This is an optimization exercise on Yosys and OpenROAD, whose aim is a short achievable clock period and few clock cycles, not a production implementation. Where RTL was checked, it was by simulation tests only, not by an equivalence proof against the original. Not every run is shown, and edits may drop behaviour that the tests do not exercise. Function not checked in runs 2, 3 and 7: the RTL went through the layout flow alone. Power and IR drop assume default switching activity.

==> flow/design.v <==
module TopLevel(
  input        CLK,
  input        reset,
  input        start,
  output       halt,
  output [7:0] mem_addr,
  output       mem_re,
  output       mem_we,
  output [7:0] mem_wdata,
  input  [7:0] mem_rdata
);
  localparam logic [3:0] K_NONE = 4'd0, K_RLO = 4'd1, K_RHI = 4'd2,
                         K_WLO = 4'd3, K_WHI = 4'd4, K_RPAT = 4'd5,
                         K_RSTR = 4'd6, K_W193 = 4'd7, K_W192 = 4'd8,
                         K_W194 = 4'd9;
  function automatic logic [5:0] last_step(input logic [1:0] p);
    last_step = (p == 2'd2) ? 6'd35 : 6'd59;
  endfunction
  function automatic logic [15:0] encode(input logic [10:0] d);
    logic p1, p2, p4, p8, p16;
    p8  = ^d[10:4];
    p4  = (^d[10:7]) ^ (^d[3:1]);
    p2  = d[10]^d[9]^d[6]^d[5]^d[3]^d[2]^d[0];
    p1  = d[10]^d[8]^d[6]^d[4]^d[3]^d[1]^d[0];
    p16 = ^d ^ p8 ^ p4 ^ p2 ^ p1;
    encode = {d[10:4], p8, d[3:1], p4, d[0], p2, p1, p16};
  endfunction
  function automatic logic [15:0] decode(input logic [15:0] c);
    logic [3:0]  s;
    logic        par, dbl;
    logic [15:0] e;
    logic [10:0] d;
    s = '0;
    for (int k = 1; k < 16; k++)
      if (c[k]) s = s ^ 4'(k);
    par = ^c;
    e = par ? (16'h1 << s) : 16'h0;
    e = c ^ e;
    d = {e[15:9], e[7:5], e[3]};
    dbl = !par && (s != 4'd0);
    if (dbl) begin
      if (s == 4'd11) d = d ^ 11'h030;
      if (s == 4'd13) d = d ^ 11'h090;
      if (s == 4'd14) d = d ^ 11'h0a0;
    end
    decode = {dbl, 4'b0, d};
  endfunction
  function automatic logic [3:0] in_hits(input logic [7:0] b, input logic [4:0] pt);
    logic [3:0] h;
    for (int o = 0; o < 4; o++)
      h[o] = (b[7-o -: 5] == pt);
    in_hits = h;
  endfunction
  function automatic logic [3:0] cross_hits(input logic [7:0] a, input logic [7:0] b, input logic [4:0] pt);
    logic [15:0] w;
    logic [3:0]  h;
    w = {a, b};
    for (int o = 0; o < 4; o++)
      h[o] = (w[11-o -: 5] == pt);
    cross_hits = h;
  endfunction
  function automatic logic [2:0] cnt4(input logic [3:0] h);
    cnt4 = {2'b0, h[0]} + {2'b0, h[1]} + {2'b0, h[2]} + {2'b0, h[3]};
  endfunction
  logic       halt_r;
  logic [1:0] prog_r;           
  logic [5:0] step_r;           
  logic       re_r, we_r;
  logic [7:0] addr_r, wdata_r;
  logic [3:0] kind_r;
  logic [7:0]  lo_r;            
  logic [15:0] raw_r;           
  logic [15:0] proc_r;          
  logic [4:0]  pat_r;           
  logic [7:0]  cur_r, prev_r;   
  logic [7:0]  c1_r;            
  logic [5:0]  c2_r;            
  logic [6:0]  cx_r;            
  wire        run   = !halt_r;
  wire        last  = (step_r == last_step(prog_r));
  wire [1:0]  prog_n = (prog_r == 2'd0) ? 2'd1 : 2'd2;
  wire        vld   = (prog_r == 2'd2) && run && (step_r >= 6'd2) && (step_r <= 6'd33);
  wire        first = (step_r == 6'd2);
  wire [3:0]  hin   = in_hits(cur_r, pat_r);
  wire [3:0]  hx    = first ? 4'b0 : cross_hits(prev_r, cur_r, pat_r);
  wire [7:0]  c1_n  = c1_r + (vld ? {5'b0, cnt4(hin)} : 8'd0);
  wire [5:0]  c2_n  = c2_r + (vld ? {5'b0, |hin} : 6'd0);
  wire [6:0]  cx_n  = cx_r + (vld ? {4'b0, cnt4(hx)} : 7'd0);
  wire        hit_rd = |in_hits(mem_rdata, pat_r);
  logic [1:0] np;
  logic [5:0] ns;
  always_comb begin
    if (halt_r) begin
      np = prog_r; ns = 6'd1;                     
    end else if (last) begin
      np = prog_n; ns = 6'd0;                     
    end else begin
      np = prog_r; ns = step_r + 6'd1;
    end
  end
  logic       n_re, n_we;
  logic [7:0] n_addr;
  logic [3:0] n_kind;
  logic [7:0] ib, ob, oi, ot;
  always_comb begin
    n_re = 1'b0; n_we = 1'b0; n_addr = 8'd0; n_kind = K_NONE;
    ib = (np == 2'd0) ? 8'd0  : 8'd64;
    ob = (np == 2'd0) ? 8'd30 : 8'd94;
    ot = {2'b0, ns} - 8'd2;
    oi = {2'b0, ot[7:2]} + 8'd1;
    if (np == 2'd2) begin
      if (ns == 6'd0) begin
        n_re = 1'b1; n_addr = 8'd160; n_kind = K_RPAT;
      end else if (ns <= 6'd32) begin
        n_re = 1'b1; n_addr = 8'd127 + {2'b0, ns}; n_kind = K_RSTR;
      end else if (ns == 6'd33) begin
        n_we = 1'b1; n_addr = 8'd193; n_kind = K_W193;
      end else if (ns == 6'd34) begin
        n_we = 1'b1; n_addr = 8'd192; n_kind = K_W192;
      end else begin
        n_we = 1'b1; n_addr = 8'd194; n_kind = K_W194;
      end
    end else if (ns == 6'd0) begin
      n_re = 1'b1; n_addr = ib; n_kind = K_RLO;
    end else if (ns == 6'd1) begin
      n_re = 1'b1; n_addr = ib + 8'd1; n_kind = K_RHI;
    end else if (ns >= 6'd58) begin
      n_we = 1'b1; n_addr = ob + 8'd28 + {7'b0, ns[0]}; n_kind = ns[0] ? K_WHI : K_WLO;
    end else begin
      case (ot[1:0])
        2'd0: begin n_re = 1'b1; n_addr = ib + {oi[6:0], 1'b0};        n_kind = K_RLO; end
        2'd1: begin n_re = 1'b1; n_addr = ib + {oi[6:0], 1'b0} + 8'd1; n_kind = K_RHI; end
        2'd2: begin n_we = 1'b1; n_addr = ob + {oi[6:0], 1'b0} - 8'd2; n_kind = K_WLO; end
        default: begin n_we = 1'b1; n_addr = ob + {oi[6:0], 1'b0} - 8'd1; n_kind = K_WHI; end
      endcase
    end
  end
  logic [7:0] wdata_n;
  always_comb begin
    case (n_kind)
      K_WLO:   wdata_n = proc_r[7:0];
      K_WHI:   wdata_n = proc_r[15:8];
      K_W193:  wdata_n = {2'b0, c2_n} + {7'b0, hit_rd};
      K_W192:  wdata_n = c1_n;
      K_W194:  wdata_n = c1_r + {1'b0, cx_r};
      default: wdata_n = 8'h00;
    endcase
  end
  always_ff @(posedge CLK) begin
    if (reset) begin
      halt_r <= 1'b1;
      prog_r <= 2'd0;
      step_r <= 6'd0;
      re_r   <= 1'b1;
      we_r   <= 1'b0;
      addr_r <= 8'd0;
      kind_r <= K_RLO;
    end else if (halt_r) begin
      if (start) begin
        halt_r <= 1'b0;
        step_r <= 6'd1;
        re_r   <= n_re;
        we_r   <= n_we;
        addr_r <= n_addr;
        kind_r <= n_kind;
      end
    end else begin
      if (last) begin
        halt_r <= 1'b1;
        prog_r <= prog_n;
        step_r <= 6'd0;
      end else
        step_r <= step_r + 6'd1;
      re_r   <= n_re;
      we_r   <= n_we;
      addr_r <= n_addr;
      kind_r <= n_kind;
    end
  end
  always_ff @(posedge CLK) begin
    wdata_r <= wdata_n;
    if (kind_r == K_RLO)  lo_r  <= mem_rdata;
    if (kind_r == K_RHI)  raw_r <= {mem_rdata, lo_r};
    proc_r <= (prog_r == 2'd0) ? encode(raw_r[10:0]) : decode(raw_r);
    if (kind_r == K_RPAT) pat_r <= mem_rdata[4:0];
    if (kind_r == K_RSTR) begin
      cur_r  <= mem_rdata;
      prev_r <= cur_r;
    end
    if (kind_r == K_RPAT) begin
      c1_r <= '0; c2_r <= '0; cx_r <= '0;
    end else begin
      c1_r <= c1_n; c2_r <= c2_n; cx_r <= cx_n;
    end
  end
  assign halt      = halt_r;
  assign mem_addr  = addr_r;
  assign mem_re    = re_r;
  assign mem_we    = we_r;
  assign mem_wdata = wdata_r;
endmodule
==> flow/run.sh <==
#!/bin/bash
# synth_recipe.tcl (not shown) runs the flow's synth.tcl, then flattens the netlist and writes it again
# the make line also repeats each setting of config.mk as NAME=value (left out here)
make -C /OpenROAD-flow-scripts/flow DESIGN_CONFIG=/design/flow/config.mk WORK_HOME=/design/flow/orfs CLKGATE_MAP_FILE= SYNTH_SCRIPT=/design/flow/synth_recipe.tcl finish
==> flow/config.mk <==
export PLATFORM = sky130hd
export DESIGN_NAME = TopLevel
export DESIGN_NICKNAME = TopLevel
export VERILOG_FILES = /design/flow/design.v
export SDC_FILE = /design/flow/constraint.sdc
export NUM_CORES = 4
export LEC_CHECK = 0
export CAP_MARGIN = 40
export CORE_MARGIN = 2
export CORE_UTILIZATION = 25
export SLEW_MARGIN = 40
export SYNTH_MEMORY_MAX_BITS = 16384
==> flow/constraint.sdc <==
create_clock -name core_clock -period 10.0 [get_ports {CLK}]
set_input_delay 2.0000 -clock core_clock [delete_from_list [all_inputs] [get_ports {CLK}]]
set_output_delay 2.0000 -clock core_clock [all_outputs]
set_load 0.01 [all_outputs]
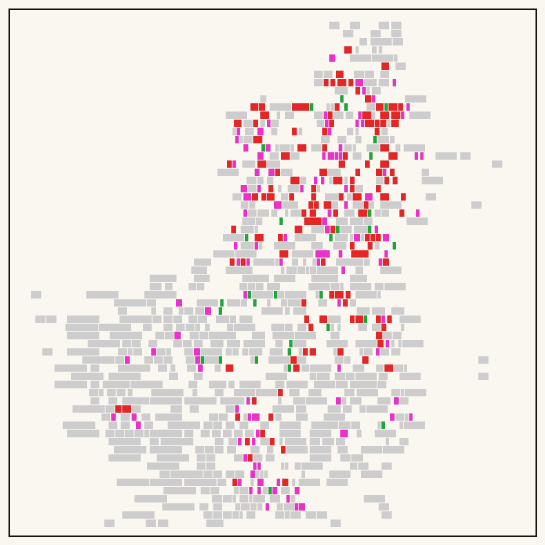
Fig. 1. Logic cells by family (run 1).
(3 px per um)
family	color	cells
inverters	green	30
inverting AOI/OAI gates	red	128
NAND gates	magenta	105
fraction of standard cell area in multi-input logic: 53.6%
Post-Layout Cell Count: 1192
most common cell after layout, fill and taps aside: sky130_fd_sc_hd__xnor2_1

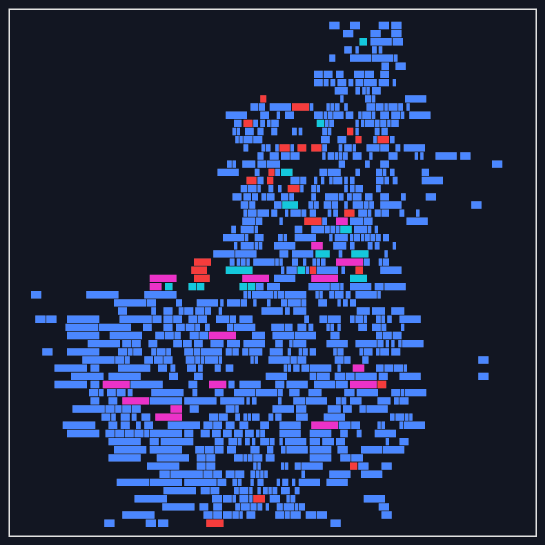
Fig. 2. Cell sizes after repair (run 1).
(3 px per um)
size	color	cells	most used
drive 1 or less	blue	753	xnor2_1
drive 3 to 4	cyan	15	buf_4
drive 2	red	24	or2_2
drive 6 and up	magenta	16	clkbuf_16
Post-Layout Inst Area: 0.00831 sq mm
worst path setup slack after routing: 5.42 ns
post-synthesis to final-layout area growth: 13.5%

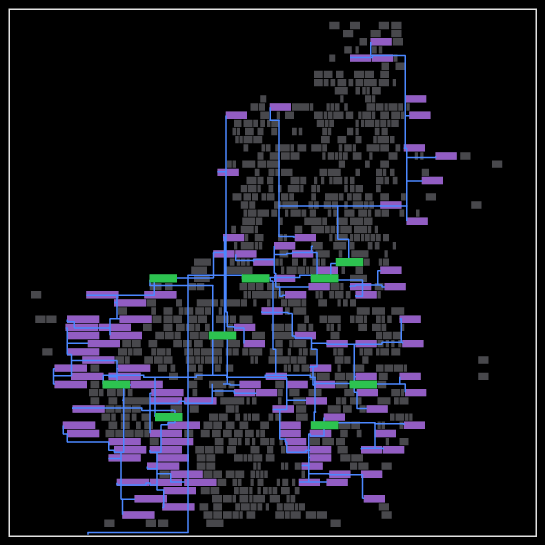
Fig. 3. Clock wires, drivers and flops (run 1).
(3 px per um)
[flip-flops] purple | count: 109
[clock wires] blue | length: 1550 um
[cells driving clock nets] green | count: 9
routed clock nets	10
worst skew pair latency: 0.37 ns
power dissipated in the clock network: 0.000392 W

[run 1: routing by layer]
| metal | vias to the layer above | global-route usage, % | share of wire, % |
|---|---|---|---|
| li1 | 2828 | - | - |
| met1 | 2662 | 15.6 | 48 |
| met2 | 103 | 18.5 | 46 |
| met3 | 25 | 2.09 | 3.2 |
| met4 | 0 | 3.58 | 2.0 |
| met5 | - | 0 | 0 |
[run 1: cell type report]
| cell class | instances | area, sq um | area share, % |
|---|---|---|---|
| multi-input combinational | 616 | 4450 | 53.6 |
| sequential | 109 | 2590 | 31.2 |
| tap | 384 | 480 | 5.78 |
| timing repair buffer | 37 | 350 | 4.21 |
| clock buffer | 10 | 250 | 3.01 |
| inverter | 30 | 113 | 1.35 |
| clock inverter | 6 | 72.6 | 0.873 |
[run 1: cell families (layout without fill, tap and decap cells)]
logic type / Yosys count / count (layout)
flip-flops: 109 / 109
adder cells (fa/ha/maj): 42 / 42
buffers and inverters: 67 / 83
multiplexers: 16 / 16
AO/OA/AOI/OAI: 160 / 160
XOR/XNOR: 143 / 143
AND/OR/NAND/NOR: 255 / 255
==> metrics.log, run 1 <==
[metrics] result of the run: complete, no violations
[metrics] GRT Overall Usage: 11.5%
[metrics] XOR/XNOR share of the synthesized area: 17.4%
[metrics] RSZ-0062 raised after global routing: false
[metrics] vias in the first global route: 5484
[metrics] ys async rst share: 0%
[metrics] leftover overflow at the end of global routing: 0
[metrics] worst reg2reg endpoint: addr_r[6]$_SDFFE_PP0P_
[metrics] initial antenna violation count: 0
[metrics] clock net sink count: 109
[metrics] delay of the slowest cell on the worst path: 0.68 ns
[metrics] Netlist cell types: 89
[metrics] largest fanout on the critical path: 8
[metrics] Slew headroom: 45.3%
[metrics] slew at the pin closest to its max-slew limit: 0.815 ns
[metrics] endpoint of the worst hold-timing path: raw_r[5]$_DFFE_PN_
[metrics] CP Cell Sequence: clkdlybuf4s50_1 > xnor2_1 > nand3_1 > o311ai_1 > ha_1 > nand3_1 > nor3_1 > xnor2_1 > mux2_1 > a221o_1
[metrics] die span in x: 175 um
[metrics] data required time of the critical path: 10.25 ns
[metrics] clk buf depth: 2
[metrics] Total Nets Final: 856
[metrics] share of total power in combinational logic: 19.3%
[metrics] fin crit period: 4.58 ns
[metrics] DR pass1 iterations: 5
[metrics] Syn Nets: 845
[metrics] CP arrival: 4.83 ns
[metrics] switching share of power: 30.4%
[metrics] Routed wire per std cell: 14.6 um
[metrics] worst path buffer plus inverter count: 1
[metrics] WHS Path Cells: 0
[metrics] count of port buffers added during placement: 29
[metrics] total I/O pin count: 30
[metrics] type of the worst min-delay path: reg -> reg
[metrics] Seq group: 0.000508 W
[metrics] total net switching power: 0.000339 W
[metrics] top cell types by occurrence after synthesis: sky130_fd_sc_hd__xnor2_1 (71), sky130_fd_sc_hd__xor2_1 (70), sky130_fd_sc_hd__dfxtp_1 (68)
[metrics] startpoint of the most critical hold path: lo_r[5]$_DFFE_PN_
[metrics] Final setup violation count: 0
[metrics] final-layout worst hold slack: 0.426 ns
[metrics] static leakage: 3.08 nW
[metrics] Final GP Congestion: 0.872
[metrics] largest family of logic cells by synthesized area: simple AND/OR/NAND/NOR gates
[metrics] Post CTS Setup Buffer Count: 0
[metrics] adder and majority gate portion of the synthesized area: 7.69%
[metrics] clock root buffer: sky130_fd_sc_hd__clkbuf_16
[metrics] slowest cell on the critical path: sky130_fd_sc_hd__clkdlybuf4s50_1
[metrics] remaining antenna violation count after routing: 0
[metrics] die span in y: 175 um
[metrics] Die Outline Area: 0.0307 sq mm
[metrics] placement row count: 62
[metrics] startpoint class of the critical path: input pin
[metrics] gate count of the mapped netlist: 792
[metrics] largest clock skew in the final design: 0.0168 ns
[metrics] final-layout setup total negative slack: 0 ns
[metrics] top post-synthesis cells by area: sky130_fd_sc_hd__dfxtp_1 (19%), sky130_fd_sc_hd__edfxtp_1 (17%), sky130_fd_sc_hd__xnor2_1 (8.5%), sky130_fd_sc_hd__xor2_1 (8.4%), sky130_fd_sc_hd__ha_1 (6.3%)
[metrics] number of buffers created by CTS: 9
[metrics] P_int: 0.000776 W
[metrics] overall routed net length: 17400 um
[metrics] Largest Pwr Group: sequential cells
[metrics] largest registers: proc_r: 16 flops, raw_r: 16 flops
[metrics] category of cells accounting for the largest share of critical-path delay: compound AO/OA/AOI/OAI gates
[metrics] share of the synthesized area in the top cell type: 18.6%
[metrics] number of violations of the max-capacitance limit: 0
[metrics] Critical path destination: wdata_r[5]$_DFF_P_
[metrics] pin count of the biggest net entering global routing: 27
[metrics] placeable core region: 0.0288 sq mm
[metrics] commonest non-fill, non-tap cells in the layout: sky130_fd_sc_hd__xnor2_1 (71), sky130_fd_sc_hd__xor2_1 (70), sky130_fd_sc_hd__dfxtp_1 (68)
[metrics] startpoint of the lowest-slack register-to-register path: step_r[0]$_SDFFE_PP0P_
[metrics] Layout fillers: 2980
[metrics] crit path launch: mem_rdata[3]
[metrics] post-route DRC violation count: 0
[metrics] count of cell instances traversed by the critical path: 10
[metrics] post-DP HPWL: 12900 um
[metrics] antenna cells: 0
[metrics] Worst Reg-to-Reg Cells: 14
[metrics] Avg Cell Area, Syn: 9.25 sq um
[metrics] Achievable Freq: 218 MHz
[metrics] dominant register cell in the synthesized netlist: sky130_fd_sc_hd__dfxtp_1
[metrics] placed insts: 1176
[metrics] Post-CTS Resized: 0
[metrics] combinational-cell power consumption: 0.000215 W
[metrics] pre-CTS worst setup slack: 4.83 ns
[metrics] utilization of the core after routing: 28.9%
[metrics] Final Slew Violations: 0
[metrics] multiplexer fraction of the synthesized cell area: 2.41%
[metrics] total placed instance area: 0.00799 sq mm
[metrics] share of the clock period used by the worst path: 45.8%
[metrics] level count of the clock H-tree: 3
[metrics] IR Drop Worst-Case VDD: 0.0677 mV
[metrics] Starting Density: 25.4%
[metrics] register-to-register setup slack: 5.48 ns
[metrics] count of state elements after synthesis: 109
[metrics] clock tree from TritonCTS: yes
[metrics] post-synthesis compound-gate area fraction: 15.2%
[metrics] Seq/Total Area, Yosys: 35.4%
[metrics] CP endpoint kind: register
[metrics] total via count after detailed routing: 5618
[metrics] path type of the worst setup path: in -> reg
[metrics] DRT iter0 DRCs: 449
[metrics] total power: 0.00111 W
[metrics] ratio of total power to cell area: 134 mW/mm^2
[metrics] wire length of the first global-routing pass: 28600 um
[metrics] Vias per Instance: 4.71
Testbench counts for the RTL of run 1, summed over its fixed seeds: cycles 5,024.
Fig. 4: run 1, sequential cells colored by netlist name
(3 px per um) Other sequential cells in the stronger gray, the rest of the logic in the fainter gray.
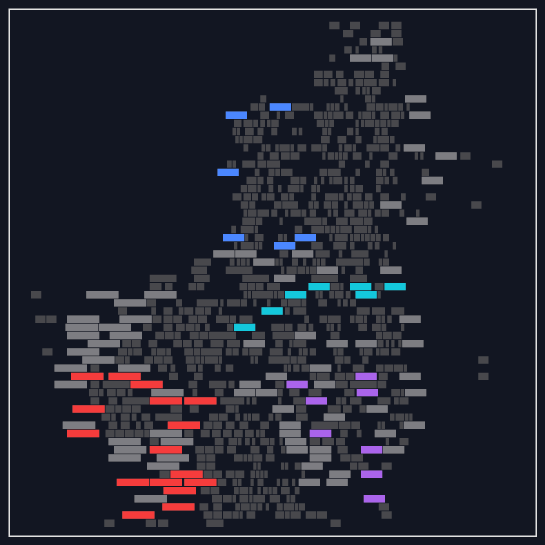

## Run 2: files that changed since run 1, shown whole
removed: flow/run.sh
==> flow/design.v <==
module TopLevel(
  input        CLK,
  input        reset,
  input        start,
  output       halt,
  output [7:0] mem_addr,
  output       mem_re,
  output       mem_we,
  output [7:0] mem_wdata,
  input  [7:0] mem_rdata
);
  localparam logic [3:0] K_NONE = 4'd0, K_RLO = 4'd1, K_RHI = 4'd2,
                         K_WLO = 4'd3, K_WHI = 4'd4, K_RPAT = 4'd5,
                         K_RSTR = 4'd6, K_W193 = 4'd7, K_W192 = 4'd8,
                         K_W194 = 4'd9;
  function automatic logic [15:0] encode(input logic [10:0] d);
    logic p1, p2, p4, p8, p16;
    p8  = ^d[10:4];
    p4  = (^d[10:7]) ^ (^d[3:1]);
    p2  = d[10]^d[9]^d[6]^d[5]^d[3]^d[2]^d[0];
    p1  = d[10]^d[8]^d[6]^d[4]^d[3]^d[1]^d[0];
    p16 = ^d ^ p8 ^ p4 ^ p2 ^ p1;
    encode = {d[10:4], p8, d[3:1], p4, d[0], p2, p1, p16};
  endfunction
  function automatic logic [15:0] decode(input logic [15:0] c);
    logic [3:0]  s;
    logic        par, dbl;
    logic [15:0] e;
    logic [10:0] d;
    s = '0;
    for (int k = 1; k < 16; k++)
      if (c[k]) s = s ^ 4'(k);
    par = ^c;
    e = par ? (16'h1 << s) : 16'h0;
    e = c ^ e;
    d = {e[15:9], e[7:5], e[3]};
    dbl = !par && (s != 4'd0);
    if (dbl) begin
      if (s == 4'd11) d = d ^ 11'h030;
      if (s == 4'd13) d = d ^ 11'h090;
      if (s == 4'd14) d = d ^ 11'h0a0;
    end
    decode = {dbl, 4'b0, d};
  endfunction
  function automatic logic [3:0] in_hits(input logic [7:0] b, input logic [4:0] pt);
    logic [3:0] h;
    for (int o = 0; o < 4; o++)
      h[o] = (b[7-o -: 5] == pt);
    in_hits = h;
  endfunction
  function automatic logic [3:0] cross_hits(input logic [7:0] a, input logic [7:0] b, input logic [4:0] pt);
    logic [15:0] w;
    logic [3:0]  h;
    w = {a, b};
    for (int o = 0; o < 4; o++)
      h[o] = (w[11-o -: 5] == pt);
    cross_hits = h;
  endfunction
  function automatic logic [2:0] cnt4(input logic [3:0] h);
    cnt4 = {2'b0, h[0]} + {2'b0, h[1]} + {2'b0, h[2]} + {2'b0, h[3]};
  endfunction
  logic       halt_r;
  logic [1:0] prog_r;           
  logic       re_r, we_r;
  logic [7:0] addr_r, wdata_r;
  logic [3:0] kind_r;
  logic       last_r;           
  logic       nx_re, nx_we, nx_lst;
  logic [7:0] nx_addr;
  logic [3:0] nx_kind;
  logic [5:0] a_step;
  logic [7:0]  lo_r;            
  logic [15:0] raw_r;           
  logic [15:0] proc_r;          
  logic [4:0]  pat_r;           
  logic [7:0]  cur_r, prev_r;   
  logic        vld_r, first_r, pk_pat;
  logic [7:0]  c1_r;            
  logic [5:0]  c2_r;            
  logic [6:0]  cx_r;            
  wire [1:0]  prog_n = (prog_r == 2'd0) ? 2'd1 : 2'd2;
  logic       t_re, t_we, t_lst;
  logic [7:0] t_addr;
  logic [3:0] t_kind;
  logic [7:0] ib, ob, oi, ot;
  always_comb begin
    t_re = 1'b0; t_we = 1'b0; t_addr = 8'd0; t_kind = K_NONE; t_lst = 1'b0;
    ib = (prog_r == 2'd0) ? 8'd0  : 8'd64;
    ob = (prog_r == 2'd0) ? 8'd30 : 8'd94;
    ot = {2'b0, a_step} - 8'd2;
    oi = {2'b0, ot[7:2]} + 8'd1;
    if (prog_r == 2'd2) begin
      if (a_step <= 6'd32) begin
        t_re = 1'b1; t_addr = 8'd127 + {2'b0, a_step}; t_kind = K_RSTR;
      end else if (a_step == 6'd33) begin
        t_we = 1'b1; t_addr = 8'd193; t_kind = K_W193;
      end else if (a_step == 6'd34) begin
        t_we = 1'b1; t_addr = 8'd192; t_kind = K_W192;
      end else begin
        t_we = 1'b1; t_addr = 8'd194; t_kind = K_W194; t_lst = 1'b1;
      end
    end else if (a_step >= 6'd58) begin
      t_we = 1'b1; t_addr = ob + 8'd28 + {7'b0, a_step[0]}; t_kind = a_step[0] ? K_WHI : K_WLO;
      t_lst = a_step[0];
    end else begin
      case (ot[1:0])
        2'd0: begin t_re = 1'b1; t_addr = ib + {oi[6:0], 1'b0};        t_kind = K_RLO; end
        2'd1: begin t_re = 1'b1; t_addr = ib + {oi[6:0], 1'b0} + 8'd1; t_kind = K_RHI; end
        2'd2: begin t_we = 1'b1; t_addr = ob + {oi[6:0], 1'b0} - 8'd2; t_kind = K_WLO; end
        default: begin t_we = 1'b1; t_addr = ob + {oi[6:0], 1'b0} - 8'd1; t_kind = K_WHI; end
      endcase
    end
  end
  wire [3:0]  hin   = in_hits(cur_r, pat_r);
  wire [3:0]  hx    = first_r ? 4'b0 : cross_hits(prev_r, cur_r, pat_r);
  wire [7:0]  c1_n  = c1_r + (vld_r ? {5'b0, cnt4(hin)} : 8'd0);
  wire [5:0]  c2_n  = c2_r + (vld_r ? {5'b0, |hin} : 6'd0);
  wire [6:0]  cx_n  = cx_r + (vld_r ? {4'b0, cnt4(hx)} : 7'd0);
  wire        hit_rd = |in_hits(mem_rdata, pat_r);
  wire [7:0]  w193_0 = {2'b0, c2_n};
  wire [7:0]  w193_1 = {2'b0, c2_n} + 8'd1;
  logic [7:0] wdata_n;
  always_comb begin
    case (nx_kind)
      K_WLO:   wdata_n = proc_r[7:0];
      K_WHI:   wdata_n = proc_r[15:8];
      K_W193:  wdata_n = hit_rd ? w193_1 : w193_0;
      K_W192:  wdata_n = c1_n;
      K_W194:  wdata_n = c1_r + {1'b0, cx_r};
      default: wdata_n = 8'h00;
    endcase
  end
  wire adv = halt_r ? start : !last_r;       
  always_ff @(posedge CLK) begin
    if (reset || (!halt_r && last_r)) begin
      halt_r  <= 1'b1;
      last_r  <= 1'b0;
      a_step  <= 6'd2;
      re_r    <= 1'b1;
      we_r    <= 1'b0;
      nx_re   <= 1'b1;
      nx_we   <= 1'b0;
      nx_lst  <= 1'b0;
      if (reset || prog_r == 2'd2) begin      
        prog_r  <= reset ? 2'd0 : 2'd2;
        addr_r  <= reset ? 8'd0 : 8'd160;
        kind_r  <= reset ? K_RLO : K_RPAT;
        nx_addr <= reset ? 8'd1 : 8'd128;
        nx_kind <= reset ? K_RHI : K_RSTR;
      end else begin
        prog_r  <= prog_n;
        addr_r  <= (prog_r == 2'd0) ? 8'd64 : 8'd160;
        kind_r  <= (prog_r == 2'd0) ? K_RLO : K_RPAT;
        nx_addr <= (prog_r == 2'd0) ? 8'd65 : 8'd128;
        nx_kind <= (prog_r == 2'd0) ? K_RHI : K_RSTR;
      end
    end else if (adv) begin
      halt_r  <= 1'b0;
      re_r    <= nx_re;
      we_r    <= nx_we;
      addr_r  <= nx_addr;
      kind_r  <= nx_kind;
      last_r  <= nx_lst;
      nx_re   <= t_re;
      nx_we   <= t_we;
      nx_addr <= t_addr;
      nx_kind <= t_kind;
      nx_lst  <= t_lst;
      a_step  <= a_step + 6'd1;
    end
  end
  always_ff @(posedge CLK) begin
    wdata_r <= wdata_n;
    if (kind_r == K_RLO)  lo_r  <= mem_rdata;
    if (kind_r == K_RHI)  raw_r <= {mem_rdata, lo_r};
    proc_r <= (prog_r == 2'd0) ? encode(raw_r[10:0]) : decode(raw_r);
    if (kind_r == K_RPAT) pat_r <= mem_rdata[4:0];
    if (kind_r == K_RSTR) begin
      cur_r  <= mem_rdata;
      prev_r <= cur_r;
    end
    pk_pat  <= (kind_r == K_RPAT);
    vld_r   <= (kind_r == K_RSTR);
    first_r <= (kind_r == K_RSTR) && pk_pat;
    if (kind_r == K_RPAT) begin
      c1_r <= '0; c2_r <= '0; cx_r <= '0;
    end else begin
      c1_r <= c1_n; c2_r <= c2_n; cx_r <= cx_n;
    end
  end
  assign halt      = halt_r;
  assign mem_addr  = addr_r;
  assign mem_re    = re_r;
  assign mem_we    = we_r;
  assign mem_wdata = wdata_r;
endmodule
==> flow/flow/run.sh <==
#!/bin/bash
# Standard ORFS layout, with timing repair aimed well below the 10 ns
# constraint (the clock period and I/O constraints are unchanged) and port
# buffers that are plain buffers. Each tool's output goes to its own log.
set -euo pipefail
bash standard.sh \
  SETUP_SLACK_MARGIN=7.3 \
  MATCH_CELL_FOOTPRINT=0 \
  "BUFFER_PORTS_ARGS=-buffer_cell sky130_fd_sc_hd__buf_4" \
  finish > make_finish.log 2>&1
==> flow/standard.sh <==
#!/bin/bash
# synth_recipe.tcl (not shown) runs the flow's synth.tcl, then flattens the netlist and writes it again
# the make line also repeats each setting of config.mk as NAME=value (left out here)
make -C /OpenROAD-flow-scripts/flow DESIGN_CONFIG=/design/flow/config.mk WORK_HOME=/design/flow/orfs CLKGATE_MAP_FILE= SYNTH_SCRIPT=/design/flow/synth_recipe.tcl "${@:-finish}"
==> flow/config.mk <==
export PLATFORM = sky130hd
export DESIGN_NAME = TopLevel
export DESIGN_NICKNAME = TopLevel
export VERILOG_FILES = /design/flow/design.v
export SDC_FILE = /design/flow/constraint.sdc
export NUM_CORES = 4
export LEC_CHECK = 0
export ABC_CLOCK_PERIOD_IN_PS = 2000
export CAP_MARGIN = 40
export CORE_MARGIN = 2
export CORE_UTILIZATION = 25
export SETUP_SLACK_MARGIN = 5
export SLEW_MARGIN = 40
export SYNTH_MEMORY_MAX_BITS = 16384
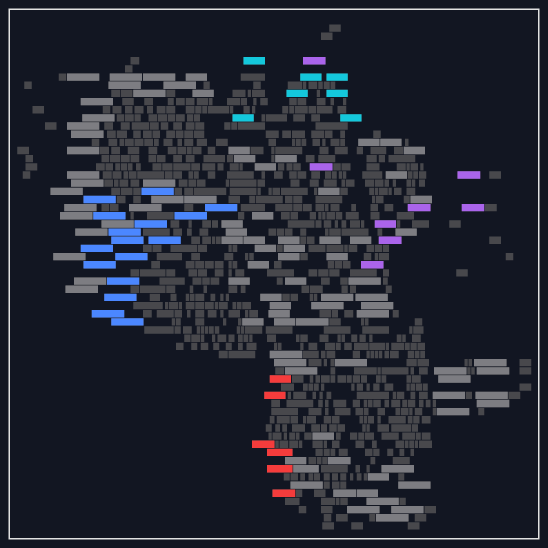
Fig. 5. Sequential cells colored by netlist name (run 2).
(3 px per um) Other sequential cells in the stronger gray, the rest of the logic in the fainter gray.
name in the netlist	color	placed flops
wdata_r	purple	8
a_step	red	6
cx_r	cyan	7
raw_r	blue	16
not colored	91
fraction of area in registers: 34.0%
utilization of the core after routing: 33.2%
area of all sequential standard cells: 0.00326 sq mm
Seq group: 0.000632 W

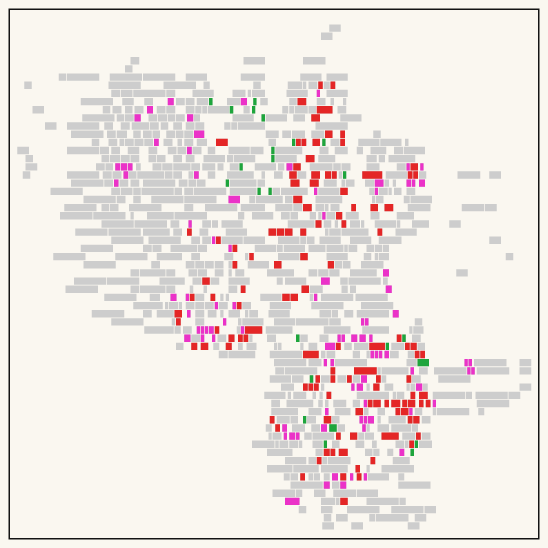
Fig. 6. Logic cells by family (run 2).
(3 px per um)
family	color	cells
inverters	green	24
NAND gates	magenta	91
inverting AOI/OAI gates	red	117
fraction of standard cell area in multi-input logic: 45.4%
Post-Layout Cell Count: 1214

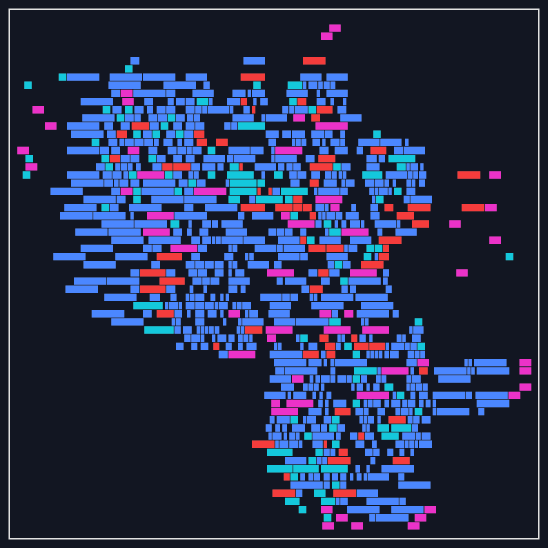
Fig. 7. Cell sizes after repair (run 2).
(3 px per um)
size	color	cells	most used
drive 2	red	69	dfxtp_2
drive 6 and up	magenta	56	buf_6
drive 1 or less	blue	610	xnor2_1
drive 3 to 4	cyan	95	buf_4
Post-Layout Inst Area: 0.00959 sq mm
worst path setup slack after routing: 6.45 ns
Non-clk bufs: 90

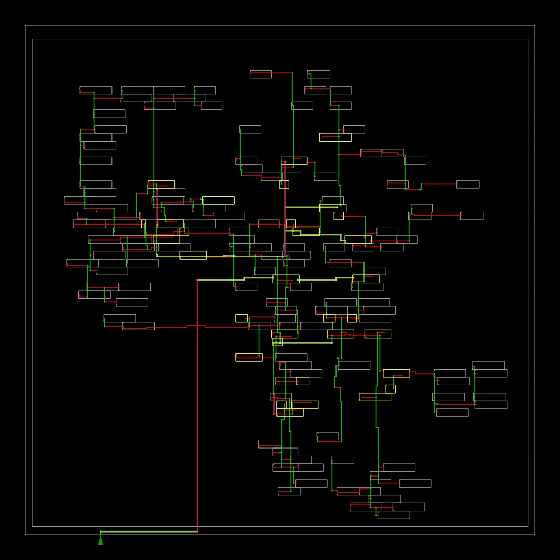
Fig. 8. Clock nets (run 2).
clock tree buffer count of the final layout: 18
worst skew pair latency: 0.42 ns
clock net sink count: 128
total number of sequential cells: 128
power dissipated in the clock network: 0.000663 W

==> run 2 against run 1 <==
- worst setup slack better by 1.0 ns
- critical path type is now reg -> reg
- sequential share of layout area rose by 2.8 points
- first-iteration DRC count shrank 34%
- critical endpoint is now wdata_r[3]$_DFF_P_
- die area is 1.0% higher
- non-clock buffer count increased by 53
- combinational power increased by 41%
- core utilization up 4.3 points
- routed wire length rose by 1.4%
==> metrics.log, run 2 <==
[metrics] total placed instance area: 0.00818 sq mm
[metrics] pin count of the biggest net entering global routing: 28
[metrics] category of cells accounting for the largest share of critical-path delay: adder cells
[metrics] met1 demand-to-capacity share in global routing: 15.0%
[metrics] startpoint class of the critical path: register
[metrics] number of violations of the max-capacitance limit: 0
[metrics] number of enable flip-flop cells after synthesis: 67
[metrics] Layout fillers: 2883
[metrics] part of the power in the clock network: 41.5%
[metrics] leading cell category by total area: multi-input gates
[metrics] largest fanout on the critical path: 4
[metrics] DRT iter0 DRCs: 298
[metrics] placement row count: 62
[metrics] share of the clock period used by the worst path: 35.5%
[metrics] multi-input combinational cell count: 556
[metrics] top post-synthesis cells by area: sky130_fd_sc_hd__edfxtp_1 (27%), sky130_fd_sc_hd__dfxtp_1 (17%), sky130_fd_sc_hd__xnor2_1 (9.8%), sky130_fd_sc_hd__xor2_1 (5.9%), sky130_fd_sc_hd__ha_1 (5.6%)
[metrics] worst reg2reg endpoint: wdata_r[3]$_DFF_P_
[metrics] result of the run: complete, no violations
[metrics] ratio of total power to cell area: 167 mW/mm^2
[metrics] met2 GRT Util: 18.6%
[metrics] share of the synthesized area in the top cell type: 27.2%
[metrics] area taken by multi-input logic gates: 0.00435 sq mm
[metrics] largest clock skew in the final design: 0.0174 ns
[metrics] top cell types by occurrence after synthesis: sky130_fd_sc_hd__xnor2_1 (83), sky130_fd_sc_hd__edfxtp_1 (67), sky130_fd_sc_hd__nor2_1 (63)
[metrics] overall routed net length: 17600 um
[metrics] wire length of the first global-routing pass: 27900 um
[metrics] pre-CTS worst setup slack: 6.24 ns
[metrics] endpoint of the worst hold-timing path: raw_r[0]$_DFFE_PN_
[metrics] Die Outline Area: 0.0310 sq mm
[metrics] total via count after detailed routing: 5561
[metrics] commonest non-fill, non-tap cells in the layout: sky130_fd_sc_hd__xnor2_1 (75), sky130_fd_sc_hd__edfxtp_1 (67), sky130_fd_sc_hd__buf_4 (63)
[metrics] total net switching power: 0.000455 W
[metrics] total power: 0.00160 W
[metrics] Critical path destination: wdata_r[3]$_DFF_P_
[metrics] P_int: 0.00114 W
[metrics] Final setup violation count: 0
[metrics] Largest Pwr Group: the clock network
[metrics] die span in x: 176 um
[metrics] data required time of the critical path: 10.28 ns
[metrics] crit path launch: pat_r[1]$_DFFE_PP_
[metrics] dominant register cell in the synthesized netlist: sky130_fd_sc_hd__edfxtp_1
[metrics] Clock buf/inv share: 6.49%
[metrics] Total Nets Final: 866
[metrics] count of cell instances traversed by the critical path: 17
[metrics] IR Drop Worst-Case VDD: 0.111 mV
[metrics] most common cell after layout, fill and taps aside: sky130_fd_sc_hd__xnor2_1
[metrics] clock tree from TritonCTS: yes
[metrics] vias in the first global route: 5442
[metrics] Final GP Congestion: 0.834
[metrics] slowest cell on the critical path: sky130_fd_sc_hd__fa_1
[metrics] most frequent cell after synthesis: sky130_fd_sc_hd__xnor2_1
[metrics] fraction of layout cells with a size suffix above 1: 26.5%
[metrics] CP endpoint kind: register
[metrics] placeable core region: 0.0289 sq mm
[metrics] layer with the highest usage after global routing: met2
[metrics] antenna cells: 0
[metrics] static leakage: 3.59 nW
[metrics] GRT Overall Usage: 11.3%
[metrics] met3 demand-to-capacity share in global routing: 2.09%
[metrics] Syn Nets: 789
[metrics] Achievable Freq: 282 MHz
[metrics] Slew headroom: 53.9%
[metrics] largest registers: proc_r: 16 flops, raw_r: 16 flops
[metrics] part of the power in registers: 39.6%
[metrics] slew at the pin closest to its max-slew limit: 0.691 ns
[metrics] die span in y: 176 um
[metrics] remaining antenna violation count after routing: 0
[metrics] WHS Path Cells: 0
[metrics] fin crit period: 3.55 ns
[metrics] placed insts: 1127
[metrics] Final Slew Violations: 0
[metrics] cell type with the highest aggregate area in the netlist: sky130_fd_sc_hd__edfxtp_1
[metrics] startpoint of the most critical hold path: lo_r[0]$_DFFE_PN_
[metrics] final-layout setup total negative slack: 0 ns
[metrics] post-DP HPWL: 11900 um
[metrics] ys async rst share: 0%
[metrics] register-to-register setup slack: 6.45 ns
[metrics] quantity of hold-fixing buffers added after cts: 0
[metrics] WL met2: 8380 um
[metrics] wire length on met1: 8420 um
[metrics] type of the worst min-delay path: reg -> reg
[metrics] Vias per Instance: 4.58
[metrics] clock root buffer: sky130_fd_sc_hd__clkbuf_16
[metrics] buffer share of cell area: 8.10%
[metrics] leftover overflow at the end of global routing: 0
[metrics] gate count of the mapped netlist: 740
[metrics] detailed-routed wire length on met3: 579 um
[metrics] Avg Cell Area, Syn: 10.0 sq um
[metrics] Routed wire per std cell: 14.5 um
[metrics] number of buffers created by CTS: 17
[metrics] CP Cell Sequence: buf_4 > xor2_1 > nor3_1 > nand3_1 > fa_1 > inv_2 > ha_4 > ha_4 > nand2_4 > inv_2 > ha_4 > a21o_1 > a21oi_2 > xor2_1 > o22ai_1 > a21oi_2 > o21ai_2
[metrics] Cell Area, Synth: 0.00740 sq mm
[metrics] CP arrival: 3.84 ns
[metrics] final-layout worst hold slack: 0.420 ns
[metrics] Seq/Total Area, Yosys: 43.7%
[metrics] level count of the clock H-tree: 4
[metrics] post-synthesis to final-layout area growth: 29.7%
[metrics] share of total power in combinational logic: 19.0%
[metrics] RSZ-0062 raised after global routing: true
[metrics] highest routed metal layer: met4
[metrics] final hold violation count: 0
[metrics] path type of the worst setup path: reg -> reg
[metrics] yosys warns: 1
[metrics] Non-CTS inverters: 24
[metrics] worst path buffer plus inverter count: 3
[metrics] startpoint of the lowest-slack register-to-register path: pat_r[1]$_DFFE_PP_
[metrics] total I/O pin count: 30
[metrics] combinational-cell power consumption: 0.000303 W
[metrics] count of port buffers added during placement: 29
[metrics] delay of the slowest cell on the worst path: 0.57 ns
[metrics] Netlist cell types: 60
[metrics] count of state elements after synthesis: 128
[metrics] Starting Density: 25.6%
[metrics] DR pass1 iterations: 5
[metrics] clk buf depth: 2
[metrics] Worst Reg-to-Reg Cells: 17
[metrics] tap cell count: 384
[metrics] post-route DRC violation count: 0
[metrics] initial antenna violation count: 0
[metrics] switching share of power: 28.4%
-- run 2: cell types whose count changed after synthesis, moves of 8 or more --
| cell | delta |
|---|---|
| sky130_fd_sc_hd__nand2b_1 | +11 |
| sky130_fd_sc_hd__nand2_1 | -14 |
| sky130_fd_sc_hd__a22oi_1 | +11 |
| sky130_fd_sc_hd__xnor2_1 | +12 |
| sky130_fd_sc_hd__o21ai_0 | -11 |
| sky130_fd_sc_hd__edfxtp_1 | +26 |
| sky130_fd_sc_hd__xor2_1 | -20 |
| sky130_fd_sc_hd__a221o_1 | -8 |
| sky130_fd_sc_hd__nor2b_1 | +8 |
-- run 2: cell families after synthesis --
group           after synthesis  share of synthesized area (%)
compound gates              135                           11.7
mux                           7                          0.947
flops                       128                           43.7
simple gates                236                           15.7
xor+xnor                    140                           18.0
buf+inv                      56                           3.03
fa+ha+maj                    38                           6.93
-- run 2: repair_timing --
item,in CTS,in global routing
gates resized for setup,58,40
pin swaps,28,29
setup endpoints to repair,53,48
buffers inserted,29,26
endpoints found under the hold margin,0,0
Fig. 9: run 2, clock wires, drivers and flops
(3 px per um)
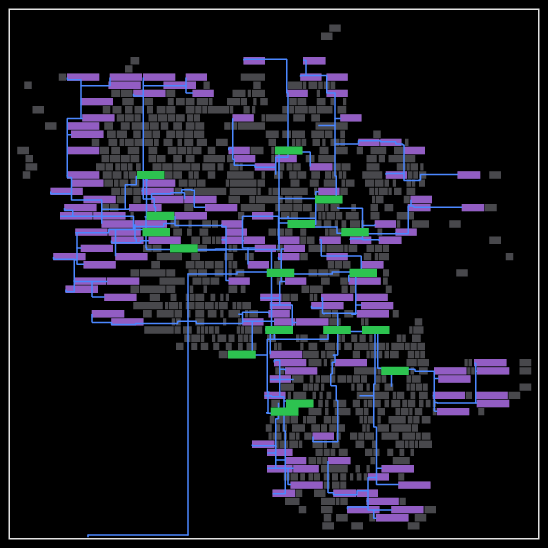

## Run 3: what changed since run 2
==> flow/run.sh (new file) <==
#!/bin/bash
# synth_recipe.tcl (not shown) runs the flow's synth.tcl, then flattens the netlist and writes it again
# the make line also repeats each setting of config.mk as NAME=value (left out here)
make -C /OpenROAD-flow-scripts/flow DESIGN_CONFIG=/design/flow/config.mk WORK_HOME=/design/flow/orfs CLKGATE_MAP_FILE= SYNTH_SCRIPT=/design/flow/synth_recipe.tcl finish
removed: flow/flow/run.sh
removed: flow/standard.sh
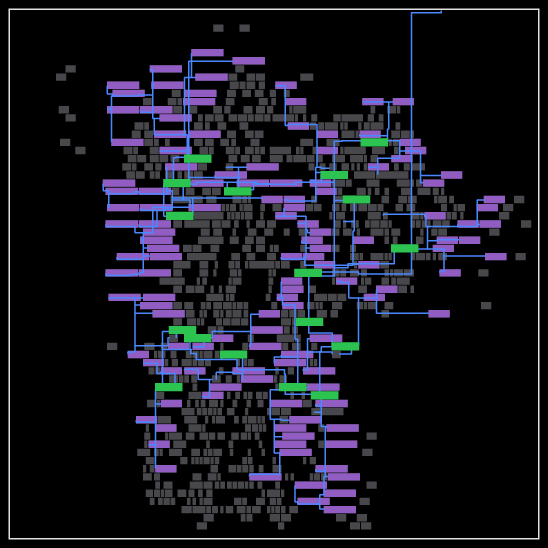
Fig. 10. Clock wires, drivers and flops (run 3).
(3 px per um)
[clock wires] blue | length: 1750 um
[flip-flops] purple | count: 128
[cells driving clock nets] green | count: 17
routed clock nets	18
power dissipated in the clock network: 0.000634 W
largest clock skew in the final design: 0.00693 ns

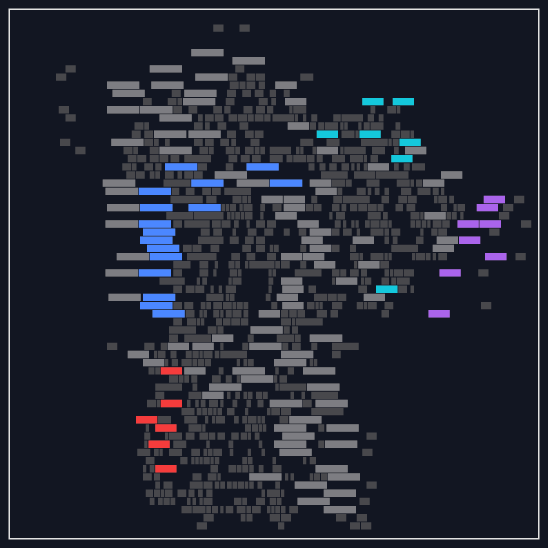
Fig. 11. Sequential cells colored by netlist name (run 3).
(3 px per um) Other sequential cells in the stronger gray, the rest of the logic in the fainter gray.
name in the netlist	color	placed flops
a_step	red	6
raw_r	blue	16
wdata_r	purple	8
cx_r	cyan	7
fraction of area in registers: 37.1%
utilization of the core after routing: 30.1%

==> run 3 against run 2 <==
- critical path depth is 11 lower
- clock skew is 0.010 ns lower
- non-clock buffer count is 56 lower
- total power is 4.3% lower
- core utilization is 3.1 points lower
- maximum frequency is 17% lower
- combinational power is 13% lower
- final area is 9.2% lower
- register-to-register slack worse by 0.59 ns
- synthesized cell count stayed put
- largest power group unchanged
- hold slack worse by 0.0064 ns
- flip-flop and latch count stayed put
==> metrics.log, run 3 <==
[metrics] gate count of the mapped netlist: 740
[metrics] largest family of logic cells by synthesized area: XOR/XNOR gates
[metrics] total power: 0.00153 W
[metrics] count of port buffers added during placement: 29
[metrics] result of the run: complete, no violations
[metrics] CP endpoint kind: register
[metrics] Final Slew Violations: 0
[metrics] path type of the worst setup path: in -> reg
[metrics] Non-CTS inverters: 24
[metrics] P_int: 0.00111 W
[metrics] die span in x: 176 um
[metrics] post-synthesis to final-layout area growth: 17.7%
[metrics] pre-CTS worst setup slack: 5.25 ns
[metrics] most common cell after layout, fill and taps aside: sky130_fd_sc_hd__xnor2_1
[metrics] antenna cells: 0
[metrics] share of the clock period used by the worst path: 42.9%
[metrics] buffer share of cell area: 3.76%
[metrics] IR Drop Worst-Case VDD: 0.122 mV
[metrics] area of all sequential standard cells: 0.00323 sq mm
[metrics] wire length of the first global-routing pass: 26000 um
[metrics] Post CTS Setup Buffer Count: 0
[metrics] Syn Nets: 789
[metrics] Final GP Congestion: 0.883
[metrics] Avg Cell Area, Syn: 10.0 sq um
[metrics] placed insts: 1126
[metrics] total net switching power: 0.000418 W
[metrics] Cell Area, Synth: 0.00740 sq mm
[metrics] fraction of layout cells with a size suffix above 1: 7.11%
[metrics] slew at the pin closest to its max-slew limit: 0.676 ns
[metrics] Vias per Instance: 4.46
[metrics] clock root buffer: sky130_fd_sc_hd__clkbuf_16
[metrics] startpoint class of the critical path: input pin
[metrics] category of cells accounting for the largest share of critical-path delay: buffers and inverters
[metrics] tap cell count: 384
[metrics] clock net sink count: 128
[metrics] Achievable Freq: 233 MHz
[metrics] Post-CTS Resized: 0
[metrics] pin count of the biggest net entering global routing: 28
[metrics] total placed instance area: 0.00809 sq mm
[metrics] overall routed net length: 15800 um
[metrics] vias in the first global route: 5071
[metrics] static leakage: 3.18 nW
[metrics] Post-Layout Inst Area: 0.00871 sq mm
[metrics] CP arrival: 4.55 ns
[metrics] clock tree from TritonCTS: yes
[metrics] multi-input combinational cell count: 556
[metrics] share of the synthesized area in the top cell type: 27.2%
[metrics] quantity of hold-fixing buffers added after cts: 0
[metrics] largest registers: proc_r: 16 flops, raw_r: 16 flops
[metrics] fin crit period: 4.29 ns
[metrics] adder and majority gate portion of the synthesized area: 6.93%
[metrics] commonest non-fill, non-tap cells in the layout: sky130_fd_sc_hd__xnor2_1 (83), sky130_fd_sc_hd__edfxtp_1 (67), sky130_fd_sc_hd__nor2_1 (61), sky130_fd_sc_hd__dfxtp_1 (61), sky130_fd_sc_hd__nand2_1 (52)
[metrics] worst path buffer plus inverter count: 2
[metrics] part of the power in registers: 41.4%
[metrics] post-DP HPWL: 11500 um
[metrics] leftover overflow at the end of global routing: 0
[metrics] final hold violation count: 0
[metrics] Die Outline Area: 0.0310 sq mm
[metrics] top cell types by occurrence after synthesis: sky130_fd_sc_hd__xnor2_1 (83), sky130_fd_sc_hd__edfxtp_1 (67), sky130_fd_sc_hd__nor2_1 (63)
[metrics] placeable core region: 0.0289 sq mm
[metrics] count of state elements after synthesis: 128
[metrics] level count of the clock H-tree: 4
[metrics] switching share of power: 27.3%
[metrics] CP Cell Sequence: clkdlybuf4s50_1 > nor2_2 > clkinv_1 > a31oi_1 > mux2i_1 > o221ai_1
[metrics] ratio of total power to cell area: 176 mW/mm^2
[metrics] worst skew pair latency: 0.42 ns
[metrics] type of the worst min-delay path: reg -> reg
[metrics] final-layout setup total negative slack: 0 ns
[metrics] delay of the slowest cell on the worst path: 0.64 ns
[metrics] Total Nets Final: 810
[metrics] area fraction in and, or, nand and nor cells after synthesis: 15.7%
[metrics] Seq/Total Area, Yosys: 43.7%
[metrics] dominant register cell in the synthesized netlist: sky130_fd_sc_hd__edfxtp_1
[metrics] worst path setup slack after routing: 5.71 ns
[metrics] Clock buf/inv share: 6.98%
[metrics] Final setup violation count: 0
[metrics] data required time of the critical path: 10.26 ns
[metrics] largest fanout on the critical path: 18
[metrics] post-synthesis compound-gate area fraction: 11.7%
[metrics] cell type with the highest aggregate area in the netlist: sky130_fd_sc_hd__edfxtp_1
[metrics] Routed wire per std cell: 13.6 um
[metrics] Non-clk bufs: 34
[metrics] Slew headroom: 54.6%
[metrics] most frequent cell after synthesis: sky130_fd_sc_hd__xnor2_1
[metrics] initial antenna violation count: 0
[metrics] total via count after detailed routing: 5168
[metrics] die span in y: 176 um
[metrics] DR pass1 iterations: 5
[metrics] DRT iter0 DRCs: 310
[metrics] clk buf depth: 2
[metrics] XOR/XNOR share of the synthesized area: 18.0%
[metrics] Netlist cell types: 60
[metrics] share of total power in combinational logic: 17.2%
[metrics] Starting Density: 25.6%
[metrics] top post-synthesis cells by area: sky130_fd_sc_hd__edfxtp_1 (27%), sky130_fd_sc_hd__dfxtp_1 (17%), sky130_fd_sc_hd__xnor2_1 (9.8%), sky130_fd_sc_hd__xor2_1 (5.9%), sky130_fd_sc_hd__ha_1 (5.6%)
[metrics] GRT Overall Usage: 10.6%
[metrics] leading cell category by total area: multi-input gates
[metrics] placement row count: 62
[metrics] area taken by multi-input logic gates: 0.00397 sq mm
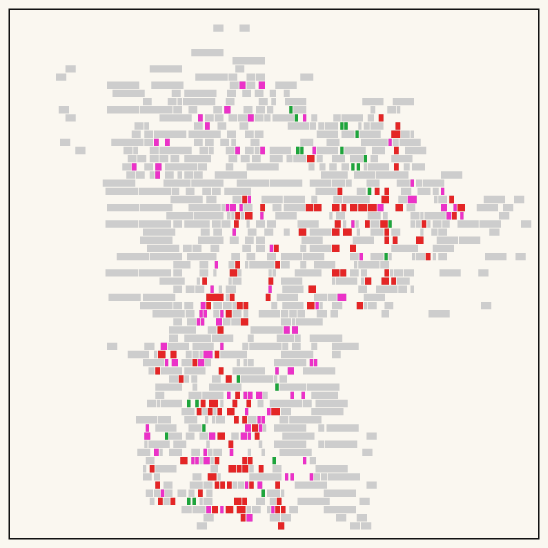
Fig. 12. Logic cells by family (run 3).
(3 px per um)
family	color	cells
NAND gates	magenta	91
inverting AOI/OAI gates	red	117
inverters	green	24
fraction of standard cell area in multi-input logic: 45.6%
Post-Layout Cell Count: 1158

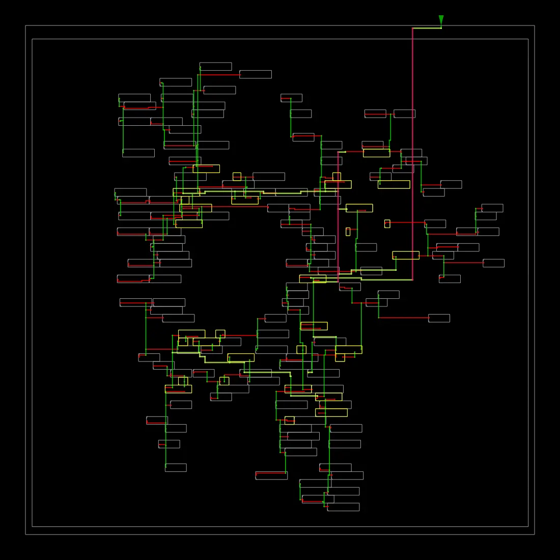
Fig. 13. Clock nets (run 3).
clock tree buffer count of the final layout: 17
number of buffers created by CTS: 17

run 3: final timing paths:
kind	startpoint	to	slack, ns	cells past startpoint
min reg2reg	lo_r[1]$_DFFE_PN_	raw_r[1]$_DFFE_PN_	0.41	0
min	lo_r[1]$_DFFE_PN_	raw_r[1]$_DFFE_PN_	0.41	0
max	reset	nx_addr[6]$_DFFE_PP_	5.71	6
max reg2reg	pat_r[0]$_DFFE_PP_	wdata_r[7]$_DFF_P_	5.86	17
run 3: power by group through the flow:
stage	logic (W)	clock network, W	registers (W)
after floorplan	0.000194	0	0.000633
after global placement	0.000258	0	0.000643
after detailed placement	0.000262	0	0.000644
after CTS	0.000263	0.000648	0.000633
after global routing	0.000292	0.000673	0.000639
final	0.000263	0.000634	0.000633
run 3: per-layer routing:
| metal | up-vias | wire length, um | track usage (%) |
|---|---|---|---|
| li1 | 2631 | - | - |
| met1 | 2421 | 7570 | 14.1 |
| met2 | 97 | 7250 | 16.5 |
| met3 | 19 | 667 | 2.58 |
| met4 | 0 | 295 | 4.24 |
| met5 | - | 0 | 0 |
Fig. 14: run 3, cell sizes after repair
(3 px per um)
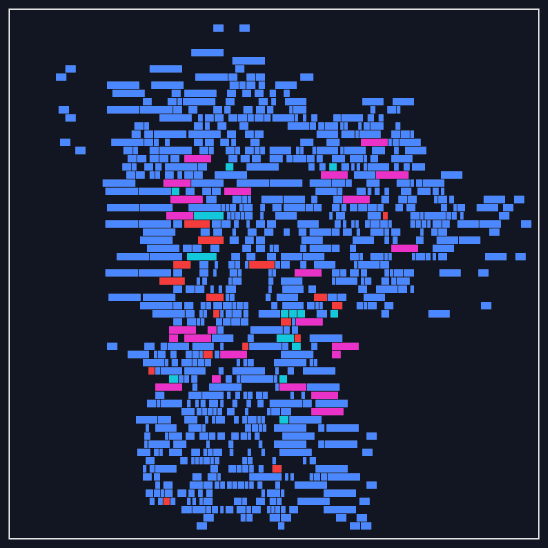

--- run 4 (changed files replaced; the others as in run 3) ---
removed: flow/run.sh
==> flow/design.v <==
module TopLevel(
  input        CLK,
  input        reset,
  input        start,
  output       halt,
  output [7:0] mem_addr,
  output       mem_re,
  output       mem_we,
  output [7:0] mem_wdata,
  input  [7:0] mem_rdata
);
  localparam logic [3:0] K_NONE = 4'd0, K_RLO = 4'd1, K_RHI = 4'd2,
                         K_WLO = 4'd3, K_WHI = 4'd4, K_RPAT = 4'd5,
                         K_RSTR = 4'd6, K_W193 = 4'd7, K_W192 = 4'd8,
                         K_W194 = 4'd9;
  function automatic logic [15:0] encode(input logic [10:0] d);
    logic p1, p2, p4, p8, p16;
    p8  = ^d[10:4];
    p4  = (^d[10:7]) ^ (^d[3:1]);
    p2  = d[10]^d[9]^d[6]^d[5]^d[3]^d[2]^d[0];
    p1  = d[10]^d[8]^d[6]^d[4]^d[3]^d[1]^d[0];
    p16 = ^d ^ p8 ^ p4 ^ p2 ^ p1;
    encode = {d[10:4], p8, d[3:1], p4, d[0], p2, p1, p16};
  endfunction
  function automatic logic [15:0] decode(input logic [15:0] c);
    logic [3:0]  s;
    logic        par, dbl;
    logic [15:0] e;
    logic [10:0] d;
    s = '0;
    for (int k = 1; k < 16; k++)
      if (c[k]) s = s ^ 4'(k);
    par = ^c;
    e = par ? (16'h1 << s) : 16'h0;
    e = c ^ e;
    d = {e[15:9], e[7:5], e[3]};
    dbl = !par && (s != 4'd0);
    if (dbl) begin
      if (s == 4'd11) d = d ^ 11'h030;
      if (s == 4'd13) d = d ^ 11'h090;
      if (s == 4'd14) d = d ^ 11'h0a0;
    end
    decode = {dbl, 4'b0, d};
  endfunction
  function automatic logic [3:0] in_hits(input logic [7:0] b, input logic [4:0] pt);
    logic [3:0] h;
    for (int o = 0; o < 4; o++)
      h[o] = (b[7-o -: 5] == pt);
    in_hits = h;
  endfunction
  function automatic logic [3:0] cross_hits(input logic [7:0] a, input logic [7:0] b, input logic [4:0] pt);
    logic [15:0] w;
    logic [3:0]  h;
    w = {a, b};
    for (int o = 0; o < 4; o++)
      h[o] = (w[11-o -: 5] == pt);
    cross_hits = h;
  endfunction
  function automatic logic [2:0] cnt4(input logic [3:0] h);
    cnt4 = {2'b0, h[0]} + {2'b0, h[1]} + {2'b0, h[2]} + {2'b0, h[3]};
  endfunction
  logic       halt_r;
  logic [1:0] prog_r;           
  logic       re_r, we_r;
  logic [7:0] addr_r, wdata_r;
  logic [3:0] kind_r;
  logic       last_r;           
  logic       nx_re, nx_we, nx_lst;
  logic [7:0] nx_addr;
  logic [3:0] nx_kind;
  logic [5:0] a_step;
  logic [7:0]  lo_r;            
  logic [15:0] raw_r;           
  logic [15:0] proc_r;          
  logic [4:0]  pat_r;           
  logic [7:0]  cur_r;           
  logic        vld_r, first_r, pk_pat;
  logic [7:0]  c1_r;            
  logic [5:0]  c2_r;            
  logic [6:0]  cx_r;            
  wire [1:0]  prog_n = (prog_r == 2'd0) ? 2'd1 : 2'd2;
  logic       t_re, t_we, t_lst;
  logic [7:0] t_addr;
  logic [3:0] t_kind;
  logic [7:0] ib, ob, oi, ot;
  always_comb begin
    t_re = 1'b0; t_we = 1'b0; t_addr = 8'd0; t_kind = K_NONE; t_lst = 1'b0;
    ib = (prog_r == 2'd0) ? 8'd0  : 8'd64;
    ob = (prog_r == 2'd0) ? 8'd30 : 8'd94;
    ot = {2'b0, a_step} - 8'd2;
    oi = {2'b0, ot[7:2]} + 8'd1;
    if (prog_r == 2'd2) begin
      if (a_step <= 6'd32) begin
        t_re = 1'b1; t_addr = 8'd127 + {2'b0, a_step}; t_kind = K_RSTR;
      end else if (a_step == 6'd33) begin
        t_we = 1'b1; t_addr = 8'd193; t_kind = K_W193;
      end else if (a_step == 6'd34) begin
        t_we = 1'b1; t_addr = 8'd192; t_kind = K_W192;
      end else begin
        t_we = 1'b1; t_addr = 8'd194; t_kind = K_W194; t_lst = 1'b1;
      end
    end else if (a_step >= 6'd58) begin
      t_we = 1'b1; t_addr = ob + 8'd28 + {7'b0, a_step[0]}; t_kind = a_step[0] ? K_WHI : K_WLO;
      t_lst = a_step[0];
    end else begin
      case (ot[1:0])
        2'd0: begin t_re = 1'b1; t_addr = ib + {oi[6:0], 1'b0};        t_kind = K_RLO; end
        2'd1: begin t_re = 1'b1; t_addr = ib + {oi[6:0], 1'b0} + 8'd1; t_kind = K_RHI; end
        2'd2: begin t_we = 1'b1; t_addr = ob + {oi[6:0], 1'b0} - 8'd2; t_kind = K_WLO; end
        default: begin t_we = 1'b1; t_addr = ob + {oi[6:0], 1'b0} - 8'd1; t_kind = K_WHI; end
      endcase
    end
  end
  wire [3:0]  hit_in = in_hits(mem_rdata, pat_r);
  wire [3:0]  hit_x  = cross_hits(cur_r, mem_rdata, pat_r);
  wire        hit_any = |hit_in;
  logic [3:0] hin_r, hx_r;
  logic [5:0] c2p1_r;           
  wire [7:0]  c1_n  = c1_r + (vld_r ? {5'b0, cnt4(hin_r)} : 8'd0);
  wire [6:0]  cx_n  = cx_r + ((vld_r && !first_r) ? {4'b0, cnt4(hx_r)} : 7'd0);
  logic [1:0] ip;
  always_comb begin
    if (reset)                    ip = 2'd0;
    else if (halt_r || !last_r)   ip = prog_r;
    else                          ip = prog_n;
  end
  wire [7:0] ip_addr  = (ip == 2'd0) ? 8'd0  : (ip == 2'd1) ? 8'd64 : 8'd160;
  wire [3:0] ip_kind  = (ip == 2'd2) ? K_RPAT : K_RLO;
  wire [7:0] ip_naddr = (ip == 2'd0) ? 8'd1  : (ip == 2'd1) ? 8'd65 : 8'd128;
  wire [3:0] ip_nkind = (ip == 2'd2) ? K_RSTR : K_RHI;
  wire go   = !reset && (halt_r ? start : !last_r);    
  logic [7:0] wdata_n;
  always_comb begin
    case (nx_kind)
      K_WLO:   wdata_n = proc_r[7:0];
      K_WHI:   wdata_n = proc_r[15:8];
      K_W193:  wdata_n = {2'b0, hit_any ? c2p1_r : c2_r};
      K_W192:  wdata_n = c1_n;
      K_W194:  wdata_n = c1_r + {1'b0, cx_r};
      default: wdata_n = 8'h00;
    endcase
  end
  always_ff @(posedge CLK) begin
    halt_r  <= reset || (halt_r ? !start : last_r);
    prog_r  <= reset ? 2'd0 : ip;
    if (go) begin
      re_r    <= nx_re;
      we_r    <= nx_we;
      addr_r  <= nx_addr;
      kind_r  <= nx_kind;
      last_r  <= nx_lst;
      nx_re   <= t_re;
      nx_we   <= t_we;
      nx_addr <= t_addr;
      nx_kind <= t_kind;
      nx_lst  <= t_lst;
      a_step  <= a_step + 6'd1;
    end else begin
      re_r    <= 1'b1;
      we_r    <= 1'b0;
      addr_r  <= ip_addr;
      kind_r  <= ip_kind;
      last_r  <= 1'b0;
      nx_re   <= 1'b1;
      nx_we   <= 1'b0;
      nx_addr <= ip_naddr;
      nx_kind <= ip_nkind;
      nx_lst  <= 1'b0;
      a_step  <= 6'd2;
    end
  end
  always_ff @(posedge CLK) begin
    wdata_r <= wdata_n;
    if (kind_r == K_RLO)  lo_r  <= mem_rdata;
    if (kind_r == K_RHI)  raw_r <= {mem_rdata, lo_r};
    proc_r <= (prog_r == 2'd0) ? encode(raw_r[10:0]) : decode(raw_r);
    if (kind_r == K_RPAT) pat_r <= mem_rdata[4:0];
    if (kind_r == K_RSTR) begin
      cur_r <= mem_rdata;
      hin_r <= hit_in;
      hx_r  <= hit_x;
    end
    pk_pat  <= (kind_r == K_RPAT);
    vld_r   <= (kind_r == K_RSTR);
    first_r <= (kind_r == K_RSTR) && pk_pat;
    if (kind_r == K_RPAT) begin
      c1_r <= '0; c2_r <= '0; c2p1_r <= 6'd1; cx_r <= '0;
    end else begin
      c1_r <= c1_n; cx_r <= cx_n;
      if (kind_r == K_RSTR && hit_any) begin
        c2_r <= c2p1_r; c2p1_r <= c2p1_r + 6'd1;
      end
    end
  end
  assign halt      = halt_r;
  assign mem_addr  = addr_r;
  assign mem_re    = re_r;
  assign mem_we    = we_r;
  assign mem_wdata = wdata_r;
endmodule
==> flow/flow/run.sh <==
#!/bin/bash
# Standard ORFS layout, with timing repair aimed well below the 10 ns
# constraint (the clock period and I/O constraints are unchanged) and port
# buffers that are plain buffers. Each tool's output goes to its own log.
set -euo pipefail
bash standard.sh \
  SETUP_SLACK_MARGIN=7.3 \
  MATCH_CELL_FOOTPRINT=0 \
  "BUFFER_PORTS_ARGS=-buffer_cell sky130_fd_sc_hd__buf_4" \
  finish > make_finish.log 2>&1
==> flow/standard.sh <==
#!/bin/bash
# synth_recipe.tcl (not shown) runs the flow's synth.tcl, then flattens the netlist and writes it again
# the make line also repeats each setting of config.mk as NAME=value (left out here)
make -C /OpenROAD-flow-scripts/flow DESIGN_CONFIG=/design/flow/config.mk WORK_HOME=/design/flow/orfs CLKGATE_MAP_FILE= SYNTH_SCRIPT=/design/flow/synth_recipe.tcl "${@:-finish}"
==> flow/config.mk <==
export PLATFORM = sky130hd
export DESIGN_NAME = TopLevel
export DESIGN_NICKNAME = TopLevel
export VERILOG_FILES = /design/flow/design.v
export SDC_FILE = /design/flow/constraint.sdc
export NUM_CORES = 4
export LEC_CHECK = 0
export ABC_CLOCK_PERIOD_IN_PS = 2000
export CAP_MARGIN = 40
export CORE_MARGIN = 2
export CORE_UTILIZATION = 25
export CTS_CLUSTER_DIAMETER = 300
export CTS_CLUSTER_SIZE = 40
export SETUP_SLACK_MARGIN = 5
export SLEW_MARGIN = 40
export SYNTH_MEMORY_MAX_BITS = 16384
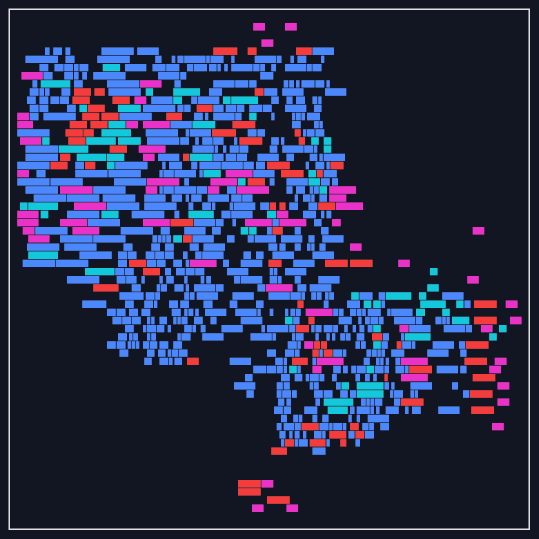
Fig. 15. Cell sizes after repair (run 4).
(3 px per um)
size	color	cells	most used
drive 2	red	77	dfxtp_2
drive 6 and up	magenta	60	buf_6
drive 3 to 4	cyan	65	buf_4
drive 1 or less	blue	588	dfxtp_1
post-synthesis to final-layout area growth: 31.8%
worst path setup slack after routing: 6.88 ns
Post-Layout Inst Area: 0.00939 sq mm
Non-clk bufs: 62

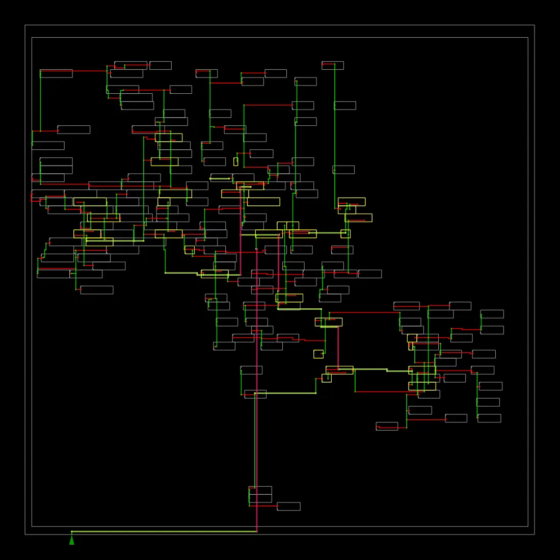
Fig. 16. Clock nets (run 4).
power dissipated in the clock network: 0.000689 W
clock tree buffer count of the final layout: 18
clock net sink count: 134
total number of sequential cells: 134
largest clock skew in the final design: 0.0167 ns

==> run 4 against run 3 <==
- sequential share of layout area decreased by 3.8 points
- via count increased by 3.5%
- worst setup slack improved by 1.2 ns
- critical path type unchanged
==> metrics.log, run 4 <==
[metrics] RSZ-0062 raised after global routing: true
[metrics] ratio of total power to cell area: 155 mW/mm^2
[metrics] Total Nets Final: 824
[metrics] number of enable flip-flop cells after synthesis: 41
[metrics] startpoint of the lowest-slack register-to-register path: hin_r[0]$_DFFE_PP_
[metrics] share of the synthesized area in the top cell type: 26.1%
[metrics] category of cells accounting for the largest share of critical-path delay: compound AO/OA/AOI/OAI gates
[metrics] Final setup violation count: 0
[metrics] Vias per Instance: 4.58
[metrics] total placed instance area: 0.00792 sq mm
[metrics] top post-synthesis cells by area: sky130_fd_sc_hd__dfxtp_1 (26%), sky130_fd_sc_hd__edfxtp_1 (17%), sky130_fd_sc_hd__xnor2_1 (9.5%), sky130_fd_sc_hd__ha_1 (5.4%), sky130_fd_sc_hd__xor2_1 (5.3%)
[metrics] Final Slew Violations: 0
[metrics] result of the run: complete, no violations
[metrics] static leakage: 3.60 nW
[metrics] pin count of the biggest net entering global routing: 22
[metrics] top cell types by occurrence after synthesis: sky130_fd_sc_hd__dfxtp_1 (93), sky130_fd_sc_hd__xnor2_1 (77), sky130_fd_sc_hd__nor2_1 (72)
[metrics] Syn Nets: 775
[metrics] CP endpoint kind: register
[metrics] Worst Reg-to-Reg Cells: 12
[metrics] area taken by multi-input logic gates: 0.00441 sq mm
[metrics] Seq/Total Area, Yosys: 43.4%
[metrics] combinational-cell power consumption: 0.000167 W
[metrics] yosys warns: 1
[metrics] register-to-register setup slack: 7.00 ns
[metrics] vias in the first global route: 5121
[metrics] Starting Density: 25.5%
[metrics] data required time of the critical path: 10.29 ns
[metrics] clock-pin slew on the worst setup and hold paths: 0.06 ns
[metrics] Routed wire per std cell: 14.8 um
[metrics] gate count of the mapped netlist: 728
[metrics] Netlist cell types: 68
[metrics] path type of the worst setup path: in -> reg
[metrics] total net switching power: 0.000369 W
[metrics] Avg Cell Area, Syn: 9.79 sq um
[metrics] overall routed net length: 17300 um
[metrics] Critical path destination: c2p1_r[4]$_SDFFE_PP0P_
[metrics] share of the clock period used by the worst path: 31.2%
[metrics] leftover overflow at the end of global routing: 0
[metrics] count of cell instances traversed by the critical path: 9
[metrics] initial antenna violation count: 0
[metrics] Largest Pwr Group: the clock network
[metrics] DRT iter0 DRCs: 320
[metrics] pre-CTS worst setup slack: 6.16 ns
[metrics] placeable core region: 0.0279 sq mm
[metrics] final-layout worst hold slack: 0.409 ns
[metrics] die span in y: 173 um
[metrics] ys async rst share: 0%
[metrics] fraction of layout cells with a size suffix above 1: 25.6%
[metrics] largest fanout on the critical path: 5
[metrics] clock tree from TritonCTS: yes
[metrics] count of port buffers added during placement: 29
[metrics] worst reg2reg endpoint: wdata_r[7]$_DFF_P_
[metrics] remaining antenna violation count after routing: 0
[metrics] number of buffers created by CTS: 17
[metrics] commonest non-fill, non-tap cells in the layout: sky130_fd_sc_hd__dfxtp_1 (70), sky130_fd_sc_hd__nor2_1 (65), sky130_fd_sc_hd__xnor2_1 (61)
[metrics] placement row count: 61
[metrics] final hold violation count: 0
[metrics] number of violations of the max-capacitance limit: 0
[metrics] worst path buffer plus inverter count: 2
[metrics] clk buf depth: 2
[metrics] total power: 0.00145 W
[metrics] quantity of hold-fixing buffers added after cts: 0
[metrics] worst skew pair latency: 0.42 ns
[metrics] slowest cell on the critical path: sky130_fd_sc_hd__o41a_4
[metrics] total via count after detailed routing: 5348
[metrics] crit path launch: mem_rdata[4]
[metrics] Layout fillers: 2833
[metrics] die span in x: 173 um
[metrics] clock root buffer: sky130_fd_sc_hd__clkbuf_16
[metrics] share of total power in combinational logic: 11.5%
[metrics] startpoint class of the critical path: input pin
[metrics] largest registers: proc_r: 16 flops, raw_r: 16 flops
[metrics] Final GP Congestion: 0.839
[metrics] part of the power in the clock network: 47.4%
[metrics] wire length of the first global-routing pass: 27500 um
[metrics] final-layout setup total negative slack: 0 ns
[metrics] CP arrival: 3.41 ns
[metrics] antenna cells: 0
[metrics] GRT Overall Usage: 11.5%
[metrics] Achievable Freq: 321 MHz
[metrics] startpoint of the most critical hold path: nx_re$_SDFF_PN1_
[metrics] part of the power in registers: 41.2%
[metrics] slew at the pin closest to its max-slew limit: 0.791 ns
[metrics] switching share of power: 25.3%
[metrics] CP Cell Sequence: buf_12 > xnor2_4 > nand3_2 > nor3_4 > buf_6 > o41a_4 > nand4_1 > xor2_1 > nor2_1
[metrics] IR Drop Worst-Case VDD: 0.123 mV
[metrics] post-route DRC violation count: 0
[metrics] delay of the slowest cell on the worst path: 0.48 ns
[metrics] type of the worst min-delay path: reg -> reg
[metrics] endpoint of the worst hold-timing path: re_r$_SDFF_PN1_
[metrics] placed insts: 1106
[metrics] P_int: 0.00109 W
[metrics] post-DP HPWL: 11700 um
[metrics] most frequent cell after synthesis: sky130_fd_sc_hd__dfxtp_1
[metrics] Cell Area, Synth: 0.00713 sq mm
[metrics] DR pass1 iterations: 5
[metrics] total I/O pin count: 30
[metrics] cell type with the highest aggregate area in the netlist: sky130_fd_sc_hd__dfxtp_1
[metrics] fin crit period: 3.12 ns
[metrics] Seq group: 0.000599 W
[metrics] level count of the clock H-tree: 4
[metrics] dominant register cell in the synthesized netlist: sky130_fd_sc_hd__dfxtp_1
[metrics] Slew headroom: 46.8%
[metrics] Die Outline Area: 0.0299 sq mm
[metrics] WHS Path Cells: 1
[metrics] count of state elements after synthesis: 134
Testbench counts for the RTL of run 4, summed over its fixed seeds: cycles 5,024.
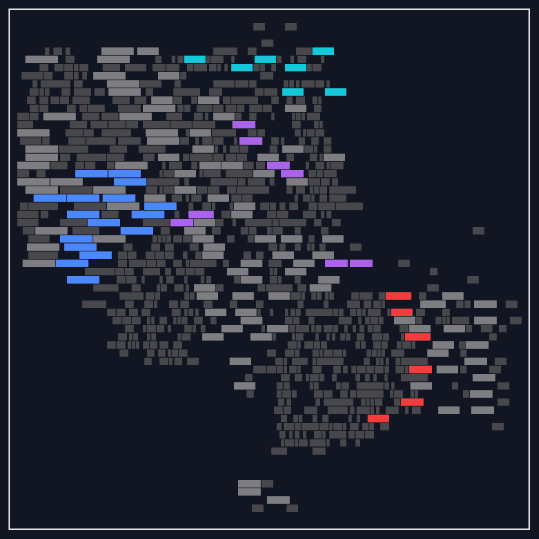
Fig. 17. Sequential cells colored by netlist name (run 4).
(3 px per um) Other sequential cells in the stronger gray, the rest of the logic in the fainter gray.
name in the netlist	color	placed flops
raw_r	blue	16
a_step	red	6
wdata_r	purple	8
cx_r	cyan	7
not colored	97
utilization of the core after routing: 33.6%
area of all sequential standard cells: 0.00313 sq mm
fraction of area in registers: 33.3%

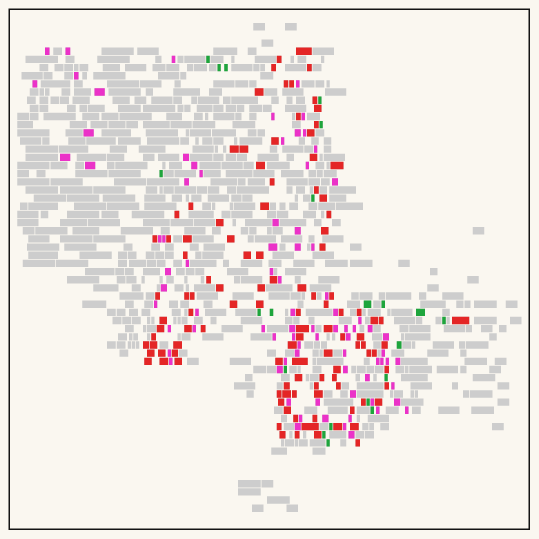
Fig. 18. Logic cells by family (run 4).
(3 px per um)
family	color	cells
NAND gates	magenta	82
inverting AOI/OAI gates	red	111
inverters	green	21
fraction of standard cell area in multi-input logic: 47.0%
most common cell after layout, fill and taps aside: sky130_fd_sc_hd__dfxtp_1
Post-Layout Cell Count: 1168

[run 4: cell type report]
class	instances	share of cell area, %
Clock buffer	18	4.57
Tap cell	378	5.03
Inverter	20	0.892
Multi-Input combinational cell	541	47.0
Clock inverter	14	2.29
Timing Repair inverter	1	0.0533
Timing Repair Buffer	62	6.83
Sequential cell	134	33.3
[run 4: cells by family after synthesis]
group / Yosys count / synth area share [%]
xor+xnor: 125 / 16.3
mux: 18 / 2.54
flops: 134 / 43.4
compound gates: 130 / 12.1
fa+ha+maj: 36 / 6.84
buf+inv: 54 / 2.98
simple gates: 231 / 15.8
[run 4: routing by layer]
metal | GRT usage (%) | vias up | wire [um]
met2 | 18.1 | 103 | 8210
met4 | 3.95 | 0 | 257
met3 | 2.20 | 17 | 559
met1 | 15.6 | 2587 | 8310
met5 | 0 | - | 0
li1 | - | 2641 | -
[run 4: timing repair]
action | CTS | global route
cloned | 2 | 0
gates resized for setup | 86 | 46
pin swaps | 32 | 15
endpoints found under the setup margin | 51 | 49
setup buffers | 18 | 10
## Run 5: what changed since run 4
--- a/flow/config.mk
+++ b/flow/config.mk
@@ -9,8 +9,6 @@
 export CAP_MARGIN = 40
 export CORE_MARGIN = 2
 export CORE_UTILIZATION = 25
-export CTS_CLUSTER_DIAMETER = 300
-export CTS_CLUSTER_SIZE = 40
 export SETUP_SLACK_MARGIN = 5
 export SLEW_MARGIN = 40
 export SYNTH_MEMORY_MAX_BITS = 16384
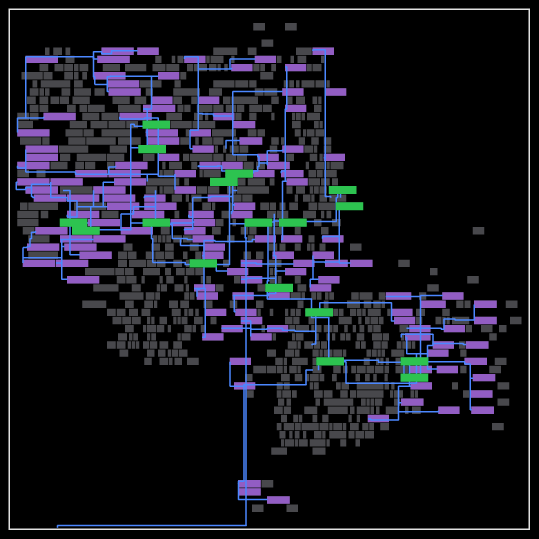
Fig. 19. Clock wires, drivers and flops (run 5).
(3 px per um)
[cells driving clock nets] green | count: 17
[flip-flops] purple | count: 134
[clock wires] blue | length: 1970 um
routed clock nets	18
part of the power in the clock network: 47.4%

==> run 5 against run 4 <==
- core utilization is the same
- die area is the same
- hold slack is the same
- final area is the same
- global-route usage is the same
- clock skew is the same
- count of clock-buffer cells in the layout is the same
- flip-flop and latch count is the same
- non-clock buffer count is the same
- total power is the same
- combinational power is essentially flat
- critical path depth is the same
- critical path type unchanged
- largest cell class unchanged
- highest routed layer unchanged
==> metrics.log, run 5 <==
[metrics] result of the run: complete, no violations
[metrics] Seq/Total Area, Yosys: 43.4%
[metrics] Final Slew Violations: 0
[metrics] initial antenna violation count: 0
[metrics] placement row count: 61
[metrics] fin crit period: 3.12 ns
[metrics] Achievable Freq: 321 MHz
[metrics] top post-synthesis cells by area: sky130_fd_sc_hd__dfxtp_1 (26%), sky130_fd_sc_hd__edfxtp_1 (17%), sky130_fd_sc_hd__xnor2_1 (9.5%), sky130_fd_sc_hd__ha_1 (5.4%), sky130_fd_sc_hd__xor2_1 (5.3%)
[metrics] Syn Nets: 775
[metrics] largest registers: proc_r: 16 flops, raw_r: 16 flops
[metrics] number of buffers created by CTS: 17
[metrics] total placed instance area: 0.00792 sq mm
[metrics] CP endpoint kind: register
[metrics] endpoint of the worst hold-timing path: re_r$_SDFF_PN1_
[metrics] clock tree from TritonCTS: yes
[metrics] Cell Area, Synth: 0.00713 sq mm
[metrics] total power: 0.00145 W
[metrics] count of port buffers added during placement: 29
[metrics] level count of the clock H-tree: 4
[metrics] ys async rst share: 0%
[metrics] met2 GRT Util: 18.1%
[metrics] utilization of the core after routing: 33.6%
[metrics] gate count of the mapped netlist: 728
[metrics] total via count after detailed routing: 5348
[metrics] area fraction in and, or, nand and nor cells after synthesis: 15.8%
[metrics] share of the synthesized area in the top cell type: 26.1%
[metrics] largest clock skew in the final design: 0.0167 ns
[metrics] Netlist cell types: 68
[metrics] wire length of the first global-routing pass: 27500 um
[metrics] dominant register cell in the synthesized netlist: sky130_fd_sc_hd__dfxtp_1
[metrics] ratio of total power to cell area: 155 mW/mm^2
[metrics] worst skew pair latency: 0.42 ns
[metrics] clock-pin slew on the worst setup and hold paths: 0.06 ns
[metrics] adder and majority gate portion of the synthesized area: 6.84%
[metrics] startpoint of the most critical hold path: nx_re$_SDFF_PN1_
[metrics] most frequent cell after synthesis: sky130_fd_sc_hd__dfxtp_1
[metrics] Final setup violation count: 0
[metrics] clock root buffer: sky130_fd_sc_hd__clkbuf_16
[metrics] XOR/XNOR share of the synthesized area: 16.3%
[metrics] final-layout setup total negative slack: 0 ns
[metrics] startpoint class of the critical path: input pin
[metrics] largest family of logic cells by synthesized area: XOR/XNOR gates
[metrics] layer with the highest usage after global routing: met2
[metrics] largest fanout on the critical path: 5
[metrics] multiplexer fraction of the synthesized cell area: 2.54%
[metrics] CP arrival: 3.41 ns
[metrics] RSZ-0062 raised after global routing: true
[metrics] post-synthesis to final-layout area growth: 31.8%
[metrics] Vias per Instance: 4.58
[metrics] number of enable flip-flop cells after synthesis: 41
[metrics] total I/O pin count: 30
[metrics] antenna cells: 0
[metrics] clock net sink count: 134
[metrics] die span in y: 173 um
[metrics] worst path setup slack after routing: 6.88 ns
[metrics] Critical path destination: c2p1_r[4]$_SDFFE_PP0P_
[metrics] startpoint of the lowest-slack register-to-register path: hin_r[0]$_DFFE_PP_
[metrics] post-route DRC violation count: 0
[metrics] clk buf depth: 2
[metrics] WHS Path Cells: 1
[metrics] slew at the pin closest to its max-slew limit: 0.791 ns
[metrics] Avg Cell Area, Syn: 9.79 sq um
[metrics] data required time of the critical path: 10.29 ns
[metrics] most common cell after layout, fill and taps aside: sky130_fd_sc_hd__dfxtp_1
[metrics] leftover overflow at the end of global routing: 0
[metrics] commonest non-fill, non-tap cells in the layout: sky130_fd_sc_hd__dfxtp_1 (70), sky130_fd_sc_hd__nor2_1 (65), sky130_fd_sc_hd__xnor2_1 (61)
[metrics] cell type with the highest aggregate area in the netlist: sky130_fd_sc_hd__dfxtp_1
[metrics] path type of the worst setup path: in -> reg
[metrics] Routed wire per std cell: 14.8 um
[metrics] worst reg2reg endpoint: wdata_r[7]$_DFF_P_
[metrics] Starting Density: 25.5%
[metrics] top cell types by occurrence after synthesis: sky130_fd_sc_hd__dfxtp_1 (93), sky130_fd_sc_hd__xnor2_1 (77), sky130_fd_sc_hd__nor2_1 (72)
[metrics] pin count of the biggest net entering global routing: 22
[metrics] share of the clock period used by the worst path: 31.2%
[metrics] yosys warns: 1
[metrics] Die Outline Area: 0.0299 sq mm
[metrics] remaining antenna violation count after routing: 0
[metrics] Total Nets Final: 824
[metrics] vias in the first global route: 5121
[metrics] met3 demand-to-capacity share in global routing: 2.20%
[metrics] count of state elements after synthesis: 134
[metrics] Final GP Congestion: 0.839
[metrics] Post-Layout Inst Area: 0.00939 sq mm
[metrics] static leakage: 3.60 nW
[metrics] number of violations of the max-capacitance limit: 0
[metrics] Post CTS Setup Buffer Count: 18
[metrics] pre-CTS worst setup slack: 6.16 ns
[metrics] DRT iter0 DRCs: 320
[metrics] placed insts: 1106
[metrics] final hold violation count: 0
[metrics] placeable core region: 0.0279 sq mm
[metrics] Slew headroom: 46.8%
[metrics] fraction of layout cells with a size suffix above 1: 25.6%
[metrics] overall routed net length: 17300 um
[metrics] register-to-register setup slack: 7.00 ns
[metrics] met1 demand-to-capacity share in global routing: 15.6%
[metrics] GRT Overall Usage: 11.5%
[metrics] Post-Layout Cell Count: 1168
[metrics] die span in x: 173 um
[metrics] DR pass1 iterations: 5
[metrics] quantity of hold-fixing buffers added after cts: 0
[metrics] crit path launch: mem_rdata[4]
[metrics] type of the worst min-delay path: reg -> reg
[metrics] Worst Reg-to-Reg Cells: 12
[metrics] final-layout worst hold slack: 0.409 ns
[metrics] Post-CTS Resized: 86
[metrics] post-DP HPWL: 11700 um
[metrics] IR Drop Worst-Case VDD: 0.123 mV
[metrics] post-synthesis compound-gate area fraction: 12.1%
run 5: final cells by class:
type / instances / area (sq um)
timing repair buffer: 62 / 642
inverter: 20 / 83.8
timing repair inverter: 1 / 5.00
sequential: 134 / 3130
clock inverter: 14 / 215
multi-input combinational: 541 / 4410
tap: 378 / 473
fill: 2833 / 18500
clock buffer: 18 / 429
run 5: report_power, final:
part	leakage (nW)	switching [W]	internal [W]	total, W
Sequential	1.16	0.0000171	0.000582	0.000599
Combinational	2.13	0.0000886	0.0000781	0.000167
Clock	0.314	0.000263	0.000426	0.000689
run 5: routing by layer:
layer | wire (um) | up-vias
li1 | - | 2641
met1 | 8310 | 2587
met2 | 8210 | 103
met3 | 559 | 17
met4 | 257 | 0
met5 | 0 | -
run 5: worst max-delay path, stage by stage:
cell                      delay, ns
sky130_fd_sc_hd__buf_12        0.13
sky130_fd_sc_hd__xnor2_4       0.12
sky130_fd_sc_hd__nand3_2       0.13
sky130_fd_sc_hd__nor3_4        0.06
sky130_fd_sc_hd__buf_6         0.13
sky130_fd_sc_hd__o41a_4        0.48
sky130_fd_sc_hd__nand4_1       0.14
sky130_fd_sc_hd__xor2_1        0.15
sky130_fd_sc_hd__nor2_1        0.06
## Run 6: what changed since run 5
--- a/flow/config.mk
+++ b/flow/config.mk
@@ -8,7 +8,9 @@
 export ABC_CLOCK_PERIOD_IN_PS = 2000
 export CAP_MARGIN = 40
 export CORE_MARGIN = 2
-export CORE_UTILIZATION = 25
+export CORE_UTILIZATION = 60
+export CTS_CLUSTER_DIAMETER = 150
+export CTS_CLUSTER_SIZE = 30
 export SETUP_SLACK_MARGIN = 5
 export SLEW_MARGIN = 40
 export SYNTH_MEMORY_MAX_BITS = 16384
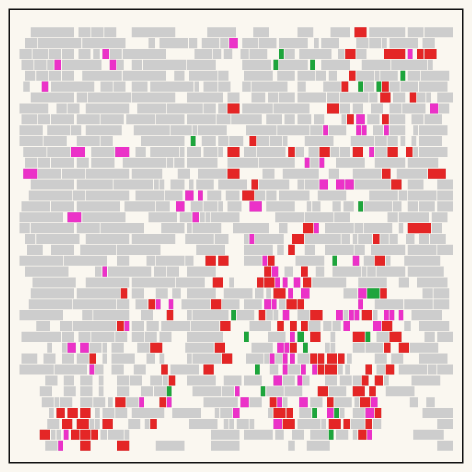
Fig. 20. Logic cells by family (run 6).
(4 px per um)
family	color	cells
inverters	green	21
inverting AOI/OAI gates	red	111
NAND gates	magenta	82
fraction of standard cell area in multi-input logic: 49.3%
Post-Layout Cell Count: 924

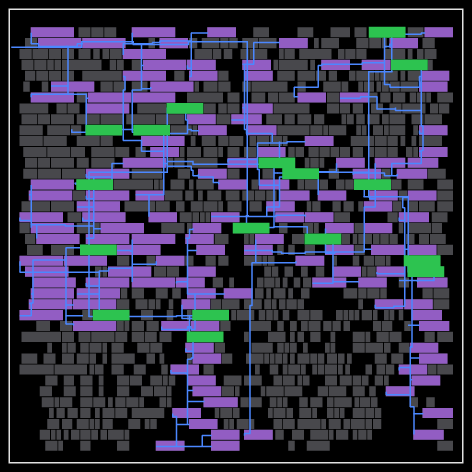
Fig. 21. Clock wires, drivers and flops (run 6).
(4 px per um)
[flip-flops] purple | count: 134
[cells driving clock nets] green | count: 17
[clock wires] blue | length: 1570 um
flops lie	widely spread
routed clock nets	18
power dissipated in the clock network: 0.000541 W
part of the power in the clock network: 41.8%

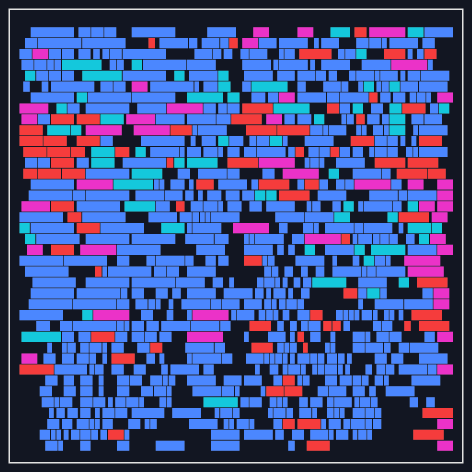
Fig. 22. Cell sizes after repair (run 6).
(4 px per um)
size	color	cells
drive 1 or less	blue	599
drive 6 and up	magenta	45
drive 2	red	77
drive 3 to 4	cyan	60
Non-clk bufs: 53
worst path setup slack after routing: 6.86 ns
Post-Layout Inst Area: 0.00876 sq mm
post-synthesis to final-layout area growth: 22.8%

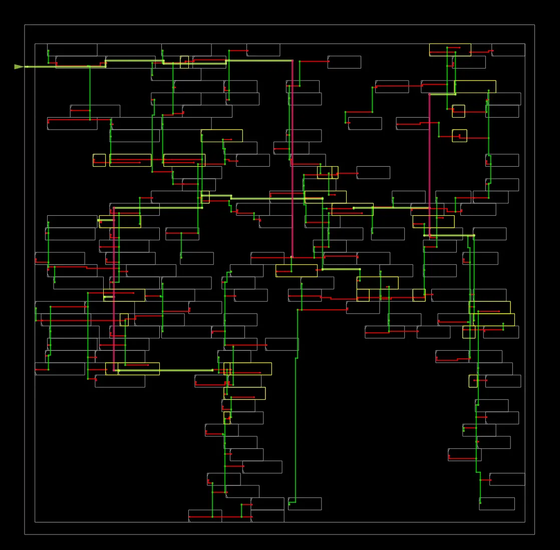
Fig. 23. Clock nets (run 6).
largest clock skew in the final design: 0.00723 ns
clock tree buffer count of the final layout: 19
worst skew pair latency: 0.41 ns

==> run 6 against run 5 <==
- still clean
- sequential share of layout area is 2.3 points higher
- first-iteration DRC count is 15% higher
- hold slack better by 0.0032 ns
- maximum frequency is 0.71% lower
- flip-flop and latch count stayed put
- routed wire length is 7.6% lower
- total power is 11% lower
- critical path depth stayed put
- synthesized cell count stayed put
- clock power is 21% lower
- synthesized area stayed put
- via count is 0.36% higher
==> metrics.log, run 6 <==
[metrics] number of violations of the max-capacitance limit: 0
[metrics] post-route DRC violation count: 0
[metrics] clock-pin slew on the worst setup and hold paths: 0.06 ns
[metrics] vias in the first global route: 5042
[metrics] type of the worst min-delay path: reg -> reg
[metrics] DR pass1 iterations: 16
[metrics] met2 GRT Util: 41.2%
[metrics] Final GP Congestion: 0.887
[metrics] CP Cell Sequence: buf_12 > xnor2_4 > nand3_2 > nor3_4 > buf_6 > o41a_4 > buf_4 > mux2i_1 > nor2_1
[metrics] startpoint of the most critical hold path: nx_re$_SDFF_PN1_
[metrics] Worst Reg-to-Reg Cells: 12
[metrics] share of the clock period used by the worst path: 31.4%
[metrics] placement row count: 39
[metrics] Cell Area, Synth: 0.00713 sq mm
[metrics] largest registers: proc_r: 16 flops, raw_r: 16 flops
[metrics] level count of the clock H-tree: 4
[metrics] part of the power in registers: 46.2%
[metrics] Total Nets Final: 815
[metrics] Final Slew Violations: 0
[metrics] overall routed net length: 16000 um
[metrics] placed insts: 870
[metrics] register-to-register setup slack: 7.00 ns
[metrics] IR Drop Worst-Case VDD: 0.105 mV
[metrics] total via count after detailed routing: 5367
[metrics] initial antenna violation count: 0
[metrics] count of port buffers added during placement: 29
[metrics] highest routed metal layer: met4
[metrics] delay of the slowest cell on the worst path: 0.53 ns
[metrics] Achievable Freq: 319 MHz
[metrics] fin crit period: 3.14 ns
[metrics] clock tree from TritonCTS: yes
[metrics] top cell types by occurrence after synthesis: sky130_fd_sc_hd__dfxtp_1 (93), sky130_fd_sc_hd__xnor2_1 (77), sky130_fd_sc_hd__nor2_1 (72)
[metrics] startpoint of the lowest-slack register-to-register path: hin_r[3]$_DFFE_PP_
[metrics] startpoint class of the critical path: input pin
[metrics] WL met2: 7860 um
[metrics] final hold violation count: 0
[metrics] Final setup violation count: 0
[metrics] pin count of the biggest net entering global routing: 22
[metrics] remaining antenna violation count after routing: 0
[metrics] largest fanout on the critical path: 5
[metrics] layer with the highest usage after global routing: met2
[metrics] clk buf depth: 2
[metrics] slowest cell on the critical path: sky130_fd_sc_hd__o41a_4
[metrics] met1 demand-to-capacity share in global routing: 34.2%
[metrics] Starting Density: 61.9%
[metrics] slew at the pin closest to its max-slew limit: 0.715 ns
[metrics] RSZ-0062 raised after global routing: true
[metrics] cell type with the highest aggregate area in the netlist: sky130_fd_sc_hd__dfxtp_1
[metrics] share of total power in combinational logic: 12.0%
[metrics] result of the run: complete, no violations
[metrics] yosys warns: 1
[metrics] combinational-cell power consumption: 0.000155 W
[metrics] number of enable flip-flop cells after synthesis: 41
[metrics] leftover overflow at the end of global routing: 0
[metrics] count of cell instances traversed by the critical path: 9
[metrics] DRT iter0 DRCs: 367
[metrics] path type of the worst setup path: in -> reg
[metrics] detailed-routed wire length on met3: 729 um
[metrics] top post-synthesis cells by area: sky130_fd_sc_hd__dfxtp_1 (26%), sky130_fd_sc_hd__edfxtp_1 (17%), sky130_fd_sc_hd__xnor2_1 (9.5%), sky130_fd_sc_hd__ha_1 (5.4%), sky130_fd_sc_hd__xor2_1 (5.3%)
[metrics] wire length of the first global-routing pass: 25500 um
[metrics] Routed wire per std cell: 17.3 um
[metrics] worst path buffer plus inverter count: 3
[metrics] crit path launch: mem_rdata[4]
[metrics] post-DP HPWL: 10900 um
run 6: cell counts after synthesis:
Identical to the previous run, type by type.
run 6: final cells by class:
class	instances	area [sq um]
clock buffer	19	433
clock inverter	13	86.3
fill	776	2760
inverter	20	80.1
multi-input combinational	541	4320
sequential	134	3120
tap	143	179
timing repair buffer	53	529
timing repair inverter	1	5.00
run 6: cells by family after synthesis:
logic type / after synthesis / share of synthesized area (%)
AO/OA/AOI/OAI: 130 / 12.1
buffers and inverters: 54 / 2.98
adder cells (fa/ha/maj): 36 / 6.84
XOR/XNOR: 125 / 16.3
flip-flops: 134 / 43.4
multiplexers: 18 / 2.54
AND/OR/NAND/NOR: 231 / 15.8
run 6: timing repair:
item                                    4_1_cts  5_1_grt
endpoints found under the hold margin         0        0
buffers inserted                             13        7
endpoints found under the setup margin       46       51
cloned                                        2        0
pin swaps                                    30       19
resized for setup                            71       31
run 6: per-stage QoR:
step	hold WS [ns]	utilization, %	setup WS, ns	instance area, sq um
final	0.412	76.0	6.86	8760
after floorplan	0.390	-	6.60	7390
after global placement	0.397	66.1	6.26	7610
after CTS	0.415	74.3	6.92	8560
after detailed placement	0.405	66.1	6.18	7610
after global routing	0.430	76.0	6.82	8760
Fig. 24: run 6, sequential cells colored by netlist name
(4 px per um) Other sequential cells in the stronger gray, the rest of the logic in the fainter gray.
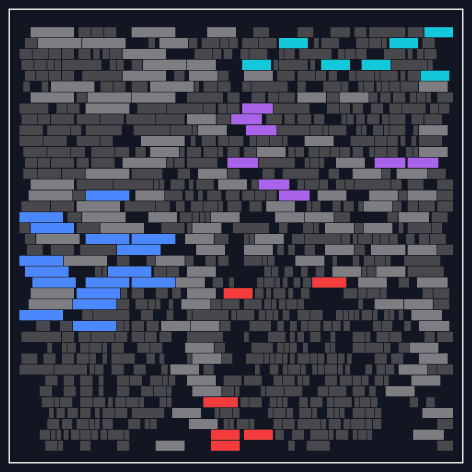

## Run 7: what changed since run 6
--- a/flow/design.v
+++ b/flow/design.v
@@ -115,7 +115,8 @@
   wire [3:0]  hit_x  = cross_hits(cur_r, mem_rdata, pat_r);
   wire        hit_any = |hit_in;
   logic [3:0] hin_r, hx_r;
-  logic [5:0] c2p1_r;           
+  logic       hany_r;           
+  logic [5:0] c2p1_r, c2p2_r;   
   wire [7:0]  c1_n  = c1_r + (vld_r ? {5'b0, cnt4(hin_r)} : 8'd0);
   wire [6:0]  cx_n  = cx_r + ((vld_r && !first_r) ? {4'b0, cnt4(hx_r)} : 7'd0);
   logic [1:0] ip;
@@ -134,7 +135,8 @@
     case (nx_kind)
       K_WLO:   wdata_n = proc_r[7:0];
       K_WHI:   wdata_n = proc_r[15:8];
-      K_W193:  wdata_n = {2'b0, hit_any ? c2p1_r : c2_r};
+      K_W193:  wdata_n = {2'b0, hit_any ? (hany_r ? c2p2_r : c2p1_r)
+                                        : (hany_r ? c2p1_r : c2_r)};
       K_W192:  wdata_n = c1_n;
       K_W194:  wdata_n = c1_r + {1'b0, cx_r};
       default: wdata_n = 8'h00;
@@ -179,16 +181,17 @@
       cur_r <= mem_rdata;
       hin_r <= hit_in;
       hx_r  <= hit_x;
+      hany_r <= hit_any;
     end
     pk_pat  <= (kind_r == K_RPAT);
     vld_r   <= (kind_r == K_RSTR);
     first_r <= (kind_r == K_RSTR) && pk_pat;
     if (kind_r == K_RPAT) begin
-      c1_r <= '0; c2_r <= '0; c2p1_r <= 6'd1; cx_r <= '0;
+      c1_r <= '0; c2_r <= '0; c2p1_r <= 6'd1; c2p2_r <= 6'd2; cx_r <= '0;
     end else begin
       c1_r <= c1_n; cx_r <= cx_n;
-      if (kind_r == K_RSTR && hit_any) begin
-        c2_r <= c2p1_r; c2p1_r <= c2p1_r + 6'd1;
+      if (vld_r && hany_r) begin
+        c2_r <= c2p1_r; c2p1_r <= c2p2_r; c2p2_r <= c2p2_r + 6'd1;
       end
     end
   end
--- a/flow/config.mk
+++ b/flow/config.mk
@@ -8,9 +8,7 @@
 export ABC_CLOCK_PERIOD_IN_PS = 2000
 export CAP_MARGIN = 40
 export CORE_MARGIN = 2
-export CORE_UTILIZATION = 60
-export CTS_CLUSTER_DIAMETER = 150
-export CTS_CLUSTER_SIZE = 30
+export CORE_UTILIZATION = 25
 export SETUP_SLACK_MARGIN = 5
 export SLEW_MARGIN = 40
 export SYNTH_MEMORY_MAX_BITS = 16384
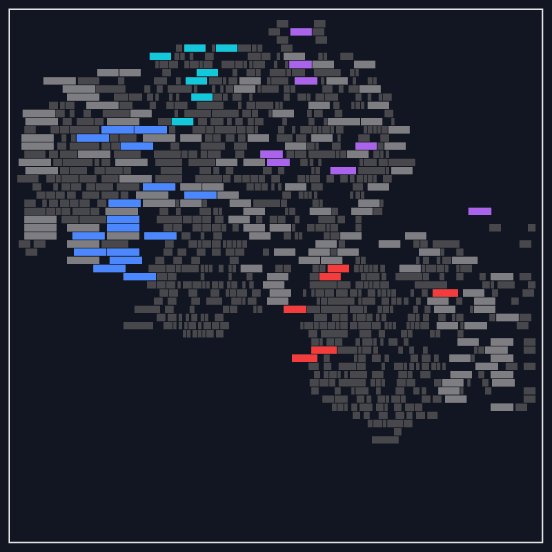
Fig. 25. Sequential cells colored by netlist name (run 7).
(3 px per um) Other sequential cells in the stronger gray, the rest of the logic in the fainter gray.
name in the netlist	color	placed flops
cx_r	cyan	7
raw_r	blue	16
wdata_r	purple	8
a_step	red	6
not colored	104
Seq group: 0.000625 W
area of all sequential standard cells: 0.00328 sq mm
fraction of area in registers: 34.3%
utilization of the core after routing: 32.3%

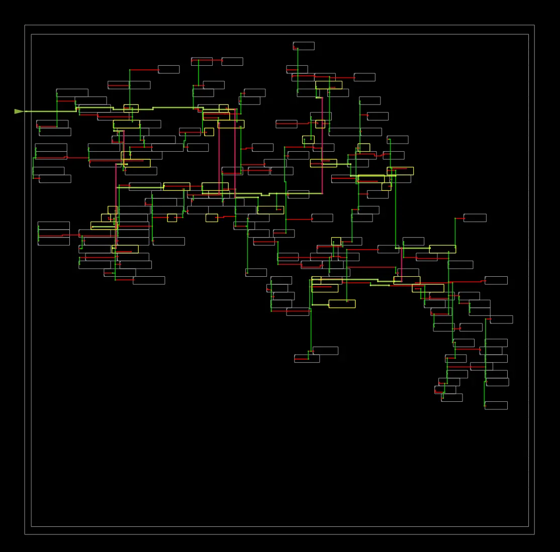
Fig. 26. Clock nets (run 7).
worst skew pair latency: 0.43 ns
total number of sequential cells: 141
largest clock skew in the final design: 0.0111 ns
clock tree buffer count of the final layout: 18
power dissipated in the clock network: 0.000626 W

==> run 7 against run 6 <==
- critical path type unchanged
- count of clock-buffer cells in the layout fell by 1
- largest power group is now the clock network
- global-route usage fell by 14 points
- clock skew rose by 0.0039 ns
- core utilization fell by 44 points
- combinational power rose by 8%
- synthesized area rose by 5.3%
- highest routed layer unchanged
- worst setup slack improved by 0.046 ns
- hold slack improved by 0.0018 ns
- register-to-register slack improved by 0.15 ns
- total power rose by 9.6%
==> metrics.log, run 7 <==
[metrics] layer with the highest usage after global routing: met2
[metrics] highest routed metal layer: met4
[metrics] type of the worst min-delay path: reg -> reg
[metrics] wire length on met1: 8170 um
[metrics] worst path buffer plus inverter count: 2
[metrics] fraction of layout cells with a size suffix above 1: 24.1%
[metrics] slew at the pin closest to its max-slew limit: 0.768 ns
[metrics] CP arrival: 3.42 ns
[metrics] Final GP Congestion: 0.833
[metrics] share of total power in combinational logic: 11.8%
[metrics] Largest Pwr Group: the clock network
[metrics] Seq/Total Area, Yosys: 43.2%
[metrics] Final Slew Violations: 0
[metrics] clock-pin slew on the worst setup and hold paths: 0.06 ns
[metrics] multi-input combinational cell count: 586
[metrics] CP Cell Sequence: buf_12 > xnor2_4 > nand3_2 > nor3_4 > nor4_4 > buf_6 > xor2_1 > nor2_1 > o31ai_1
[metrics] post-DP HPWL: 11800 um
[metrics] category of cells accounting for the largest share of critical-path delay: simple AND/OR/NAND/NOR gates
[metrics] Starting Density: 25.3%
[metrics] tap cell count: 390
[metrics] detailed-routed wire length on met3: 647 um
[metrics] overall routed net length: 17100 um
[metrics] CP endpoint kind: register
[metrics] path type of the worst setup path: in -> reg
[metrics] fin crit period: 3.09 ns
[metrics] met3 demand-to-capacity share in global routing: 2.42%
[metrics] part of the power in the clock network: 44.1%
[metrics] adder and majority gate portion of the synthesized area: 6.50%
[metrics] IR Drop Worst-Case VDD: 0.0834 mV
[metrics] antenna cells: 0
[metrics] total net switching power: 0.000371 W
[metrics] Netlist cell types: 60
[metrics] final-layout setup total negative slack: 0 ns
[metrics] Clock buf/inv share: 6.18%
[metrics] leading cell category by total area: multi-input gates
[metrics] Achievable Freq: 323 MHz
[metrics] Routed wire per std cell: 13.9 um
[metrics] commonest non-fill, non-tap cells in the layout: sky130_fd_sc_hd__dfxtp_1 (78), sky130_fd_sc_hd__nand2_1 (71), sky130_fd_sc_hd__nor2_1 (70)
[metrics] Post-Layout Inst Area: 0.00956 sq mm
[metrics] Non-CTS inverters: 19
[metrics] Cell Area, Synth: 0.00751 sq mm
[metrics] clock net sink count: 141
[metrics] WL met2: 8070 um
[metrics] largest family of logic cells by synthesized area: simple AND/OR/NAND/NOR gates
[metrics] die span in y: 177 um
[metrics] delay of the slowest cell on the worst path: 0.39 ns
[metrics] clk buf depth: 2
[metrics] number of buffers created by CTS: 17
[metrics] share of the clock period used by the worst path: 30.9%
[metrics] total via count after detailed routing: 5589
[metrics] gate count of the mapped netlist: 789
[metrics] slowest cell on the critical path: sky130_fd_sc_hd__nor4_4
[metrics] placeable core region: 0.0296 sq mm
[metrics] ys async rst share: 0%
[metrics] Syn Nets: 836
[metrics] Total Nets Final: 877
[metrics] die span in x: 177 um
[metrics] leftover overflow at the end of global routing: 0
[metrics] Layout fillers: 3035
[metrics] dominant register cell in the synthesized netlist: sky130_fd_sc_hd__dfxtp_1
[metrics] ratio of total power to cell area: 148 mW/mm^2
[metrics] placement row count: 63
[metrics] DRT iter0 DRCs: 227
[metrics] total I/O pin count: 30
[metrics] P_int: 0.00105 W
[metrics] Slew headroom: 48.4%
[metrics] result of the run: complete, no violations
[metrics] XOR/XNOR share of the synthesized area: 16.4%
[metrics] DR pass1 iterations: 5
[metrics] level count of the clock H-tree: 4
[metrics] largest fanout on the critical path: 7
[metrics] Non-clk bufs: 65
[metrics] area fraction in and, or, nand and nor cells after synthesis: 16.5%
[metrics] combinational-cell power consumption: 0.000168 W
[metrics] final hold violation count: 0
[metrics] yosys warns: 1
[metrics] number of enable flip-flop cells after synthesis: 42
[metrics] wire length of the first global-routing pass: 27900 um
[metrics] area taken by multi-input logic gates: 0.00450 sq mm
[metrics] top cell types by occurrence after synthesis: sky130_fd_sc_hd__dfxtp_1 (99), sky130_fd_sc_hd__xnor2_1 (79), sky130_fd_sc_hd__nand2_1 (74)
[metrics] count of port buffers added during placement: 29
[metrics] RSZ-0062 raised after global routing: true
[metrics] cell type with the highest aggregate area in the netlist: sky130_fd_sc_hd__dfxtp_1
[metrics] buffer share of cell area: 6.52%
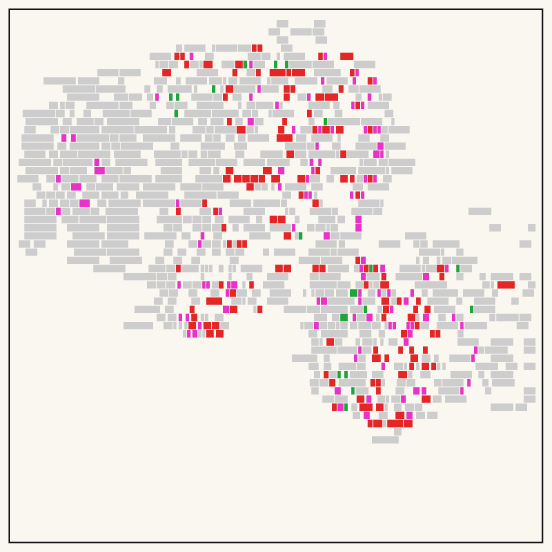
Fig. 27. Logic cells by family (run 7).
(3 px per um)
family	color	cells
inverting AOI/OAI gates	red	131
inverters	green	19
NAND gates	magenta	108
Post-Layout Cell Count: 1233
fraction of standard cell area in multi-input logic: 47.1%

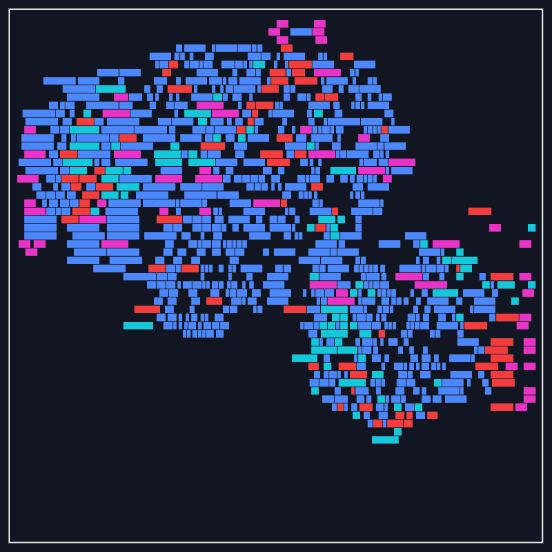
Fig. 28. Cell sizes after repair (run 7).
(3 px per um)
size	color	cells	most used
drive 6 and up	magenta	54	buf_6
drive 1 or less	blue	640	dfxtp_1
drive 3 to 4	cyan	78	buf_4
drive 2	red	71	dfxtp_2
worst path setup slack after routing: 6.91 ns
post-synthesis to final-layout area growth: 27.4%

-- run 7: stage by stage --
step	hold slack [ns]	power, W	setup slack, ns	instances	util, %
after floorplan	0.390	0.000743	6.63	789	-
after global placement	0.402	0.000778	6.39	1170	27.6
after detailed placement	0.403	0.000780	6.34	1170	27.6
after CTS	0.413	0.00142	6.94	1217	31.0
after global routing	0.425	0.00148	6.82	1233	32.3
final	0.414	0.00142	6.91	1233	32.3
-- run 7: timing repair --
item	4_1_cts	5_1_grt
gates resized for setup	81	46
pin swaps	18	24
buffers inserted	14	16
gates cloned	1	0
endpoints found under the hold margin	0	0
setup endpoints to repair	32	44
hold buffers	0	0
-- run 7: path summary, 6_finish.rpt --
path	end	start	slack (ns)	cells after the start
hold / removal	re_r$_SDFF_PN1_	nx_re$_SDFF_PN1_	0.41	1
setup / recovery	wdata_r[4]$_DFF_P_	mem_rdata[1]	6.91	9
setup reg to reg	wdata_r[4]$_DFF_P_	hin_r[0]$_DFFE_PP_	7.15	11
hold reg to reg	re_r$_SDFF_PN1_	nx_re$_SDFF_PN1_	0.41	1
Fig. 29: run 7, clock wires, drivers and flops
(3 px per um)
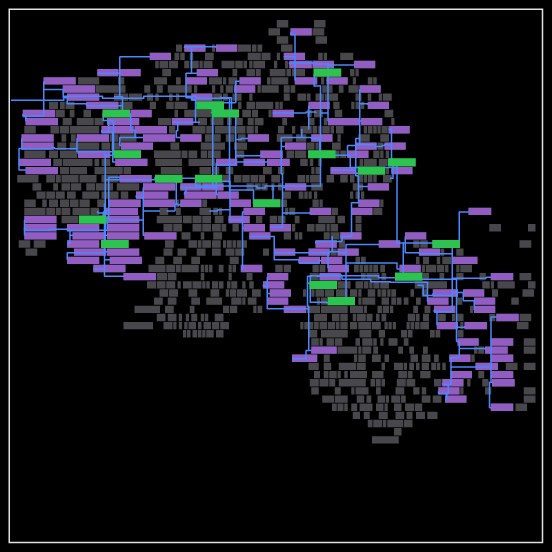

==> run 8: too many edits to list; what changed since run 7 <==
flow/design.v: 203 -> 165 lines; modules unchanged: 0
  TopLevel: edited, 203 -> 165 lines
==> flow/run.sh (new file) <==
#!/bin/bash
# synth_recipe.tcl (not shown) runs the flow's synth.tcl, then flattens the netlist and writes it again
# the make line also repeats each setting of config.mk as NAME=value (left out here)
make -C /OpenROAD-flow-scripts/flow DESIGN_CONFIG=/design/flow/config.mk WORK_HOME=/design/flow/orfs CLKGATE_MAP_FILE= SYNTH_SCRIPT=/design/flow/synth_recipe.tcl finish
--- a/flow/config.mk
+++ b/flow/config.mk
@@ -6,5 +6,4 @@
 export NUM_CORES = 4
 export LEC_CHECK = 0
-export ABC_CLOCK_PERIOD_IN_PS = 2000
 export CAP_MARGIN = 40
 export CORE_MARGIN = 2
removed: flow/flow/run.sh
removed: flow/standard.sh
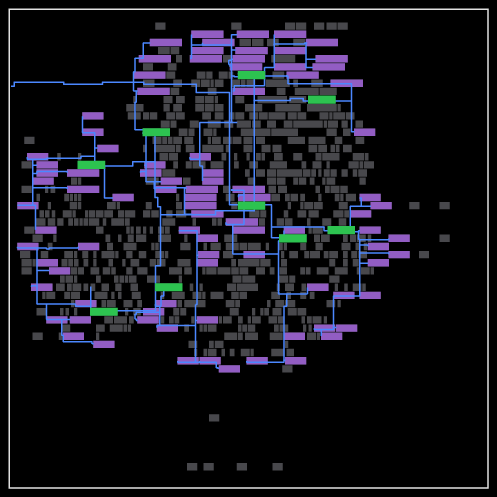
Fig. 30. Clock wires, drivers and flops (run 8).
(3 px per um)
[cells driving clock nets] green | count: 9
[clock wires] blue | length: 1250 um
[flip-flops] purple | count: 90
routed clock nets	10
power dissipated in the clock network: 0.000312 W
worst skew pair latency: 0.35 ns
largest clock skew in the final design: 0.00637 ns
part of the power in the clock network: 28.8%

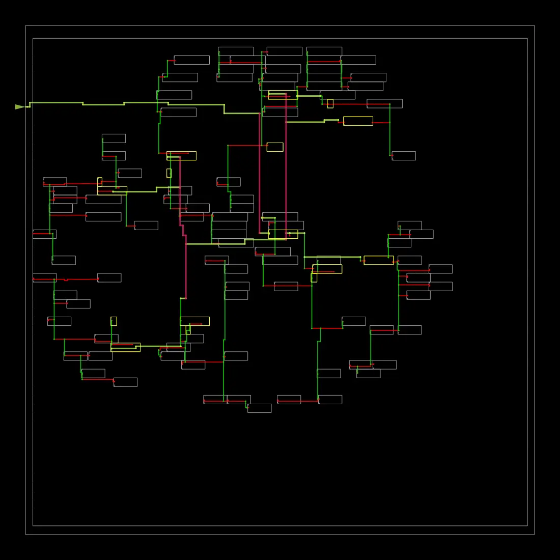
Fig. 31. Clock nets (run 8).
total number of sequential cells: 90
clock tree buffer count of the final layout: 13
number of buffers created by CTS: 9
clock net sink count: 90

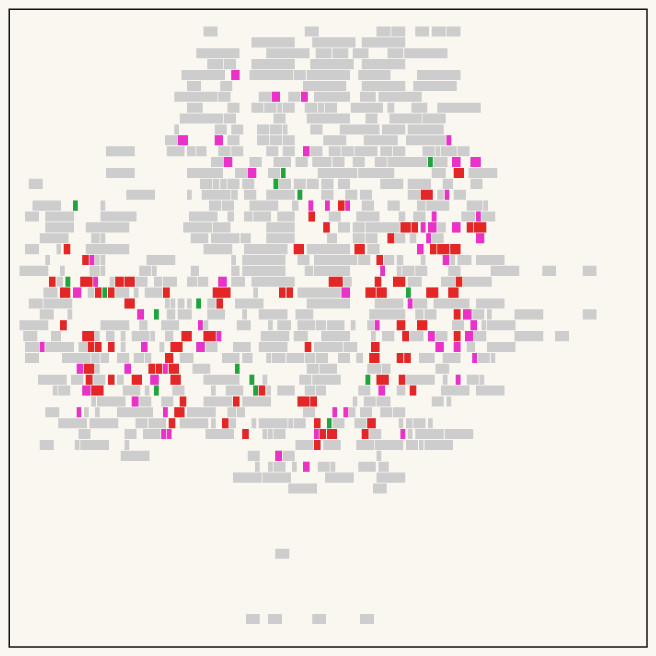
Fig. 32. Logic cells by family (run 8).
(4 px per um)
family	color	cells
NAND gates	magenta	63
inverting AOI/OAI gates	red	85
inverters	green	16
most common cell after layout, fill and taps aside: sky130_fd_sc_hd__xnor2_1
Post-Layout Cell Count: 946
fraction of standard cell area in multi-input logic: 53.8%

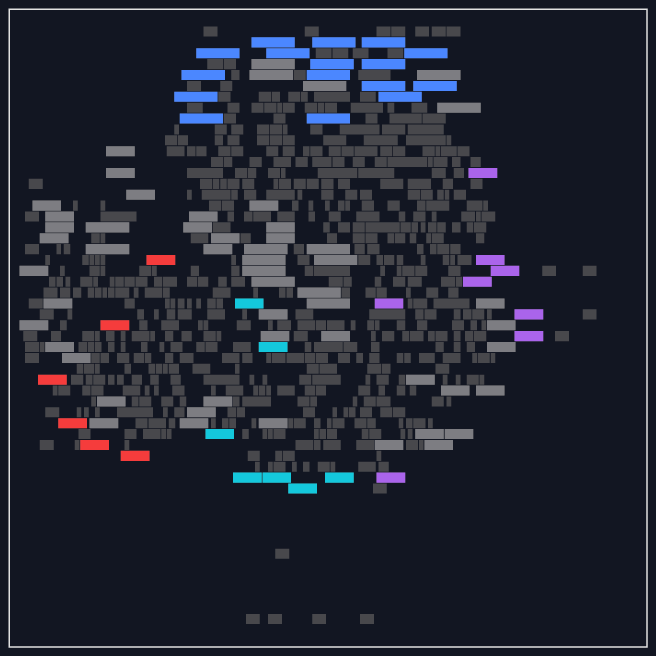
Fig. 33. Sequential cells colored by netlist name (run 8).
(4 px per um) Other sequential cells in the stronger gray, the rest of the logic in the fainter gray.
name in the netlist	color	placed flops
wdata_r	purple	8
raw_r	blue	16
a_step	red	6
cx_r	cyan	7
fraction of area in registers: 31.0%
area of all sequential standard cells: 0.00211 sq mm
utilization of the core after routing: 28.9%

==> run 8 against run 7 <==
- maximum frequency shrank 7.9%
- count of clock-buffer cells in the layout shrank 5
- global-route usage grew 0.42 points
- synthesized area shrank 20%
- sequential power shrank about 30%
- combinational power grew 96%
- largest cell class unchanged
- die area shrank 20%
- total power shrank 24%
- via count shrank 21%
- register-to-register slack lost 0.27 ns
- worst setup slack lost 0.27 ns
- flip-flop and latch count shrank 51
==> metrics.log, run 8 <==
[metrics] CP endpoint kind: output port
[metrics] number of enable flip-flop cells after synthesis: 31
[metrics] fraction of layout cells with a size suffix above 1: 8.45%
[metrics] P_int: 0.000729 W
[metrics] DR pass1 iterations: 5
[metrics] pre-CTS worst setup slack: 6.59 ns
[metrics] most frequent cell after synthesis: sky130_fd_sc_hd__xnor2_1
[metrics] Final setup violation count: 0
[metrics] Netlist cell types: 68
[metrics] XOR/XNOR share of the synthesized area: 22.4%
[metrics] initial antenna violation count: 0
[metrics] yosys warns: 1
[metrics] adder and majority gate portion of the synthesized area: 7.29%
[metrics] clock-pin slew on the worst setup and hold paths: 0.06 ns
[metrics] pin count of the biggest net entering global routing: 27
[metrics] final hold violation count: 0
[metrics] data required time of the critical path: 8.00 ns
[metrics] Seq/Total Area, Yosys: 35.1%
[metrics] clock tree from TritonCTS: yes
[metrics] result of the run: complete, no violations
[metrics] category of cells accounting for the largest share of critical-path delay: buffers and inverters
[metrics] combinational-cell power consumption: 0.000329 W
[metrics] Post CTS Setup Buffer Count: 0
[metrics] level count of the clock H-tree: 3
[metrics] wire length of the first global-routing pass: 23400 um
[metrics] top cell types by occurrence after synthesis: sky130_fd_sc_hd__xnor2_1 (70), sky130_fd_sc_hd__nor2_1 (66), sky130_fd_sc_hd__dfxtp_1 (59)
[metrics] clk buf depth: 2
[metrics] Avg Cell Area, Syn: 9.79 sq um
[metrics] remaining antenna violation count after routing: 0
[metrics] count of state elements after synthesis: 90
[metrics] post-route DRC violation count: 0
[metrics] post-DP HPWL: 10600 um
[metrics] Starting Density: 25.5%
[metrics] WHS Path Cells: 1
[metrics] multiplexer fraction of the synthesized cell area: 3.89%
[metrics] met2 GRT Util: 18.4%
[metrics] path type of the worst setup path: reg -> out
[metrics] CP Cell Sequence: clkdlybuf4s50_1
[metrics] type of the worst min-delay path: reg -> reg
[metrics] cell type with the highest aggregate area in the netlist: sky130_fd_sc_hd__dfxtp_1
[metrics] switching share of power: 32.5%
[metrics] count of cell instances traversed by the critical path: 1
[metrics] CP arrival: 1.36 ns
[metrics] Final GP Congestion: 0.848
[metrics] layer with the highest usage after global routing: met2
[metrics] RSZ-0062 raised after global routing: false
[metrics] total via count after detailed routing: 4402
[metrics] share of total power in combinational logic: 30.4%
[metrics] Post-CTS Resized: 0
[metrics] number of violations of the max-capacitance limit: 0
[metrics] placeable core region: 0.0235 sq mm
[metrics] area fraction in and, or, nand and nor cells after synthesis: 14.4%
[metrics] Final Slew Violations: 0
[metrics] Slew headroom: 47.5%
[metrics] Vias per Instance: 4.65
[metrics] startpoint of the most critical hold path: last_r$_DFF_P_
[metrics] final-layout setup total negative slack: 0 ns
[metrics] Seq group: 0.000440 W
[metrics] slowest cell on the critical path: sky130_fd_sc_hd__clkdlybuf4s50_1
[metrics] endpoint of the worst hold-timing path: a_step[1]$_SDFF_PN1_
[metrics] total placed instance area: 0.00654 sq mm
[metrics] part of the power in registers: 40.7%
[metrics] met3 demand-to-capacity share in global routing: 2.63%
[metrics] Cell Area, Synth: 0.00601 sq mm
Testbench counts for the RTL of run 8, summed over its fixed seeds: cycles 5,056.
-- run 8: cell count changes after synthesis, moves of 10 or more --
cell,previous run,this run
sky130_fd_sc_hd__dfxtp_1,99,59
sky130_fd_sc_hd__a21oi_1,47,27
sky130_fd_sc_hd__clkbuf_1,29,14
sky130_fd_sc_hd__edfxtp_1,42,31
sky130_fd_sc_hd__and2_1,20,5
sky130_fd_sc_hd__nor2b_1,17,7
sky130_fd_sc_hd__nand2_1,74,28
sky130_fd_sc_hd__a22oi_1,18,3
sky130_fd_sc_hd__o22ai_1,13,0
-- run 8: final cells by class --
class                      count  area, sq um  area share (%)
multi-input combinational    474         3660            53.8
sequential                    90         2110            31.0
tap                          319          399            5.86
timing repair buffer          31          305            4.49
clock buffer                  13          250            3.68
inverter                      16         60.1           0.882
clock inverter                 3         15.0           0.221
-- run 8: per-layer routing --
layer / share of wire, % / up-vias
li1: - / 2153
met1: 49 / 2140
met2: 46 / 91
met3: 3.7 / 18
met4: 1.4 / 0
met5: 0 / -
-- run 8: kinds of logic after synthesis --
kind of cell,count (synthesis)
and+or+nand+nor,180
xor gates and xnor gates,128
AOI/OAI and AO/OA,112
DFF,90
buffers and inverters,50
adders and majority gates,32
muxes,22

port drivers added, routing unchanged:
In the flow no input, the clock included, has a driving cell. The finished layouts below were timed again as built, in two steps.
Step 1: set_driving_cell puts a clkbuf_16 on CLK and a buf_2 on each other input, an assumption about the parent block.
Step 2 also shifts input and output timing later by t, the mid clock arrival at the registers, as if the neighbouring blocks saw the same clock.
Three values: ideal, step 1, step 2; two values: the first two.
| run | shift t [ns] | slack for setup (ns) | worst setup path at the end | slew at the worst register clock pin (ns) |
|---|---|---|---|---|
| run 1 | 0.403 | 5.418 / 5.435 / 5.032 | input to register | 0.09 / 0.09 |
| run 2 | 0.456 | 6.448 / 6.448 / 6.448 | register to register | 0.07 / 0.07 |
| run 3 | 0.458 | 5.706 / 5.715 / 5.257 | input to register | 0.06 / 0.06 |
| run 4 | 0.461 | 6.884 / 6.881 / 6.421 | input to register | 0.07 / 0.07 |
| run 5 | 0.461 | 6.884 / 6.881 / 6.421 | input to register | 0.07 / 0.07 |
| run 6 | 0.452 | 6.862 / 6.859 / 6.408 | input to register | 0.06 / 0.06 |
| run 7 | 0.465 | 6.908 / 6.903 / 6.439 | input to register | 0.07 / 0.07 |
| run 8 | 0.386 | 6.641 / 6.600 / 6.588 | input to register | 0.06 / 0.06 |
After both steps every run listed still meets setup and hold. The setup slack of run 7, which loses most, moves by -0.005 ns with the drivers and by -0.469 ns with both steps.
